What follows belongs to an exercise in optimizing a design on an open flow for small area, a short achievable clock period and few clock cycles; a production flow would make more cautious choices. Function was checked by simulation only, so behaviour that the tests miss may differ from the original. Power figures rest on the tool's default switching activity, not on a simulated workload.

==> design.v <==
module pc_reg (
    input wire clk_i,
    input wire rst_i,
    input stall_i,
    input [32-1:0] jump_addr_i,
    input                   jump_en_i,
    output reg [32-1:0] pc_o,
    output reg                   ce_o
);
    always @(posedge clk_i) begin
        if (rst_i == 1'b1) begin
            ce_o <= 1'b0;
        end else begin
            ce_o <= 1'b1;
        end
    end
    always @(posedge clk_i) begin
        if (ce_o == 1'b0) begin
            pc_o <= 32'h0;
        end else if (jump_en_i) begin
            pc_o <= jump_addr_i;
        end else if (stall_i) begin
            pc_o <= pc_o;
        end else begin
            pc_o <= pc_o + 4;
        end
    end
endmodule
module if_id (
    input clk_i,
    input rst_i,
    input [32-1:0] inst_addr_i,
    input [32-1:0] inst_i,
    output reg [32-1:0] inst_addr_o,
    output reg [32-1:0] inst_o,
    input stall_i,
    input flush_i
);
    always @(posedge clk_i) begin
        if (rst_i) begin
            inst_addr_o <= 0;
            inst_o      <= 32'h00000013;
        end else if (stall_i) begin
            inst_addr_o <= inst_addr_o;
            inst_o      <= inst_o;
        end else if (flush_i) begin
            inst_addr_o <= 0;
            inst_o      <= 32'h00000013;
        end else begin
            inst_addr_o <= inst_addr_i;
            inst_o      <= inst_i;
        end
    end
endmodule
module id_type_i (
    input [32-1:0] inst_i,
    input [32-1:0] reg1_rdata_i,
    output reg [5-1:0] reg1_raddr_o,
    output reg [5-1:0] reg2_raddr_o,
    output reg                    reg1_re_o,
    output reg                    reg2_re_o,
    output reg [32-1:0] op1_o,
    output reg [32-1:0] op2_o,
    output reg                    reg_we_o,
    output reg [5-1:0] reg_waddr_o
);
    wire [6:0] opcode = inst_i[6:0];
    wire [2:0] funct3 = inst_i[14:12];
    wire [6:0] funct7 = inst_i[31:25];
    wire [4:0] shamt = inst_i[24:20];
    wire [4:0] rd = inst_i[11:7];
    wire [4:0] rs1 = inst_i[19:15];
    wire [4:0] rs2 = inst_i[24:20];
    wire       isType_i;
    assign isType_i = (opcode == 7'b0010011);
    always @(*) begin
        if (isType_i) begin
            reg_we_o     = 1'b1;
            reg_waddr_o  = rd;
            reg1_raddr_o = rs1;
            reg2_raddr_o = 0;
            reg1_re_o    = 1'b1;
            reg2_re_o    = 1'b0;
            op1_o        = reg1_rdata_i;
            case (funct3)
                3'b000, 3'b010, 3'b011, 3'b100, 3'b110, 3'b111: begin
                    op2_o = {{20{inst_i[31]}}, inst_i[31:20]};
                end
                3'b001: begin
                    if (funct7 == 7'b0000000) begin
                        op2_o = {{27{1'b0}}, shamt[4:0]};
                    end else begin
                        reg1_raddr_o = 0;
                        reg2_raddr_o = 0;
                        reg1_re_o    = 1'b0;
                        reg2_re_o    = 1'b0;
                        reg_we_o     = 1'b0;
                        reg_waddr_o  = 0;
                        op1_o        = 32'h0;
                        op2_o        = 32'h0;
                    end
                end
                3'b101: begin
                    if (funct7 == 7'b0000000 || funct7 == 7'b0100000) begin
                        op2_o = {{27{1'b0}}, shamt[4:0]};
                    end else begin
                        reg1_raddr_o = 0;
                        reg2_raddr_o = 0;
                        reg1_re_o    = 1'b0;
                        reg2_re_o    = 1'b0;
                        reg_we_o     = 1'b0;
                        reg_waddr_o  = 0;
                        op1_o        = 32'h0;
                        op2_o        = 32'h0;
                    end
                end
                default: begin
                    reg1_raddr_o = 0;
                    reg2_raddr_o = 0;
                    reg1_re_o    = 1'b0;
                    reg2_re_o    = 1'b0;
                    reg_we_o     = 1'b0;
                    reg_waddr_o  = 0;
                    op1_o        = 32'h0;
                    op2_o        = 32'h0;
                end   
            endcase
        end else begin
            reg1_raddr_o = 0;
            reg2_raddr_o = 0;
            reg1_re_o    = 1'b0;
            reg2_re_o    = 1'b0;
            reg_we_o     = 1'b0;
            reg_waddr_o  = 0;
            op1_o        = 32'h0;
            op2_o        = 32'h0;
        end
    end
endmodule
module id_type_r (
    input [32-1:0] inst_i,
    input [32-1:0] reg1_rdata_i,
    input [32-1:0] reg2_rdata_i,
    output reg [5-1:0] reg1_raddr_o,
    output reg [5-1:0] reg2_raddr_o,
    output reg                    reg1_re_o,
    output reg                    reg2_re_o,
    output reg [32-1:0] op1_o,
    output reg [32-1:0] op2_o,
    output reg                    reg_we_o,
    output reg [5-1:0] reg_waddr_o
);
    wire [6:0] opcode = inst_i[6:0];
    wire [2:0] funct3 = inst_i[14:12];
    wire [6:0] funct7 = inst_i[31:25];
    wire [4:0] shamt = inst_i[24:20];
    wire [4:0] rd = inst_i[11:7];
    wire [4:0] rs1 = inst_i[19:15];
    wire [4:0] rs2 = inst_i[24:20];
    wire       isType_r;
    assign isType_r = (opcode == 7'b0110011);
    always @(*) begin
        if (isType_r) begin
            reg_we_o     = 1'b1;
            reg_waddr_o  = rd;
            reg1_raddr_o = rs1;
            reg2_raddr_o = rs2;
            reg1_re_o    = 1'b1;
            reg2_re_o    = 1'b1;
            op1_o        = reg1_rdata_i;
            op2_o        = reg2_rdata_i;
        end else begin
            reg_we_o     = 1'b0;
            reg_waddr_o  = 0;
            reg1_raddr_o = 0;
            reg2_raddr_o = 0;
            reg1_re_o    = 1'b0;
            reg2_re_o    = 1'b0;
            op1_o        = 0;
            op2_o        = 0;
        end
    end
endmodule
module id (
    input rst_i,
    input [32-1:0] inst_addr_i,
    input [32-1:0] inst_i,
    input [32-1:0] reg1_rdata_i,
    input [32-1:0] reg2_rdata_i,
    output reg [5-1:0] reg1_raddr_o,
    output reg [5-1:0] reg2_raddr_o,
    output reg                    reg1_re_o,
    output reg                    reg2_re_o,
    output reg [ 32-1:0] inst_o,
    output reg [32-1:0] op1_o,
    output reg [32-1:0] op2_o,
    output reg                    reg_we_o,
    output reg [5-1:0] reg_waddr_o,
    output     [ 32-1:0] inst_addr_o,
    input                    fw_en1_o,
    input                    fw_en2_o,
    input [32-1:0] fw_data1_o,
    input [32-1:0] fw_data2_o
);
    reg  [32-1:0] op1_o_final;
    reg  [32-1:0] op2_o_final;
    wire [             6:0] funct7 = inst_i[31:25];
    wire [             6:0] opcode = inst_i[6:0];
    wire [             2:0] funct3 = inst_i[14:12];
    wire [             4:0] rd = inst_i[11:7];
    wire [             4:0] rs1 = inst_i[19:15];
    wire [             4:0] rs2 = inst_i[24:20];
    wire [5-1:0] i_reg1_raddr_o;
    wire [5-1:0] i_reg2_raddr_o;
    wire                    i_reg1_re_o;
    wire                    i_reg2_re_o;
    wire [32-1:0] i_op1_o;
    wire [32-1:0] i_op2_o;
    wire                    i_reg_we_o;
    wire [5-1:0] i_reg_waddr_o;
    id_type_i inst_type_i (
        .inst_i      (inst_i),
        .reg1_rdata_i(reg1_rdata_i),
        .reg1_raddr_o(i_reg1_raddr_o),
        .reg2_raddr_o(i_reg2_raddr_o),
        .reg1_re_o   (i_reg1_re_o),
        .reg2_re_o   (i_reg2_re_o),
        .op1_o       (i_op1_o),
        .op2_o       (i_op2_o),
        .reg_we_o    (i_reg_we_o),
        .reg_waddr_o (i_reg_waddr_o)
    );
    wire [5-1:0] r_reg1_raddr_o;
    wire [5-1:0] r_reg2_raddr_o;
    wire                    r_reg1_re_o;
    wire                    r_reg2_re_o;
    wire [32-1:0] r_op1_o;
    wire [32-1:0] r_op2_o;
    wire                    r_reg_we_o;
    wire [5-1:0] r_reg_waddr_o;
    id_type_r inst_type_r (
        .inst_i      (inst_i),
        .reg1_rdata_i(reg1_rdata_i),
        .reg2_rdata_i(reg2_rdata_i),
        .reg1_raddr_o(r_reg1_raddr_o),
        .reg2_raddr_o(r_reg2_raddr_o),
        .reg1_re_o   (r_reg1_re_o),
        .reg2_re_o   (r_reg2_re_o),
        .op1_o       (r_op1_o),
        .op2_o       (r_op2_o),
        .reg_we_o    (r_reg_we_o),
        .reg_waddr_o (r_reg_waddr_o)
    );
    assign inst_addr_o = inst_addr_i;
    always @(*) begin
        if (rst_i) begin
            inst_o       = 32'h00000013;
            reg1_raddr_o = 0;
            reg2_raddr_o = 0;
            reg1_re_o    = 1'b0;
            reg2_re_o    = 1'b0;
            reg_we_o     = 1'b0;
            reg_waddr_o  = 0;
            op1_o_final  = 32'h0;
            op2_o_final  = 32'h0;
        end else begin
            case (opcode)
                7'b0010011: begin
                    inst_o       = inst_i;
                    reg1_raddr_o = i_reg1_raddr_o;
                    reg2_raddr_o = i_reg2_raddr_o;
                    reg1_re_o    = i_reg1_re_o;
                    reg2_re_o    = i_reg2_re_o;
                    op1_o_final  = i_op1_o;
                    op2_o_final  = i_op2_o;
                    reg_we_o     = i_reg_we_o;
                    reg_waddr_o  = i_reg_waddr_o;
                end
                7'b0110011: begin
                    inst_o       = inst_i;
                    reg1_raddr_o = r_reg1_raddr_o;
                    reg2_raddr_o = r_reg2_raddr_o;
                    reg1_re_o    = r_reg1_re_o;
                    reg2_re_o    = r_reg2_re_o;
                    op1_o_final  = r_op1_o;
                    op2_o_final  = r_op2_o;
                    reg_we_o     = r_reg_we_o;
                    reg_waddr_o  = r_reg_waddr_o;
                end
                7'b0110111: begin
                    inst_o       = inst_i;
                    reg1_raddr_o = 0;
                    reg2_raddr_o = 0;
                    reg1_re_o    = 1'b0;
                    reg2_re_o    = 1'b0;
                    op1_o_final  = {inst_i[31:12], {12{1'b0}}};
                    op2_o_final  = 32'h0;
                    reg_we_o     = 1'b1;
                    reg_waddr_o  = rd;
                end
                7'b0010111: begin
                    inst_o       = inst_i;
                    reg1_raddr_o = 0;
                    reg2_raddr_o = 0;
                    reg1_re_o    = 1'b0;
                    reg2_re_o    = 1'b0;
                    op1_o_final  = inst_addr_i;
                    op2_o_final  = {inst_i[31:12], {12{1'b0}}};
                    reg_we_o     = 1'b1;
                    reg_waddr_o  = rd;
                end
                7'b0100011: begin
                    inst_o       = inst_i;
                    reg1_raddr_o = rs1;
                    reg2_raddr_o = rs2;
                    reg1_re_o    = 1'b1;
                    reg2_re_o    = 1'b1;
                    op1_o_final  = reg1_rdata_i;
                    op2_o_final  = reg2_rdata_i;
                    reg_we_o     = 1'b0;
                    reg_waddr_o  = 0;
                end
                7'b0000011: begin
                    inst_o       = inst_i;
                    reg1_raddr_o = rs1;
                    reg2_raddr_o = 0;
                    reg1_re_o    = 1'b1;
                    reg2_re_o    = 1'b0;
                    op1_o_final  = reg1_rdata_i;
                    op2_o_final  = 32'h0;
                    reg_we_o     = 1'b1;
                    reg_waddr_o  = rd;
                end
                7'b1100011: begin
                    inst_o       = inst_i;
                    reg1_raddr_o = rs1;
                    reg2_raddr_o = rs2;
                    reg1_re_o    = 1'b1;
                    reg2_re_o    = 1'b1;
                    op1_o_final  = reg1_rdata_i;
                    op2_o_final  = reg2_rdata_i;
                    reg_we_o     = 1'b0;
                    reg_waddr_o  = 0;
                end
                7'b1101111: begin
                    inst_o       = inst_i;
                    reg1_raddr_o = rs1;
                    reg2_raddr_o = rs2;
                    reg1_re_o    = 1'b0;
                    reg2_re_o    = 1'b0;
                    op1_o_final  = 32'h0;
                    op2_o_final  = 32'h0;
                    reg_we_o     = 1'b1;
                    reg_waddr_o  = rd;
                end
                7'b1100111: begin
                    inst_o       = inst_i;
                    reg1_raddr_o = rs1;
                    reg2_raddr_o = rs2;
                    reg1_re_o    = 1'b1;
                    reg2_re_o    = 1'b0;
                    op1_o_final  = reg1_rdata_i;
                    op2_o_final  = 32'h0;
                    reg_we_o     = 1'b1;
                    reg_waddr_o  = rd;
                end
                default: begin
                    inst_o       = 32'h00000013;
                    reg1_raddr_o = 0;
                    reg2_raddr_o = 0;
                    reg1_re_o    = 1'b0;
                    reg2_re_o    = 1'b0;
                    reg_we_o     = 1'b0;
                    reg_waddr_o  = 0;
                    op1_o_final  = 32'h0;
                    op2_o_final  = 32'h0;
                end
            endcase
        end
    end
    always @(*) begin
        if (fw_en1_o) begin
            op1_o = fw_data1_o;
        end else begin
            op1_o = op1_o_final;
        end
    end
    always @(*) begin
        if (fw_en2_o) begin
            op2_o = fw_data2_o;
        end else begin
            op2_o = op2_o_final;
        end
    end
endmodule
module id_exe (
    input rst_i,
    input clk_i,
    input [32-1:0] op1_i,
    input [32-1:0] op2_i,
    input                    reg_we_i,
    input [5-1:0] reg_waddr_i,
    input [ 32-1:0] inst_i,
    input [ 32-1:0] inst_addr_i,
    output reg [32-1:0] op1_o,
    output reg [32-1:0] op2_o,
    output reg                    reg_we_o,
    output reg [5-1:0] reg_waddr_o,
    output reg [ 32-1:0] inst_o,
    output reg [ 32-1:0] inst_addr_o,
    input stall_i,
    input flush_i
);
    wire [6:0] opcode = inst_i[6:0];
    always @(posedge clk_i) begin
        if (rst_i) begin
            inst_o      <= 32'h00000013;
            inst_addr_o <= 32'h0;
            op1_o       <= 32'h0;
            op2_o       <= 32'h0;
            reg_we_o    <= 1'b0;
            reg_waddr_o <= 0;
        end else if (stall_i) begin
            inst_o      <= inst_o;
            inst_addr_o <= inst_addr_o;
            op1_o       <= op1_o;
            op2_o       <= op2_o;
            reg_we_o    <= reg_we_o;
            reg_waddr_o <= reg_waddr_o;
        end else if (flush_i) begin
            inst_o      <= 32'h00000013;
            inst_addr_o <= inst_addr_o;
            op1_o       <= 32'h0;
            op2_o       <= 32'h0;
            reg_we_o    <= 1'b0;
            reg_waddr_o <= 0;
        end else begin
            inst_o      <= inst_i;
            inst_addr_o <= inst_addr_i;
            op1_o       <= op1_i;
            op2_o       <= op2_i;
            reg_we_o    <= reg_we_i;
            reg_waddr_o <= reg_waddr_i;
        end
    end
endmodule
module exe_type_i (
    input rst_i,
    input      [ 32-1:0] op1_i,
    input      [ 32-1:0] op2_i,
    input      [32-1:0] inst_i,
    output reg [32-1:0] reg_wdata_o,
    output reg                    reg_we_o
);
    wire [6:0] opcode = inst_i[6:0];
    wire [2:0] funct3 = inst_i[14:12];
    wire [6:0] funct7 = inst_i[31:25];
    wire       op1_ge_op2_signed;
    wire       op1_ge_op2_unsigned;
    assign op1_ge_op2_signed   = ($signed(op1_i) >= $signed(op2_i));
    assign op1_ge_op2_unsigned = (op1_i >= op2_i);
    wire [31:0] sr_shift;
    wire [31:0] sr_shift_mask;
    assign sr_shift      = op1_i >> op2_i[4:0];
    assign sr_shift_mask = 32'hffffffff >> op2_i[4:0];
    wire isType_i;
    assign isType_i = (opcode == 7'b0010011);
    always @(*) begin
        if (rst_i == 1 || isType_i == 0) begin
            reg_wdata_o = 32'h0;
            reg_we_o    = 1'b0;
        end else begin
            if (opcode == 7'b0010011) begin
                case (funct3)
                    3'b110: begin
                        reg_wdata_o = op1_i | op2_i;
                        reg_we_o    = 1'b1;
                    end   
                    3'b000: begin
                        reg_wdata_o = $signed(op1_i) + $signed(op2_i);
                        reg_we_o    = 1'b1;
                    end   
                    3'b111: begin
                        reg_wdata_o = op1_i & op2_i;
                        reg_we_o    = 1'b1;
                    end   
                    3'b100: begin
                        reg_wdata_o = op1_i ^ op2_i;
                        reg_we_o    = 1'b1;
                    end   
                    3'b010: begin
                        reg_wdata_o = {32{(~op1_ge_op2_signed)}} & 32'h1;
                        reg_we_o    = 1'b1;
                    end   
                    3'b011: begin
                        reg_wdata_o = {32{(~op1_ge_op2_unsigned)}} & 32'h1;
                        reg_we_o    = 1'b1;
                    end   
                    3'b001: begin
                        if (funct7 == 7'b0000000) begin
                            reg_wdata_o = op1_i << op2_i;
                            reg_we_o    = 1'b1;
                        end else begin
                            reg_wdata_o = 0;
                            reg_we_o    = 1'b0;
                        end
                    end   
                    3'b101: begin
                        if (funct7 == 7'b0000000) begin
                            reg_wdata_o = op1_i >> op2_i;
                            reg_we_o    = 1'b1;
                        end else if (funct7 == 7'b0100000) begin
                            reg_wdata_o = (sr_shift & sr_shift_mask) | ({32{op1_i[31]}} & (~sr_shift_mask));
                            reg_we_o = 1'b1;
                        end else begin
                            reg_wdata_o = 32'h0;
                            reg_we_o    = 1'b0;
                        end
                    end   
                    default: begin
                        reg_wdata_o = 32'h0;
                        reg_we_o    = 1'b0;
                    end   
                endcase
            end else begin
                reg_wdata_o = 32'h0;
                reg_we_o    = 1'b0;
            end   
        end   
    end   
endmodule
module exe_type_r (
    input rst_i,
    input      [ 32-1:0] op1_i,
    input      [ 32-1:0] op2_i,
    input      [32-1:0] inst_i,
    output reg [32-1:0] reg_wdata_o,
    output reg                    reg_we_o
);
    wire [6:0] opcode = inst_i[6:0];
    wire [2:0] funct3 = inst_i[14:12];
    wire [6:0] funct7 = inst_i[31:25];
    wire       op1_ge_op2_signed;
    wire       op1_ge_op2_unsigned;
    assign op1_ge_op2_signed   = ($signed(op1_i) >= $signed(op2_i));
    assign op1_ge_op2_unsigned = (op1_i >= op2_i);
    wire [31:0] sr_shift;
    wire [31:0] sr_shift_mask;
    assign sr_shift      = op1_i >> op2_i[4:0];
    assign sr_shift_mask = 32'hffffffff >> op2_i[4:0];
    wire isType_r;
    assign isType_r = 
        (opcode == 7'b0110011) && 
        ((funct7 == 7'b0000000)||(funct7==7'b0100000));
    always @(*) begin
        if (rst_i == 1 || isType_r == 1'b0) begin
            reg_wdata_o = 32'h0;
            reg_we_o    = 1'b0;
        end else begin
            case (funct3)
                3'b000: begin
                    reg_we_o = 1'b1;
                    if (funct7 == 7'b0100000) reg_wdata_o = op1_i - op2_i;
                    else reg_wdata_o = op1_i + op2_i;
                end
                3'b001: begin
                    reg_we_o    = 1'b1;
                    reg_wdata_o = op1_i << op2_i[4:0];
                end
                3'b010: begin
                    reg_we_o    = 1'b1;
                    reg_wdata_o = {31'b0, $signed(op1_i) < $signed(op2_i)};
                end
                3'b011: begin
                    reg_we_o    = 1'b1;
                    reg_wdata_o = {31'b0, op1_i < op2_i};
                end
                3'b100: begin
                    reg_we_o    = 1'b1;
                    reg_wdata_o = op1_i ^ op2_i;
                end
                3'b101: begin
                    reg_we_o = 1'b1;
                    if (funct7 == 7'b0100000) reg_wdata_o = $signed(op1_i) >>> op2_i[4:0];
                    else reg_wdata_o = op1_i >> op2_i[4:0];
                end
                3'b110: begin
                    reg_we_o    = 1'b1;
                    reg_wdata_o = op1_i | op2_i;
                end
                3'b111: begin
                    reg_we_o    = 1'b1;
                    reg_wdata_o = op1_i & op2_i;
                end
            endcase
        end
    end   
endmodule
module exe_type_s_l (
    input rst_i,
    input [ 32-1:0] op1_i,
    input [ 32-1:0] op2_i,
    input [32-1:0] inst_i,
    output reg [32-1:0] reg_wdata_o,
    output reg                    reg_we_o,
    output reg [32-1:0] mem_addr_o,
    output reg [32-1:0] mem_data_o,
    output reg                   mem_we_o,
    output reg [            3:0] mem_op_o
);
    wire [            6:0] opcode = inst_i[6:0];
    wire [            2:0] funct3 = inst_i[14:12];
    wire [32-1:0] load_addr_offset;
    wire [32-1:0] store_addr_offset;
    assign store_addr_offset = {{20{inst_i[31]}}, inst_i[31:25], inst_i[11:7]};
    assign load_addr_offset  = {{20{inst_i[31]}}, inst_i[31:20]};
    always @(*) begin
        if (rst_i == 1) begin
            reg_wdata_o = 32'h0;
            reg_we_o    = 1'b0;
            mem_addr_o  = 32'h0;
            mem_data_o  = 32'h0;
            mem_we_o    = 1'b0;
            mem_op_o    = 4'b0000;
        end else begin
            case (opcode)
                7'b0100011: begin
                    reg_wdata_o = 32'h0;
                    reg_we_o    = 1'b0;
                    mem_addr_o  = $signed(op1_i) + $signed(store_addr_offset);
                    mem_data_o  = op2_i;
                    mem_we_o    = 1'b1;
                    case (funct3)
                        3'b000: begin
                            mem_op_o = 4'b0001;
                        end
                        3'b001: begin
                            mem_op_o = 4'b0010;
                        end
                        3'b010: begin
                            mem_op_o = 4'b0011;
                        end
                        default: begin
                            mem_op_o = 4'b0000;
                        end
                    endcase
                end
                7'b0000011: begin
                    reg_wdata_o = 32'h0;
                    reg_we_o    = 1'b1;
                    mem_addr_o  = $signed(op1_i) + $signed(load_addr_offset);
                    mem_data_o  = 32'h0;
                    mem_we_o    = 1'b0;
                    case (funct3)
                        3'b000: begin
                            mem_op_o = 4'b1001;
                        end
                        3'b001: begin
                            mem_op_o = 4'b1010;
                        end
                        3'b010: begin
                            mem_op_o = 4'b1011;
                        end
                        3'b100: begin
                            mem_op_o = 4'b1100;
                        end
                        3'b101: begin
                            mem_op_o = 4'b1101;
                        end
                        default: begin
                            mem_op_o = 4'b0000;
                        end
                    endcase
                end
                default: begin
                    reg_wdata_o = 32'h0;
                    reg_we_o    = 1'b0;
                    mem_addr_o  = 32'h0;
                    mem_data_o  = 32'h0;
                    mem_we_o    = 1'b0;
                    mem_op_o    = 4'b0000;
                end
            endcase
        end
    end
endmodule
module exe_type_b_j (
    input                   rst_i,
    input [32-1:0] inst_i,
    input [32-1:0] inst_addr_i,
    input      [32-1:0] op1_i,
    input      [32-1:0] op2_i,
    output reg [32-1:0] jump_addr_o,
    output reg                   jump_enable_o
);
    wire [            6:0] opcode = inst_i[6:0];
    wire [            2:0] funct3 = inst_i[14:12];
    wire                   op1_eq_op2 = (op1_i == op2_i);
    wire                   op1_ge_op2_signed = ($signed(op1_i) >= $signed(op2_i));
    wire                   op1_ge_op2_unsigned = (op1_i >= op2_i);
    wire [32-1:0] b_imm;
    wire [32-1:0] jal_imm;
    assign b_imm   = {{20{inst_i[31]}}, inst_i[7], inst_i[30:25], inst_i[11:8], 1'b0};
    assign jal_imm = {{12{inst_i[31]}}, inst_i[19:12], inst_i[20], inst_i[30:21], 1'b0};
    always @(*) begin
        case (opcode)
            7'b1100011: begin
                case (funct3)
                    3'b001: begin
                        jump_addr_o   = inst_addr_i + b_imm;
                        jump_enable_o = (~op1_eq_op2);
                    end
                    3'b000: begin
                        jump_addr_o   = inst_addr_i + b_imm;
                        jump_enable_o = (op1_eq_op2);
                    end
                    3'b100: begin
                        jump_addr_o   = inst_addr_i + b_imm;
                        jump_enable_o = (~op1_ge_op2_signed);
                    end
                    3'b101: begin
                        jump_addr_o   = inst_addr_i + b_imm;
                        jump_enable_o = (op1_ge_op2_signed);
                    end
                    3'b110: begin
                        jump_addr_o   = inst_addr_i + b_imm;
                        jump_enable_o = (~op1_ge_op2_unsigned);
                    end
                    3'b111: begin
                        jump_addr_o   = inst_addr_i + b_imm;
                        jump_enable_o = (op1_ge_op2_unsigned);
                    end
                    default: begin
                        jump_addr_o   = 32'h0;
                        jump_enable_o = 1'b0;
                    end
                endcase
            end
            7'b1101111: begin
                jump_addr_o   = inst_addr_i + jal_imm;
                jump_enable_o = 1'b1;
            end
            7'b1100111: begin
                jump_addr_o   = {{20{inst_i[31]}}, inst_i[31:20]};
                jump_enable_o = 1'b1;
            end
            default: begin
                jump_addr_o   = 32'h0;
                jump_enable_o = 1'b0;
            end
        endcase
    end
endmodule
module mul #(
    parameter XLEN = 32
) (
    input  wire                clk_i,
    input  wire                rst_i,
    input  wire [  XLEN-1 : 0] a_i,       
    input  wire [  XLEN-1 : 0] b_i,       
    input  wire                req_i,
    output reg                 ready_o,
    output reg  [XLEN*2-1 : 0] result_o
);
    wire is_a_zero, is_b_zero;
    assign is_a_zero = ~(|a_i);
    assign is_b_zero = ~(|b_i);
    wire [XLEN-1 : 0] op_a, op_b;
    assign op_a = a_i;
    assign op_b = b_i;
    wire              is_calc_done;
    reg  [XLEN-1 : 0] reg32;
    reg  [XLEN*2 : 0] result;   
    reg  [     5 : 0] cnt;
    assign is_calc_done = ~|cnt;
    localparam S_IDLE = 3'b000;
    localparam S_CALC = 3'b001;
    localparam S_DONE = 3'b011;
    reg [2 : 0] S, S_nxt;
    always @(posedge clk_i) begin
        if (rst_i | ~req_i | ready_o) S <= S_IDLE;
        else S <= S_nxt;
    end
    always @(*) begin
        case (S)
            S_IDLE:  S_nxt = (is_a_zero | is_b_zero) ? S_DONE : S_CALC;
            S_CALC:  S_nxt = (is_calc_done) ? S_DONE : S_CALC;
            S_DONE:  S_nxt = S_IDLE;
            default: S_nxt = S_IDLE;
        endcase
    end
    wire mul_add = result[0];
    wire [XLEN-1 : 0] adder_opa, adder_opb;
    assign adder_opa = reg32;
    assign adder_opb = result[XLEN*2-1:XLEN];
    wire [  XLEN : 0] adder_tmp = adder_opa + adder_opb;
    wire [XLEN*2 : 0] result_tmp = {adder_tmp, result[31:0]};
    always @(posedge clk_i) begin
        if (S == S_IDLE && req_i == 1'b1 && ready_o == 1'b0) begin
            if (is_a_zero | is_b_zero) begin
                result <= 65'b0;
            end else begin
                cnt    <= 'd31;
                reg32  <= op_a;
                result <= {1'b0, 32'b0, op_b};   
            end
        end else if (S == S_CALC) begin
            cnt    <= cnt - 'd1;
            result <= (mul_add) ? {1'b0, result_tmp[64 : 1]} : {1'b0, result[64 : 1]};
        end
    end
    always @(posedge clk_i) begin
        if (S == S_DONE) begin
            result_o <= result[XLEN*2-1:0];
            ready_o  <= 1'b1;
        end else begin
            result_o <= result_o;
            ready_o  <= 1'b0;
        end
    end
endmodule
module div #(
    parameter XLEN = 32
) (
    input                   clk_i,
    input                   rst_i,
    input      [XLEN-1 : 0] a_i,
    input      [XLEN-1 : 0] b_i,
    input                   req_i,
    input                   is_q_i,
    output reg [XLEN-1 : 0] result_o,
    output reg              ready_o
);
    wire is_a_zero, is_b_zero;
    assign is_a_zero = (a_i == 32'b0);
    assign is_b_zero = (b_i == 32'b0);
    wire [XLEN-1 : 0] op_a, op_b;
    assign op_a = a_i;
    assign op_b = b_i;
    wire              is_calc_done;
    reg  [XLEN-1 : 0] reg32;
    reg  [XLEN*2 : 0] result;   
    reg  [     5 : 0] cnt;
    assign is_calc_done = ~|cnt;
    wire [XLEN-1 : 0] quotient, remainder;
    assign quotient  = result[31 : 0];
    assign remainder = result[64 : 33];
    localparam S_IDLE = 3'b000, S_CALC = 3'b001, S_DONE = 3'b011;
    reg [2 : 0] S, S_next;
    always @(posedge clk_i) begin
        if (rst_i | ~req_i | ready_o) S <= S_IDLE;
        else S <= S_next;
    end
    always @(*) begin
        case (S)
            S_IDLE:  S_next = (req_i) ? (is_a_zero | is_b_zero) ? S_DONE : S_CALC : S_IDLE;
            S_CALC:  S_next = (is_calc_done) ? S_DONE : S_CALC;
            S_DONE:  S_next = S_IDLE;
            default: S_next = S_IDLE;
        endcase
    end
    wire          div_sub = (result[63:32] >= reg32);
    wire [32 : 0] sub_tmp = result[63:32] - reg32;
    wire [64 : 0] result_tmp = {sub_tmp, result[31:0]};
    always @(posedge clk_i) begin
        if ((S == S_IDLE) & req_i & ~ready_o) begin
            if (is_b_zero) begin   
                result[64:33] <= a_i;
                result[32]    <= 1'b0;
                result[31:0]  <= {32{1'b1}};
            end else begin
                cnt    <= 'd32;
                reg32  <= op_b;
                result <= {1'b0, 32'b0, op_a};   
            end
        end else if (S == S_CALC) begin
            cnt    <= cnt - 'd1;
            result <= (div_sub) ? {result_tmp[63 : 0], 1'b1} : {result[63 : 0], 1'b0};
        end
    end
    always @(posedge clk_i) begin
        if (S == S_DONE) ready_o <= 1;
        else ready_o <= 0;
    end
    always @(posedge clk_i) begin
        if (S == S_DONE) begin
            if (is_q_i) result_o <= quotient;
            else result_o <= remainder;
        end else begin
            result_o <= result_o;
        end
    end
endmodule
module exe_type_m (
    input clk_i,
    input rst_i,
    input      [ 32-1:0] op1_i,
    input      [ 32-1:0] op2_i,
    input      [32-1:0] inst_i,
    output reg [32-1:0] reg_wdata_o,
    output reg                    reg_we_o,
    output                        stall_o
);
    wire [              6:0] opcode = inst_i[6:0];
    wire [              2:0] funct3 = inst_i[14:12];
    wire [              6:0] funct7 = inst_i[31:25];
    wire                     isType_m = (opcode == 7'b0110011) && (funct7 == 7'b0000001);
    reg  [  32-1:0] a_o;
    reg  [  32-1:0] b_o;
    reg  [  32-1:0] div_result;
    reg  [32*2-1:0] mult_result_i;
    reg is_q_operation, mult_req_o, div_req_o, mult_ready_i, div_ready_i;
    mul #(
        .XLEN(32)
    ) mul0 (
        .clk_i   (clk_i),
        .rst_i   (rst_i),
        .req_i   (mult_req_o),
        .a_i     (a_o),
        .b_i     (b_o),
        .ready_o (mult_ready_i),
        .result_o(mult_result_i)
    );
    div #(
        .XLEN(32)
    ) div0 (
        .clk_i   (clk_i),
        .rst_i   (rst_i),
        .req_i   (div_req_o),
        .a_i     (a_o),
        .b_i     (b_o),
        .ready_o (div_ready_i),
        .is_q_i  (is_q_operation),
        .result_o(div_result)
    );
    assign stall_o = (mult_req_o & ~mult_ready_i) | (div_req_o & ~div_ready_i);
    reg  [  32-1:0] result;
    wire                     is_a_neg = op1_i[32-1];
    wire                     is_b_neg = op2_i[32-1];
    wire                     is_b_zero = ~(|op2_i);
    wire                     signed_adjust = is_a_neg ^ is_b_neg;
    wire [32*2-1:0] invert_result = (mult_req_o) ? ~mult_result_i + 1 : 64'b0;
    always @(*) begin
        if (rst_i | ~isType_m) begin
            reg_wdata_o = 32'h0;
        end else if (mult_ready_i | div_ready_i) begin
            reg_wdata_o = result;
        end else begin
            reg_wdata_o = 32'h0;
        end
    end
    always @(*) begin
        if (rst_i | ~isType_m) begin
            reg_we_o       = 1'b0;
            a_o            = 32'h0;
            b_o            = 32'h0;
            mult_req_o     = 1'b0;
            div_req_o      = 1'b0;
            result         = 32'b0;
            is_q_operation = 1'b0;
        end else begin
            reg_we_o       = 1'b1;
            a_o            = 32'h0;
            b_o            = 32'h0;
            mult_req_o     = 1'b0;
            div_req_o      = 1'b0;
            result         = 32'b0;
            is_q_operation = 1'b0;
            case (funct3)
                3'b000: begin
                    a_o        = op1_i;
                    b_o        = op2_i;
                    mult_req_o = 1'b1;
                    result     = mult_result_i[32-1:0];
                end
                3'b001: begin
                    a_o = (is_a_neg) ? ~op1_i + 1 : op1_i;
                    b_o = (is_b_neg) ? ~op2_i + 1 : op2_i;
                    mult_req_o = 1'b1;
                    result = (signed_adjust)? invert_result[32*2-1:32] : mult_result_i[32*2-1:32];
                end
                3'b011: begin
                    a_o        = op1_i;
                    b_o        = op2_i;
                    mult_req_o = 1'b1;
                    result     = mult_result_i[32*2-1:32];
                end
                3'b010: begin
                    a_o = (is_a_neg) ? -op1_i : op1_i;
                    b_o = op2_i;
                    mult_req_o = 1'b1;
                    result = (is_a_neg)? invert_result[32*2-1:32] : mult_result_i[32*2-1:32];
                end
                3'b100: begin
                    a_o = (is_a_neg) ? -op1_i : op1_i;
                    b_o = (is_b_neg) ? -op2_i : op2_i;
                    div_req_o = 1'b1;
                    result = (is_b_zero) ? div_result : (signed_adjust) ? -div_result : div_result;
                    is_q_operation = 1'b1;
                end
                3'b101: begin
                    a_o            = op1_i;
                    b_o            = op2_i;
                    div_req_o      = 1'b1;
                    result         = div_result;
                    is_q_operation = 1'b1;
                end
                3'b111: begin
                    a_o       = op1_i;
                    b_o       = op2_i;
                    div_req_o = 1'b1;
                    result    = div_result;
                end
                3'b110: begin
                    a_o       = (is_a_neg) ? -op1_i : op1_i;
                    b_o       = (is_b_neg) ? -op2_i : op2_i;
                    div_req_o = 1'b1;
                    result    = (is_b_zero) ? op1_i : (is_a_neg) ? -div_result : div_result;
                end
                default: begin
                end
            endcase
        end
    end
endmodule
module exe (
    input clk_i,
    input rst_i,
    input [ 32-1:0] op1_i,
    input [ 32-1:0] op2_i,
    input                    reg_we_i,
    input [5-1:0] reg_waddr_i,
    input [32-1:0] inst_i,
    input [ 32-1:0] inst_addr_i,
    output reg [5-1:0] reg_waddr_o,
    output reg                    reg_we_o,
    output reg [32-1:0] reg_wdata_o,
    output reg                   mem_we_o,
    output reg [32-1:0] mem_addr_o,
    output reg [32-1:0] mem_data_o,
    output reg [            3:0] mem_op_o,
    output reg [32-1:0] exe_bj_addr_o,
    output     exe_type_m_stall_o,
    output reg exe_bj_en_o
);
    wire [             6:0] opcode = inst_i[6:0];
    wire [             2:0] funct3 = inst_i[14:12];
    wire [             6:0] funct7 = inst_i[31:25];
    wire                    i_reg_we_o;
    wire [32-1:0] i_reg_wdata_o;
    exe_type_i exe_type_i0 (
        .rst_i      (rst_i),
        .inst_i     (inst_i),
        .op1_i      (op1_i),
        .op2_i      (op2_i),
        .reg_wdata_o(i_reg_wdata_o),
        .reg_we_o   (i_reg_we_o)
    );
    wire                    r_reg_we_o;
    wire [32-1:0] r_reg_wdata_o;
    exe_type_r exe_type_r0 (
        .rst_i      (rst_i),
        .inst_i     (inst_i),
        .op1_i      (op1_i),
        .op2_i      (op2_i),
        .reg_wdata_o(r_reg_wdata_o),
        .reg_we_o   (r_reg_we_o)
    );
    wire                    sl_reg_we_o;
    wire [32-1:0] sl_reg_wdata_o;
    wire [ 32-1:0] sl_mem_data_o;
    wire [ 32-1:0] sl_mem_addr_o;
    wire                    sl_mem_we_o;
    wire [             3:0] sl_mem_op_o;
    exe_type_s_l exe_type_s_l0 (
        .rst_i      (rst_i),
        .inst_i     (inst_i),
        .op1_i      (op1_i),
        .op2_i      (op2_i),
        .reg_wdata_o(sl_reg_wdata_o),
        .reg_we_o   (sl_reg_we_o),
        .mem_addr_o (sl_mem_addr_o),
        .mem_data_o (sl_mem_data_o),
        .mem_we_o   (sl_mem_we_o),
        .mem_op_o   (sl_mem_op_o)
    );
    wire                   m_reg_we_o;
    wire [32-1:0] m_reg_wdata_o;
    exe_type_m exe_type_m0 (
        .clk_i      (clk_i),
        .rst_i      (rst_i),
        .inst_i     (inst_i),
        .op1_i      (op1_i),
        .op2_i      (op2_i),
        .stall_o    (exe_type_m_stall_o),
        .reg_wdata_o(m_reg_wdata_o),
        .reg_we_o   (m_reg_we_o)
    );
    wire [32-1:0] b_jump_addr_o;
    wire                   b_jump_enable_o;
    exe_type_b_j exe_type_b_j0 (
        .rst_i        (rst_i),
        .inst_i       (inst_i),
        .inst_addr_i  (inst_addr_i),
        .op1_i        (op1_i),
        .op2_i        (op2_i),
        .jump_addr_o  (b_jump_addr_o),
        .jump_enable_o(b_jump_enable_o)
    );
    always @(*) begin
        if (rst_i == 1'b1) begin
            reg_waddr_o = 0;
            reg_wdata_o = 32'h0;
            reg_we_o    = 1'b0;
            mem_we_o    = 1'b0;
            mem_addr_o  = 32'h0;
            mem_data_o  = 32'h0;
            mem_op_o    = 4'b0000;
            exe_bj_en_o = 1'b0;
            exe_bj_addr_o = 32'h0;
        end else begin
            exe_bj_addr_o = 32'h0;
            case (opcode)
                7'b0010011: begin
                    reg_waddr_o = reg_waddr_i;
                    reg_wdata_o = i_reg_wdata_o;
                    reg_we_o    = i_reg_we_o;
                    mem_we_o    = 1'b0;
                    mem_addr_o  = 32'h0;
                    mem_data_o  = 32'h0;
                    mem_op_o    = 4'b0000;
                    exe_bj_en_o = 1'b0;
                end
                7'b0110011: begin
                    reg_waddr_o = reg_waddr_i;
                    mem_we_o    = 1'b0;
                    mem_addr_o  = 32'h0;
                    mem_data_o  = 32'h0;
                    mem_op_o    = 4'b0000;
                    reg_wdata_o = r_reg_wdata_o | m_reg_wdata_o;
                    reg_we_o    = r_reg_we_o | m_reg_we_o;
                    exe_bj_en_o = 1'b0;
                end
                7'b0110111, 7'b0010111: begin
                    reg_waddr_o = reg_waddr_i;
                    reg_wdata_o = op1_i + op2_i;
                    reg_we_o    = reg_we_i;
                    mem_we_o    = 1'b0;
                    mem_addr_o  = 32'h0;
                    mem_data_o  = 32'h0;
                    mem_op_o    = 4'b0000;
                    exe_bj_en_o = 1'b0;
                end
                7'b0100011, 7'b0000011: begin
                    reg_waddr_o = reg_waddr_i;
                    reg_wdata_o = sl_reg_wdata_o;
                    reg_we_o    = sl_reg_we_o;
                    mem_we_o    = sl_mem_we_o;
                    mem_addr_o  = sl_mem_addr_o;
                    mem_data_o  = sl_mem_data_o;
                    mem_op_o    = sl_mem_op_o;
                    exe_bj_en_o = 1'b0;
                end
                7'b1100011: begin
                    reg_waddr_o   = 0;
                    reg_wdata_o   = 32'h0;
                    reg_we_o      = 1'b0;
                    mem_we_o      = 1'b0;
                    mem_addr_o    = 32'h0;
                    mem_data_o    = 32'h0;
                    mem_op_o      = 4'b0000;
                    exe_bj_addr_o = b_jump_addr_o;
                    exe_bj_en_o   = b_jump_enable_o;
                end
                7'b1101111: begin
                    reg_waddr_o   = reg_waddr_i;
                    reg_wdata_o   = inst_addr_i + 4;
                    reg_we_o      = 1'b1;
                    mem_we_o      = 1'b0;
                    mem_addr_o    = 32'h0;
                    mem_data_o    = 32'h0;
                    mem_op_o      = 4'b0000;
                    exe_bj_addr_o = b_jump_addr_o;
                    exe_bj_en_o   = b_jump_enable_o;
                end
                7'b1100111: begin
                    reg_waddr_o   = reg_waddr_i;
                    reg_wdata_o   = inst_addr_i + 4;
                    reg_we_o      = 1'b1;
                    mem_we_o      = 1'b0;
                    mem_addr_o    = 32'h0;
                    mem_data_o    = 32'h0;
                    mem_op_o      = 4'b0000;
                    exe_bj_addr_o = (b_jump_addr_o + op1_i) & {{31{1'b1}}, 1'b0};
                    exe_bj_en_o   = b_jump_enable_o;
                end
                default: begin
                    reg_waddr_o = 0;
                    reg_wdata_o = 32'h0;
                    reg_we_o    = 1'b0;
                    mem_we_o    = 1'b0;
                    mem_addr_o  = 32'h0;
                    mem_data_o  = 32'h0;
                    mem_op_o    = 4'b0000;
                    exe_bj_en_o = 1'b0;
                end
            endcase
        end
    end
endmodule
module exe_mem (
    input rst_i,
    input clk_i,
    input [5-1:0] reg_waddr_i,
    input                    reg_we_i,
    input [32-1:0] reg_wdata_i,
    output reg [5-1:0] reg_waddr_o,
    output reg                    reg_we_o,
    output reg [32-1:0] reg_wdata_o,
    input                   mem_we_i,
    input [32-1:0] mem_addr_i,
    input [32-1:0] mem_data_i,
    input [            3:0] mem_op_i,
    output reg                   mem_we_o,
    output reg [32-1:0] mem_addr_o,
    output reg [32-1:0] mem_data_o,
    output reg [            3:0] mem_op_o
);
    always @(posedge clk_i) begin
        if (rst_i == 1'b1) begin
            reg_waddr_o <= 0;
            reg_we_o    <= 1'b1;
            reg_wdata_o <= 32'h0;
            mem_we_o    <= 1'b1;
            mem_addr_o  <= 32'h0;
            mem_data_o  <= 32'h0;
            mem_op_o    <= 4'b0000;
        end else begin
            reg_waddr_o <= reg_waddr_i;
            reg_we_o    <= reg_we_i;
            reg_wdata_o <= reg_wdata_i;
            mem_we_o    <= mem_we_i;
            mem_addr_o  <= mem_addr_i;
            mem_data_o  <= mem_data_i;
            mem_op_o    <= mem_op_i;
        end
    end
endmodule
module mem (
    input clk_i,
    input rst_i,
    input [5-1:0] reg_waddr_i,
    input                    reg_we_i,
    input [32-1:0] reg_wdata_i,
    output reg [5-1:0] reg_waddr_o,
    output reg                    reg_we_o,
    output reg [32-1:0] reg_wdata_o,
    input                   mem_we_i,
    input [32-1:0] mem_addr_i,
    input [32-1:0] mem_data_i,
    input [            3:0] mem_op_i,
    output                       dpram_ce_o,
    output     [32-1:0] dpram_addr_o,
    output                       dpram_we_o,
    output reg [32-1:0] dpram_data_o,
    input      [32-1:0] dpram_data_i
);
    always @(*) begin
        if (rst_i) begin
            reg_waddr_o = 0;
            reg_we_o    = 1'b0;
        end else begin
            reg_waddr_o = reg_waddr_i;
            reg_we_o    = reg_we_i;
        end
    end
    always @(*) begin
        if (mem_op_i == 4'b0001) begin
            case (mem_addr_i[1:0])
                2'b00: begin
                    dpram_data_o = {dpram_data_i[31:8], mem_data_i[7:0]};
                end
                2'b01: begin
                    dpram_data_o = {dpram_data_i[31:16], mem_data_i[7:0], dpram_data_i[7:0]};
                end
                2'b10: begin
                    dpram_data_o = {dpram_data_i[31:24], mem_data_i[7:0], dpram_data_i[15:0]};
                end
                default: begin
                    dpram_data_o = {mem_data_i[7:0], dpram_data_i[23:0]};
                end
            endcase
        end else if (mem_op_i == 4'b0010) begin
            if (~mem_addr_i[1]) begin
                dpram_data_o = {dpram_data_i[31:16], mem_data_i[15:0]};
            end else begin
                dpram_data_o = {mem_data_i[15:0], dpram_data_i[15:0]};
            end
        end else begin
            dpram_data_o = mem_data_i;
        end
    end
    always @(*) begin
        if (rst_i) begin
            reg_wdata_o = 32'h0;
        end else if (mem_op_i == 4'b1001 || mem_op_i == 4'b1100) begin
            case (mem_addr_i[1:0])
                2'b00: begin
                    reg_wdata_o = {{24{dpram_data_i[7] & (mem_op_i == 4'b1001)}}, dpram_data_i[7:0]};
                end
                2'b01: begin
                    reg_wdata_o = {{24{dpram_data_i[15] & (mem_op_i == 4'b1001)}}, dpram_data_i[15:8]};
                end
                2'b10: begin
                    reg_wdata_o = {{24{dpram_data_i[23] & (mem_op_i == 4'b1001)}}, dpram_data_i[23:16]};
                end
                default: begin
                    reg_wdata_o = {{24{dpram_data_i[31] & (mem_op_i == 4'b1001)}}, dpram_data_i[31:24]};
                end
            endcase
        end else if (mem_op_i == 4'b1010 || mem_op_i == 4'b1101) begin
            if (~mem_addr_i[1]) begin
                reg_wdata_o = {{16{dpram_data_i[15] & (mem_op_i == 4'b1010)}}, dpram_data_i[15:0]};
            end else begin
                reg_wdata_o = {{16{dpram_data_i[31] & (mem_op_i == 4'b1010)}}, dpram_data_i[31:16]};
            end
        end else if (mem_op_i == 4'b1011) begin
            reg_wdata_o = dpram_data_i;
        end else begin
            reg_wdata_o = reg_wdata_i;
        end
    end
    assign dpram_addr_o = mem_addr_i;
    assign dpram_ce_o   = (mem_op_i != 4'b0000);
    assign dpram_we_o   = mem_we_i;
endmodule
module mem_wb (
    input rst_i,
    input clk_i,
    input [5-1:0] reg_waddr_i,
    input                    reg_we_i,
    input [32-1:0] reg_wdata_i,
    output reg [5-1:0] reg_waddr_o,
    output reg                    reg_we_o,
    output reg [32-1:0] reg_wdata_o
);
    always @(posedge clk_i) begin
        if (rst_i == 1) begin
            reg_waddr_o <= 0;
            reg_we_o    <= 1'b0;
            reg_wdata_o <= 32'h0;
        end else begin
            reg_waddr_o <= reg_waddr_i;
            reg_we_o    <= reg_we_i;
            reg_wdata_o <= reg_wdata_i;
        end
    end
endmodule
module regfile (
    input wire clk_i,
    input wire rst_i,
    input wire                    we_i,
    input wire [5-1:0] waddr_i,
    input wire [32-1:0] wdata_i,
    input wire                    re1_i,
    input wire [5-1:0] raddr1_i,
    input wire                    re2_i,
    input wire [5-1:0] raddr2_i,
    output reg [32-1:0] rdata1_o,
    output reg [32-1:0] rdata2_o
);
    reg     [32-1:0] regs[0:32-1];
    always @(posedge clk_i) begin
        if (rst_i == 0) begin
            if ((we_i == 1'b1) && (waddr_i != 0)) begin
                regs[waddr_i] <= wdata_i;
            end
        end   
    end   
    always @(*) begin
        if (raddr1_i == 0) begin
            rdata1_o = 32'h0;
        end else if (raddr1_i == waddr_i && we_i == 1'b1 && re1_i == 1'b1) begin
            rdata1_o = wdata_i;
        end else if (re1_i == 1'b1) begin
            rdata1_o = regs[raddr1_i];
        end else begin
            rdata1_o = 32'h0;
        end   
    end   
    always @(*) begin
        if (raddr2_i == 0) begin
            rdata2_o = 32'h0;
        end else if (raddr2_i == waddr_i && we_i == 1'b1 && re2_i == 1'b1) begin
            rdata2_o = wdata_i;
        end else if (re2_i == 1'b1) begin
            rdata2_o = regs[raddr2_i];
        end else begin
            rdata2_o = 32'h0;
        end   
    end   
endmodule
module ForwardingUnit (
    input [5-1:0] reg1_raddr_i,
    input [5-1:0] reg2_raddr_i,
    input                    reg1_re_i,
    input                    reg2_re_i,
    input [5-1:0] exe_reg_waddr_i,
    input [32-1:0] exe_reg_wdata_i,
    input                    exe_reg_we_i,
    input                    exe_load_i,
    input [5-1:0] mem_reg_waddr_i,
    input [32-1:0] mem_reg_wdata_i,
    input                    mem_reg_we_i,
    output load_use_stall_o,
    output                        fw_en1_o,
    output                        fw_en2_o,
    output reg [32-1:0] fw_data1_o,
    output reg [32-1:0] fw_data2_o
);
    reg [3-1:0] fw_op1_o;
    reg [3-1:0] fw_op2_o;
    assign fw_en1_o = (fw_op1_o != 3'd0);
    assign fw_en2_o = (fw_op2_o != 3'd0);
    always @(*) begin
        if (reg1_re_i == 1'b1 && exe_reg_we_i == 1'b1 && exe_reg_waddr_i == reg1_raddr_i) begin
            fw_op1_o = 3'd1;
        end else if (reg1_re_i == 1'b1 && mem_reg_we_i == 1'b1 && mem_reg_waddr_i == reg1_raddr_i) begin
            fw_op1_o = 3'd2;
        end else begin
            fw_op1_o = 3'd0;
        end
    end
    always @(*) begin
        if (!(|reg1_raddr_i)) begin
            fw_data1_o = 32'h0;
        end else if (fw_op1_o == 3'd1) begin
            fw_data1_o = exe_reg_wdata_i;
        end else if (fw_op1_o == 3'd2) begin
            fw_data1_o = mem_reg_wdata_i;
        end else begin
            fw_data1_o = 32'h0;
        end
    end
    always @(*) begin
        if (reg2_re_i == 1'b1 && exe_reg_we_i == 1'b1 && exe_reg_waddr_i == reg2_raddr_i) begin
            fw_op2_o = 3'd1;
        end else if (reg2_re_i == 1'b1 && mem_reg_we_i == 1'b1 && mem_reg_waddr_i == reg2_raddr_i) begin
            fw_op2_o = 3'd2;
        end else begin
            fw_op2_o = 3'd0;
        end
    end
    always @(*) begin
        if (!(|reg2_raddr_i)) begin
            fw_data2_o = 32'h0;
        end else if (fw_op2_o == 3'd1) begin
            fw_data2_o = exe_reg_wdata_i;
        end else if (fw_op2_o == 3'd2) begin
            fw_data2_o = mem_reg_wdata_i;
        end else begin
            fw_data2_o = 32'h0;
        end
    end
    assign load_use_stall_o = exe_load_i && (fw_en1_o || fw_en2_o);
endmodule
module HazardDetectionUnit (
    input clk_i,
    input rst_i,
    input load_hazard_i,
    input m_type_stall_i,
    input jump_i,
    output reg [4:0] stall_o,
    output reg [4:0] flush_o
);
    localparam PC = 0;
    localparam IF_ID = 1;
    localparam ID_EX = 2;
    localparam EX_MEM = 3;
    localparam MEM_WB = 4;
    always @(*) begin
        stall_o = 5'b0;
        flush_o = 5'b0;
        if (rst_i) begin
        end else if (jump_i) begin
            flush_o[IF_ID] = 1'b1;
            flush_o[ID_EX] = 1'b1;
        end else if (load_hazard_i) begin
            stall_o[PC]    = 1'b1;
            stall_o[IF_ID] = 1'b1;
            flush_o[ID_EX] = 1'b1;
        end else if (m_type_stall_i) begin
            stall_o[PC]    = 1'b1;
            stall_o[IF_ID] = 1'b1;
            stall_o[ID_EX] = 1'b1;
        end
    end
endmodule
module rv32_core (
    input clk_i,
    input rst_i,
    output [32-1:0] imem_addr_o,
    output                   imem_ce_o,
    input  [32-1:0] imem_rdata_i,
    output                   dmem_ce_o,
    output                   dmem_we_o,
    output [32-1:0] dmem_addr_o,
    output [32-1:0] dmem_wdata_o,
    input  [32-1:0] dmem_rdata_i
);
    wire [ 32-1:0] pc_wire;
    wire                    ce_wire;
    wire [ 32-1:0] if_inst_addr_o;
    wire [ 32-1:0] if_inst_o;
    wire [ 32-1:0] if_id_inst_addr_o;
    wire [ 32-1:0] if_id_inst_o;
    wire [ 32-1:0] id_inst_o;
    wire [ 32-1:0] id_inst_addr_o;
    wire [32-1:0] id_op1_o;
    wire [32-1:0] id_op2_o;
    wire                    id_reg_we_o;
    wire [5-1:0] id_reg_waddr_o;
    wire [5-1:0] id_reg1_addr_o;
    wire [5-1:0] id_reg2_addr_o;
    wire                    id_reg1_re_o;
    wire                    id_reg2_re_o;
    wire [32-1:0] reg1_data_o;
    wire [32-1:0] reg2_data_o;
    wire [32-1:0] id_exe_op1_o;
    wire [32-1:0] id_exe_op2_o;
    wire                    id_exe_reg_we_o;
    wire [5-1:0] id_exe_reg_waddr_o;
    wire [ 32-1:0] id_exe_inst_o;
    wire [ 32-1:0] id_exe_inst_addr_o;
    wire [5-1:0] exe_reg_waddr_o;
    wire                    exe_reg_we_o;
    wire [32-1:0] exe_reg_wdata_o;
    wire                    exe_mem_we_o;
    wire [ 32-1:0] exe_mem_addr_o;
    wire [ 32-1:0] exe_mem_data_o;
    wire [             3:0] exe_mem_op_o;
    wire                    exe_type_m_stall_o;
    wire [ 32-1:0] jump_addr_i;
    wire                    jump_en_i;
    wire [5-1:0] mem_reg_waddr_i;
    wire                    mem_reg_we_i;
    wire [32-1:0] mem_reg_wdata_i;
    wire                    mem_we_i;
    wire [ 32-1:0] mem_addr_i;
    wire [ 32-1:0] mem_data_i;
    wire [             3:0] mem_op_i;
    wire [5-1:0] mem_reg_waddr_o;
    wire                    mem_reg_we_o;
    wire [32-1:0] mem_reg_wdata_o;
    wire [5-1:0] wb_reg_waddr_i;
    wire                    wb_reg_we_i;
    wire [32-1:0] wb_reg_wdata_i;
    wire                    mem_dpram_ce_o;
    wire [ 32-1:0] mem_dpram_addr_o;
    wire                    mem_dpram_we_o;
    wire [ 32-1:0] mem_dpram_data_o;
    wire [ 32-1:0] mem_dpram_data_i;
    wire                    fw_en1_o;
    wire                    fw_en2_o;
    wire [32-1:0] fw_data1_o;
    wire [32-1:0] fw_data2_o;
    wire                    load_use_stall_o;
    wire [             4:0] stall_o;
    wire [             4:0] flush_o;
    ForwardingUnit FW (
        .reg1_raddr_i(id_reg1_addr_o),
        .reg2_raddr_i(id_reg2_addr_o),
        .reg1_re_i   (id_reg1_re_o),
        .reg2_re_i   (id_reg2_re_o),
        .exe_reg_waddr_i(exe_reg_waddr_o),
        .exe_reg_wdata_i(exe_reg_wdata_o),
        .exe_reg_we_i   (exe_reg_we_o),
        .exe_load_i     (exe_mem_op_o[3]),
        .mem_reg_waddr_i(mem_reg_waddr_o),
        .mem_reg_wdata_i(mem_reg_wdata_o),
        .mem_reg_we_i   (mem_reg_we_o),
        .load_use_stall_o(load_use_stall_o),
        .fw_en1_o  (fw_en1_o),
        .fw_en2_o  (fw_en2_o),
        .fw_data1_o(fw_data1_o),
        .fw_data2_o(fw_data2_o)
    );
    HazardDetectionUnit HDU (
        .clk_i(clk_i),
        .rst_i(rst_i),
        .load_hazard_i(load_use_stall_o),
        .m_type_stall_i(exe_type_m_stall_o),
        .jump_i        (jump_en_i),
        .stall_o(stall_o),
        .flush_o(flush_o)
    );
    pc_reg pc_reg0 (
        .clk_i(clk_i),
        .rst_i(rst_i),
        .pc_o(pc_wire),
        .ce_o(ce_wire),
        .stall_i(stall_o[0]),
        .jump_addr_i(jump_addr_i),
        .jump_en_i  (jump_en_i)
    );
    assign imem_addr_o      = pc_wire;
    assign imem_ce_o        = ce_wire;
    assign if_inst_o        = ce_wire ? imem_rdata_i : 32'h0;
    assign dmem_ce_o        = mem_dpram_ce_o;
    assign dmem_we_o        = mem_dpram_we_o;
    assign dmem_addr_o      = mem_dpram_addr_o;
    assign dmem_wdata_o     = mem_dpram_data_o;
    assign mem_dpram_data_i = mem_dpram_ce_o ? dmem_rdata_i : 32'h0;
    if_id if_id0 (
        .clk_i(clk_i),
        .rst_i(rst_i),
        .inst_addr_i(pc_wire),
        .inst_i     (if_inst_o),
        .inst_addr_o(if_id_inst_addr_o),
        .inst_o     (if_id_inst_o),
        .stall_i(stall_o[1]),
        .flush_i(flush_o[1])
    );
    id id0 (
        .rst_i(rst_i),
        .inst_addr_i(if_id_inst_addr_o),
        .inst_i     (if_id_inst_o),
        .reg1_rdata_i(reg1_data_o),
        .reg2_rdata_i(reg2_data_o),
        .reg1_raddr_o(id_reg1_addr_o),
        .reg2_raddr_o(id_reg2_addr_o),
        .reg1_re_o   (id_reg1_re_o),
        .reg2_re_o   (id_reg2_re_o),
        .inst_o     (id_inst_o),
        .inst_addr_o(id_inst_addr_o),
        .op1_o      (id_op1_o),
        .op2_o      (id_op2_o),
        .reg_we_o   (id_reg_we_o),
        .reg_waddr_o(id_reg_waddr_o),
        .fw_en1_o  (fw_en1_o),
        .fw_en2_o  (fw_en2_o),
        .fw_data1_o(fw_data1_o),
        .fw_data2_o(fw_data2_o)
    );
    regfile regfile0 (
        .rst_i(rst_i),
        .clk_i(clk_i),
        .waddr_i(wb_reg_waddr_i),
        .we_i   (wb_reg_we_i),
        .wdata_i(wb_reg_wdata_i),
        .re1_i   (id_reg1_re_o),
        .raddr1_i(id_reg1_addr_o),
        .re2_i   (id_reg2_re_o),
        .raddr2_i(id_reg2_addr_o),
        .rdata1_o(reg1_data_o),
        .rdata2_o(reg2_data_o)
    );
    id_exe id_exe0 (
        .rst_i(rst_i),
        .clk_i(clk_i),
        .inst_i     (id_inst_o),
        .op1_i      (id_op1_o),
        .op2_i      (id_op2_o),
        .reg_we_i   (id_reg_we_o),
        .reg_waddr_i(id_reg_waddr_o),
        .inst_addr_i(id_inst_addr_o),
        .op1_o      (id_exe_op1_o),
        .op2_o      (id_exe_op2_o),
        .reg_we_o   (id_exe_reg_we_o),
        .reg_waddr_o(id_exe_reg_waddr_o),
        .inst_o     (id_exe_inst_o),
        .inst_addr_o(id_exe_inst_addr_o),
        .stall_i(stall_o[2]),
        .flush_i(flush_o[2])
    );
    exe exe0 (
        .clk_i(clk_i),
        .rst_i(rst_i),
        .op1_i      (id_exe_op1_o),
        .op2_i      (id_exe_op2_o),
        .reg_we_i   (id_exe_reg_we_o),
        .reg_waddr_i(id_exe_reg_waddr_o),
        .inst_i     (id_exe_inst_o),
        .inst_addr_i(id_exe_inst_addr_o),
        .reg_waddr_o(exe_reg_waddr_o),
        .reg_we_o   (exe_reg_we_o),
        .reg_wdata_o(exe_reg_wdata_o),
        .mem_we_o  (exe_mem_we_o),
        .mem_addr_o(exe_mem_addr_o),
        .mem_data_o(exe_mem_data_o),
        .mem_op_o  (exe_mem_op_o),
        .exe_type_m_stall_o(exe_type_m_stall_o),
        .exe_bj_en_o       (jump_en_i),
        .exe_bj_addr_o(jump_addr_i)
    );
    exe_mem exe_mem0 (
        .clk_i(clk_i),
        .rst_i(rst_i),
        .reg_waddr_i(exe_reg_waddr_o),
        .reg_we_i   (exe_reg_we_o),
        .reg_wdata_i(exe_reg_wdata_o),
        .reg_waddr_o(mem_reg_waddr_i),
        .reg_we_o   (mem_reg_we_i),
        .reg_wdata_o(mem_reg_wdata_i),
        .mem_we_i  (exe_mem_we_o),
        .mem_addr_i(exe_mem_addr_o),
        .mem_data_i(exe_mem_data_o),
        .mem_op_i  (exe_mem_op_o),
        .mem_we_o  (mem_we_i),
        .mem_addr_o(mem_addr_i),
        .mem_data_o(mem_data_i),
        .mem_op_o  (mem_op_i)
    );
    mem mem0 (
        .clk_i(clk_i),
        .rst_i(rst_i),
        .reg_waddr_i(mem_reg_waddr_i),
        .reg_we_i   (mem_reg_we_i),
        .reg_wdata_i(mem_reg_wdata_i),
        .mem_we_i  (mem_we_i),
        .mem_addr_i(mem_addr_i),
        .mem_data_i(mem_data_i),
        .mem_op_i  (mem_op_i),
        .reg_waddr_o(mem_reg_waddr_o),
        .reg_we_o   (mem_reg_we_o),
        .reg_wdata_o(mem_reg_wdata_o),
        .dpram_ce_o  (mem_dpram_ce_o),
        .dpram_addr_o(mem_dpram_addr_o),
        .dpram_we_o  (mem_dpram_we_o),
        .dpram_data_o(mem_dpram_data_o),
        .dpram_data_i(mem_dpram_data_i)
    );
    mem_wb mem_wb0 (
        .rst_i(rst_i),
        .clk_i(clk_i),
        .reg_waddr_i(mem_reg_waddr_o),
        .reg_we_i   (mem_reg_we_o),
        .reg_wdata_i(mem_reg_wdata_o),
        .reg_waddr_o(wb_reg_waddr_i),
        .reg_we_o   (wb_reg_we_i),
        .reg_wdata_o(wb_reg_wdata_i)
    );
endmodule
==> run.sh <==
#!/bin/bash
# synth_recipe.tcl (not shown) runs the flow's synth.tcl, then flattens the netlist and writes it again
# the make line also repeats each setting of config.mk as NAME=value (left out here)
make -C /OpenROAD-flow-scripts/flow DESIGN_CONFIG=/design/flow/config.mk WORK_HOME=/design/flow/orfs CLKGATE_MAP_FILE= SYNTH_SCRIPT=/design/flow/synth_recipe.tcl finish
==> config.mk <==
export PLATFORM = sky130hd
export DESIGN_NAME = rv32_core
export DESIGN_NICKNAME = rv32_core
export VERILOG_FILES = /design/flow/design.v
export SDC_FILE = /design/flow/constraint.sdc
export NUM_CORES = 8
export LEC_CHECK = 0
export CAP_MARGIN = 20
export CORE_MARGIN = 2
export CORE_UTILIZATION = 40
export SLEW_MARGIN = 20
==> constraint.sdc <==
create_clock -name core_clock -period 8.0 [get_ports {clk_i}]
set_input_delay 1.6000 -clock core_clock [delete_from_list [all_inputs] [get_ports {clk_i}]]
set_output_delay 1.6000 -clock core_clock [all_outputs]
set_load 0.01 [all_outputs]
==> notes.md <==
The proportion of cell area spent on the clock network came out at 5.380%. After global routing the overflow that remains totals 0. In this run switching power makes up 24.16% of total power. The number of hold buffers added after CTS was 0.

Startpoint of the worst hold path: exe0.exe_type_m0.mul0.result[11]$_DFFE_PP_. For this design the top-level I/O count stands at 165. The final clock skew is 0.1121 ns.

The clock buffers instantiated in the layout total 247. The largest registers in the layout are regfile0.regs: 1024 flops, exe0.exe_type_m0.div0.result: 65 flops. Sequential cells make up 39.90% of the cell area. The average detailed-routed wire length per instance works out to 35.23 um. STA classifies the critical path startpoint as a flip-flop. The cell-internal power came out at 15.03 mW. The power spent charging and discharging nets is 4.787 mW, and the overall global routing resource usage is 38.71%.

The placement-stage cell area is 112,500 sq um, and the non-clock buffer contribution to total cell area is 4.246%. The run finished with no timing, DRC or antenna violations. The depth of the worst hold-timing path works out to 0. The run gives 264,400 sq um as the core area. After synthesis the cells add up to 106,000 sq um.

In the layout the commonest cells are 2,072 x sky130_fd_sc_hd__nand2_1, 1,324 x sky130_fd_sc_hd__edfxtp_1, 947 x sky130_fd_sc_hd__a21oi_1. In the synthesized netlist, the cells that appear most often are 2,086 x sky130_fd_sc_hd__nand2_1, 1,324 x sky130_fd_sc_hd__edfxtp_1, 953 x sky130_fd_sc_hd__a21oi_1, 882 x sky130_fd_sc_hd__nor2_1, 843 x sky130_fd_sc_hd__clkbuf_1. For the relative contribution of the clock network to total power, the log shows 46.2%. The synthesized netlist devotes 18.67% of its cell area to simple gates. On the critical path, the stage with the largest delay is an instance of sky130_fd_sc_hd__nor2_1. The wire length of the first global-routing pass is 754.2 mm, and the total area of sequential cells is 47,470 sq um. TritonCTS built the clock tree. In this run, distinct cell masters in the synthesized netlist total 98. Across the run, the number of max-cap violations was 0.

Number of antenna violations at the first check in global routing: 29. The count of pins over their slew limit was 0; the number of multi-input logic gates was 9,038. Internal reg-to-reg setup slack: 1.36 ns. In the final layout, the multi-input gates occupy 54,610 sq um.

The run gives 1.082 as the global placement routability congestion. The register with the most flip-flops is regfile0.regs. Post-CTS timing repair inserted 0 buffers for setup. Among all flip-flop cells after synthesis, the most frequent one is sky130_fd_sc_hd__edfxtp_1. The pre-antenna-repair detailed-routing pass consisted of 9 iterations. Fill cells in the final layout number 25,470.

The synthesized netlist devotes 2.891% of its cell area to XOR and XNOR gates. Layer carrying the most global-route usage: met2. After layout, the worst setup slack is 1.362 ns. The register clock-pin slew on the reported worst setup and hold paths was 0.07 ns. The maximum frequency from static timing analysis is 150.6 MHz, and the hold slack is 0.4218 ns.

The number of placed instances, taps included, is 15,090. The number of buffers and inverters on the critical path was 1. Subtracting the final worst setup slack from the clock period gives 6.638 ns.

Counting every instance in the synthesized netlist gives 11,960. The design draws 19.81 mW. The initial utilization of the core area, before any placement, comes to 40.11%. Summed over all nets, the half-perimeter wirelength after detailed placement is 373.3 mm. Number of vias per cell after detailed routing: 6.801.

The post-detailed-route DRC marker count was 0. Counting flops and latches in the post-synthesis netlist gives 1,707. The maximum number of pins on one net before global-route repair came out at 178. Clock tree synthesis inserted a total of 199 buffers.

Power spread over the standard cell area amounts to 166.5 nW/um^2. Routed signal wires occupy layers up through met5. The run gives 0 as the total of endpoints with negative setup slack in the final report. By area, the combinational part of the netlist is dominated by compound AO/OA/AOI/OAI gates.

The total number of tap cells was 3,533; the number of signal-net buffers in the layout was 558. The net count reported at finish was 12,100; the worst slew margin relative to its limit was 11.45%. By instance count, the leading cell after synthesis is sky130_fd_sc_hd__nand2_1. Sequential cells burn 47.9% of the power. The layout cell share with drive strength beyond 1 is 8.007%, and the total negative setup slack is 0 ns. CTS built an H-tree with a depth of 4. After synthesis, the cell types taking the most area are sky130_fd_sc_hd__edfxtp_1 37%, sky130_fd_sc_hd__nand2_1 7.4%, sky130_fd_sc_hd__dfxtp_1 7.2%, sky130_fd_sc_hd__a21oi_1 4.5%, sky130_fd_sc_hd__o21ai_0 3.4%. Of all nets on the critical path, the largest fanout is 16. In the final design, more cell area goes to multi-input combinational cells than to any other class. The repair_antennas step left the layout with diodes totalling 19. The register with the most flip-flops in the layout has 1,024 of them. The worst min-delay path endpoint is exe0.exe_type_m0.mul0.result_o[11]$_DFFE_PP_. Clock latency on the worst-skew pair, taken at its later pin, is 0.93 ns. The worst ir drop on vdd came out at 182.7 uV.

In this run the biggest area consumer among cell types represents 37.49% of the synthesized area. The run gives 16,560 as the count of routing violations after the opening detailed-route iteration. The worst setup path is captured at a flip-flop. Timing analysis after detailed placement gives a worst setup slack of 1.501 ns.

The synthesized netlist devotes 23.58% of its cell area to compound gates. The run gives 0 as the count of instances resized after the clock tree is built. Setup repair after global routing left no endpoint under its margin.

The number of port buffers is 164. The die covers 269,200 sq um. Most frequent standard cell in the layout excluding fill and tap cells: sky130_fd_sc_hd__nand2_1. Data on the critical path is required at its endpoint by 8.72 ns. On the critical path the largest part of the delay comes from compound AO/OA/AOI/OAI gates. The tree is rooted in a sky130_fd_sc_hd__clkbuf_16. The capture instance of the worst register-to-register path was exe_mem0.mem_addr_o[30]$_SDFF_PP0_.

The area share of fa/ha/maj cells after synthesis works out to 3.356%.
-- power groups by stage --
stage	Sequential, mW	Clock, mW	Combinational [mW]
after floorplan	9.66	0	0.590
after CTS	9.49	9.21	1.10
after detailed placement	9.68	0	1.09
final	9.50	9.16	1.16
after global routing	9.49	9.55	1.18
after global placement	9.68	0	1.10
-- worst max-delay path by stage --
stage | start | to | slack, ns | cells past startpoint
2_1_floorplan | rst_i | exe0.exe_type_m0.mul0.result[0]$_DFFE_PP_ | 1.35 | 10
3_3_place_gp | rst_i | id_exe0.op2_o[5]$_SDFFE_PP0N_ | 1.53 | 14
3_5_place_dp | id_exe0.inst_o[25]$_SDFFE_PP0N_ | pc_reg0.pc_o[29]$_SDFFE_PN0P_ | 1.50 | 19
4_1_cts | id_exe0.inst_o[3]$_SDFFE_PP0N_ | exe_mem0.mem_addr_o[30]$_SDFF_PP0_ | 1.42 | 25
5_1_grt | id_exe0.inst_o[3]$_SDFFE_PP0N_ | exe_mem0.mem_addr_o[30]$_SDFF_PP0_ | 1.05 | 25
6_report | id_exe0.inst_o[3]$_SDFFE_PP0N_ | exe_mem0.mem_addr_o[30]$_SDFF_PP0_ | 1.36 | 25
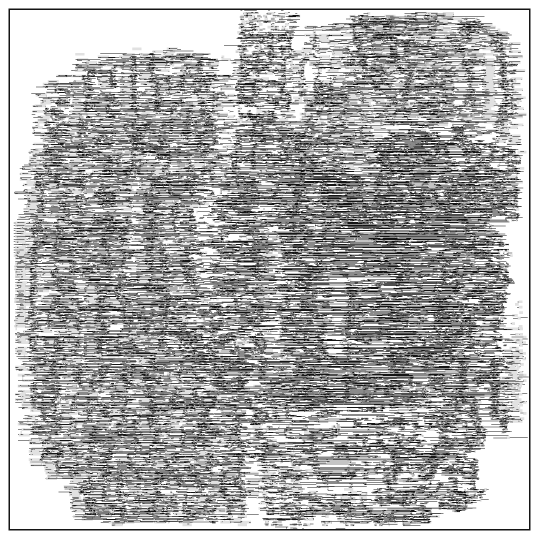
(images/m1.png)
Drawn at 1 px/um.
- share of all routed wire: 37%
- wire length on this layer: 202 mm
total number of vias: 105,200
routing usage on met1: 48.79%
total detailed-routing wirelength: 544.9 mm

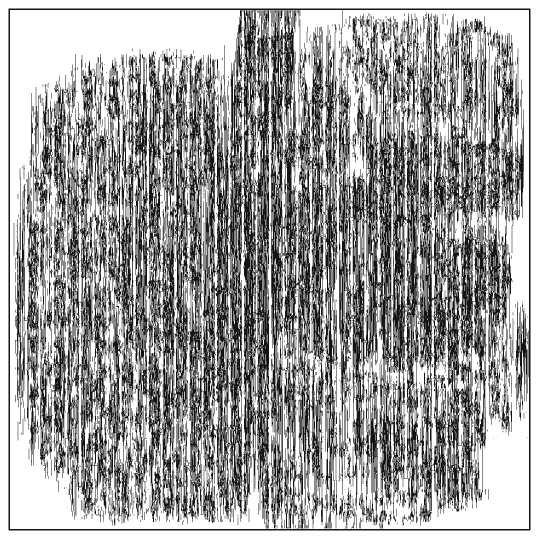
(images/m2.png)
Drawn at 1 px/um.
- wire length on this layer: 235 mm
- main direction: vertical
- longest straight run: 144 um
- share of all routed wire: 43%
- nets with wire on the layer: 9,884
grt met2 use: 58.69%

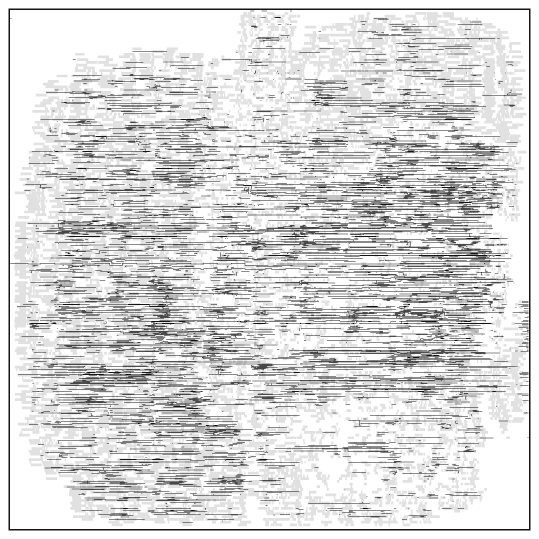
(images/m3.png)
Drawn at 1 px/um.
- longest straight run: 194 um
- nets with wire on the layer: 1,799
GR Layer Usage met3: 9.013%

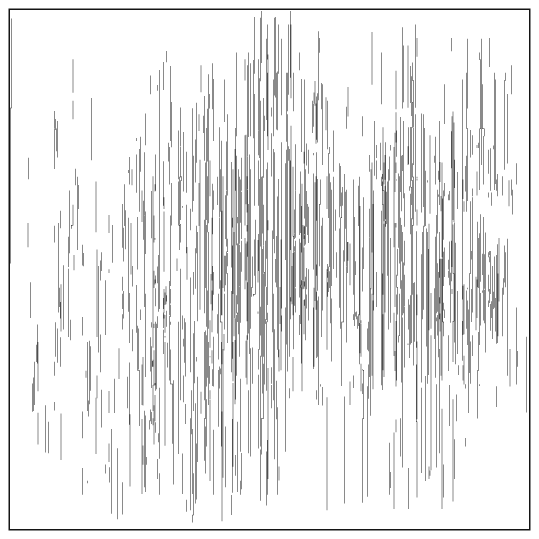
(images/m4.png)
Drawn at 1 px/um.
- share of all routed wire: 8.4%
- longest straight run: 257 um
- wire length on this layer: 45.7 mm
- nets with wire on the layer: 567
- main direction: vertical

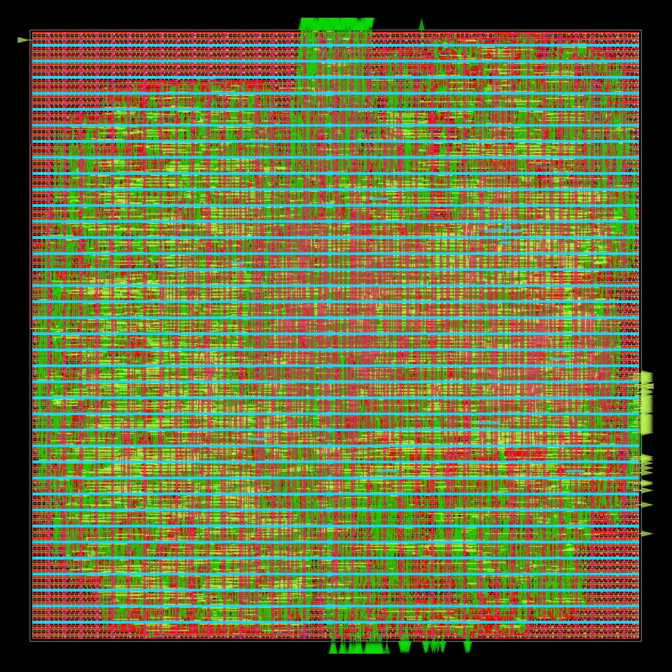
(images/chip.png)
Die Height: 518.9 um
share of the core filled with cells in the final layout: 45.00%
post-route cell area: 119,000 sq um
non-filler instance count after layout: 15,470

[static timing again, ports no longer ideal]
How much do the figures lean on ideal ports? The routed layout below was timed once more, with nothing changed but the port constraints.
Step 1 sets driving cells, clkbuf_16 on the clock port and buf_2 on the other inputs (assumed; they add their load-dependent delay and slew).
Step 2 also shifts input and output timing later by t, the mid clock arrival at the registers, as if the neighbouring blocks saw the same clock.
Slacks: ideal ports / drivers / drivers and shift; pairs: ideal ports / drivers.
shift t [ns]: 0.980
slack for setup (ns): 1.362 / 1.362 / 1.041
clock arrival spread, ns: 0.117 / 0.117
worst slew at a driven data input, ns: 0.08
cell pins on the clock port's net: 1
After both steps setup and hold are still met in this run. The setup slack of this run moves by 0.000 ns with the drivers and by -0.321 ns with both steps.
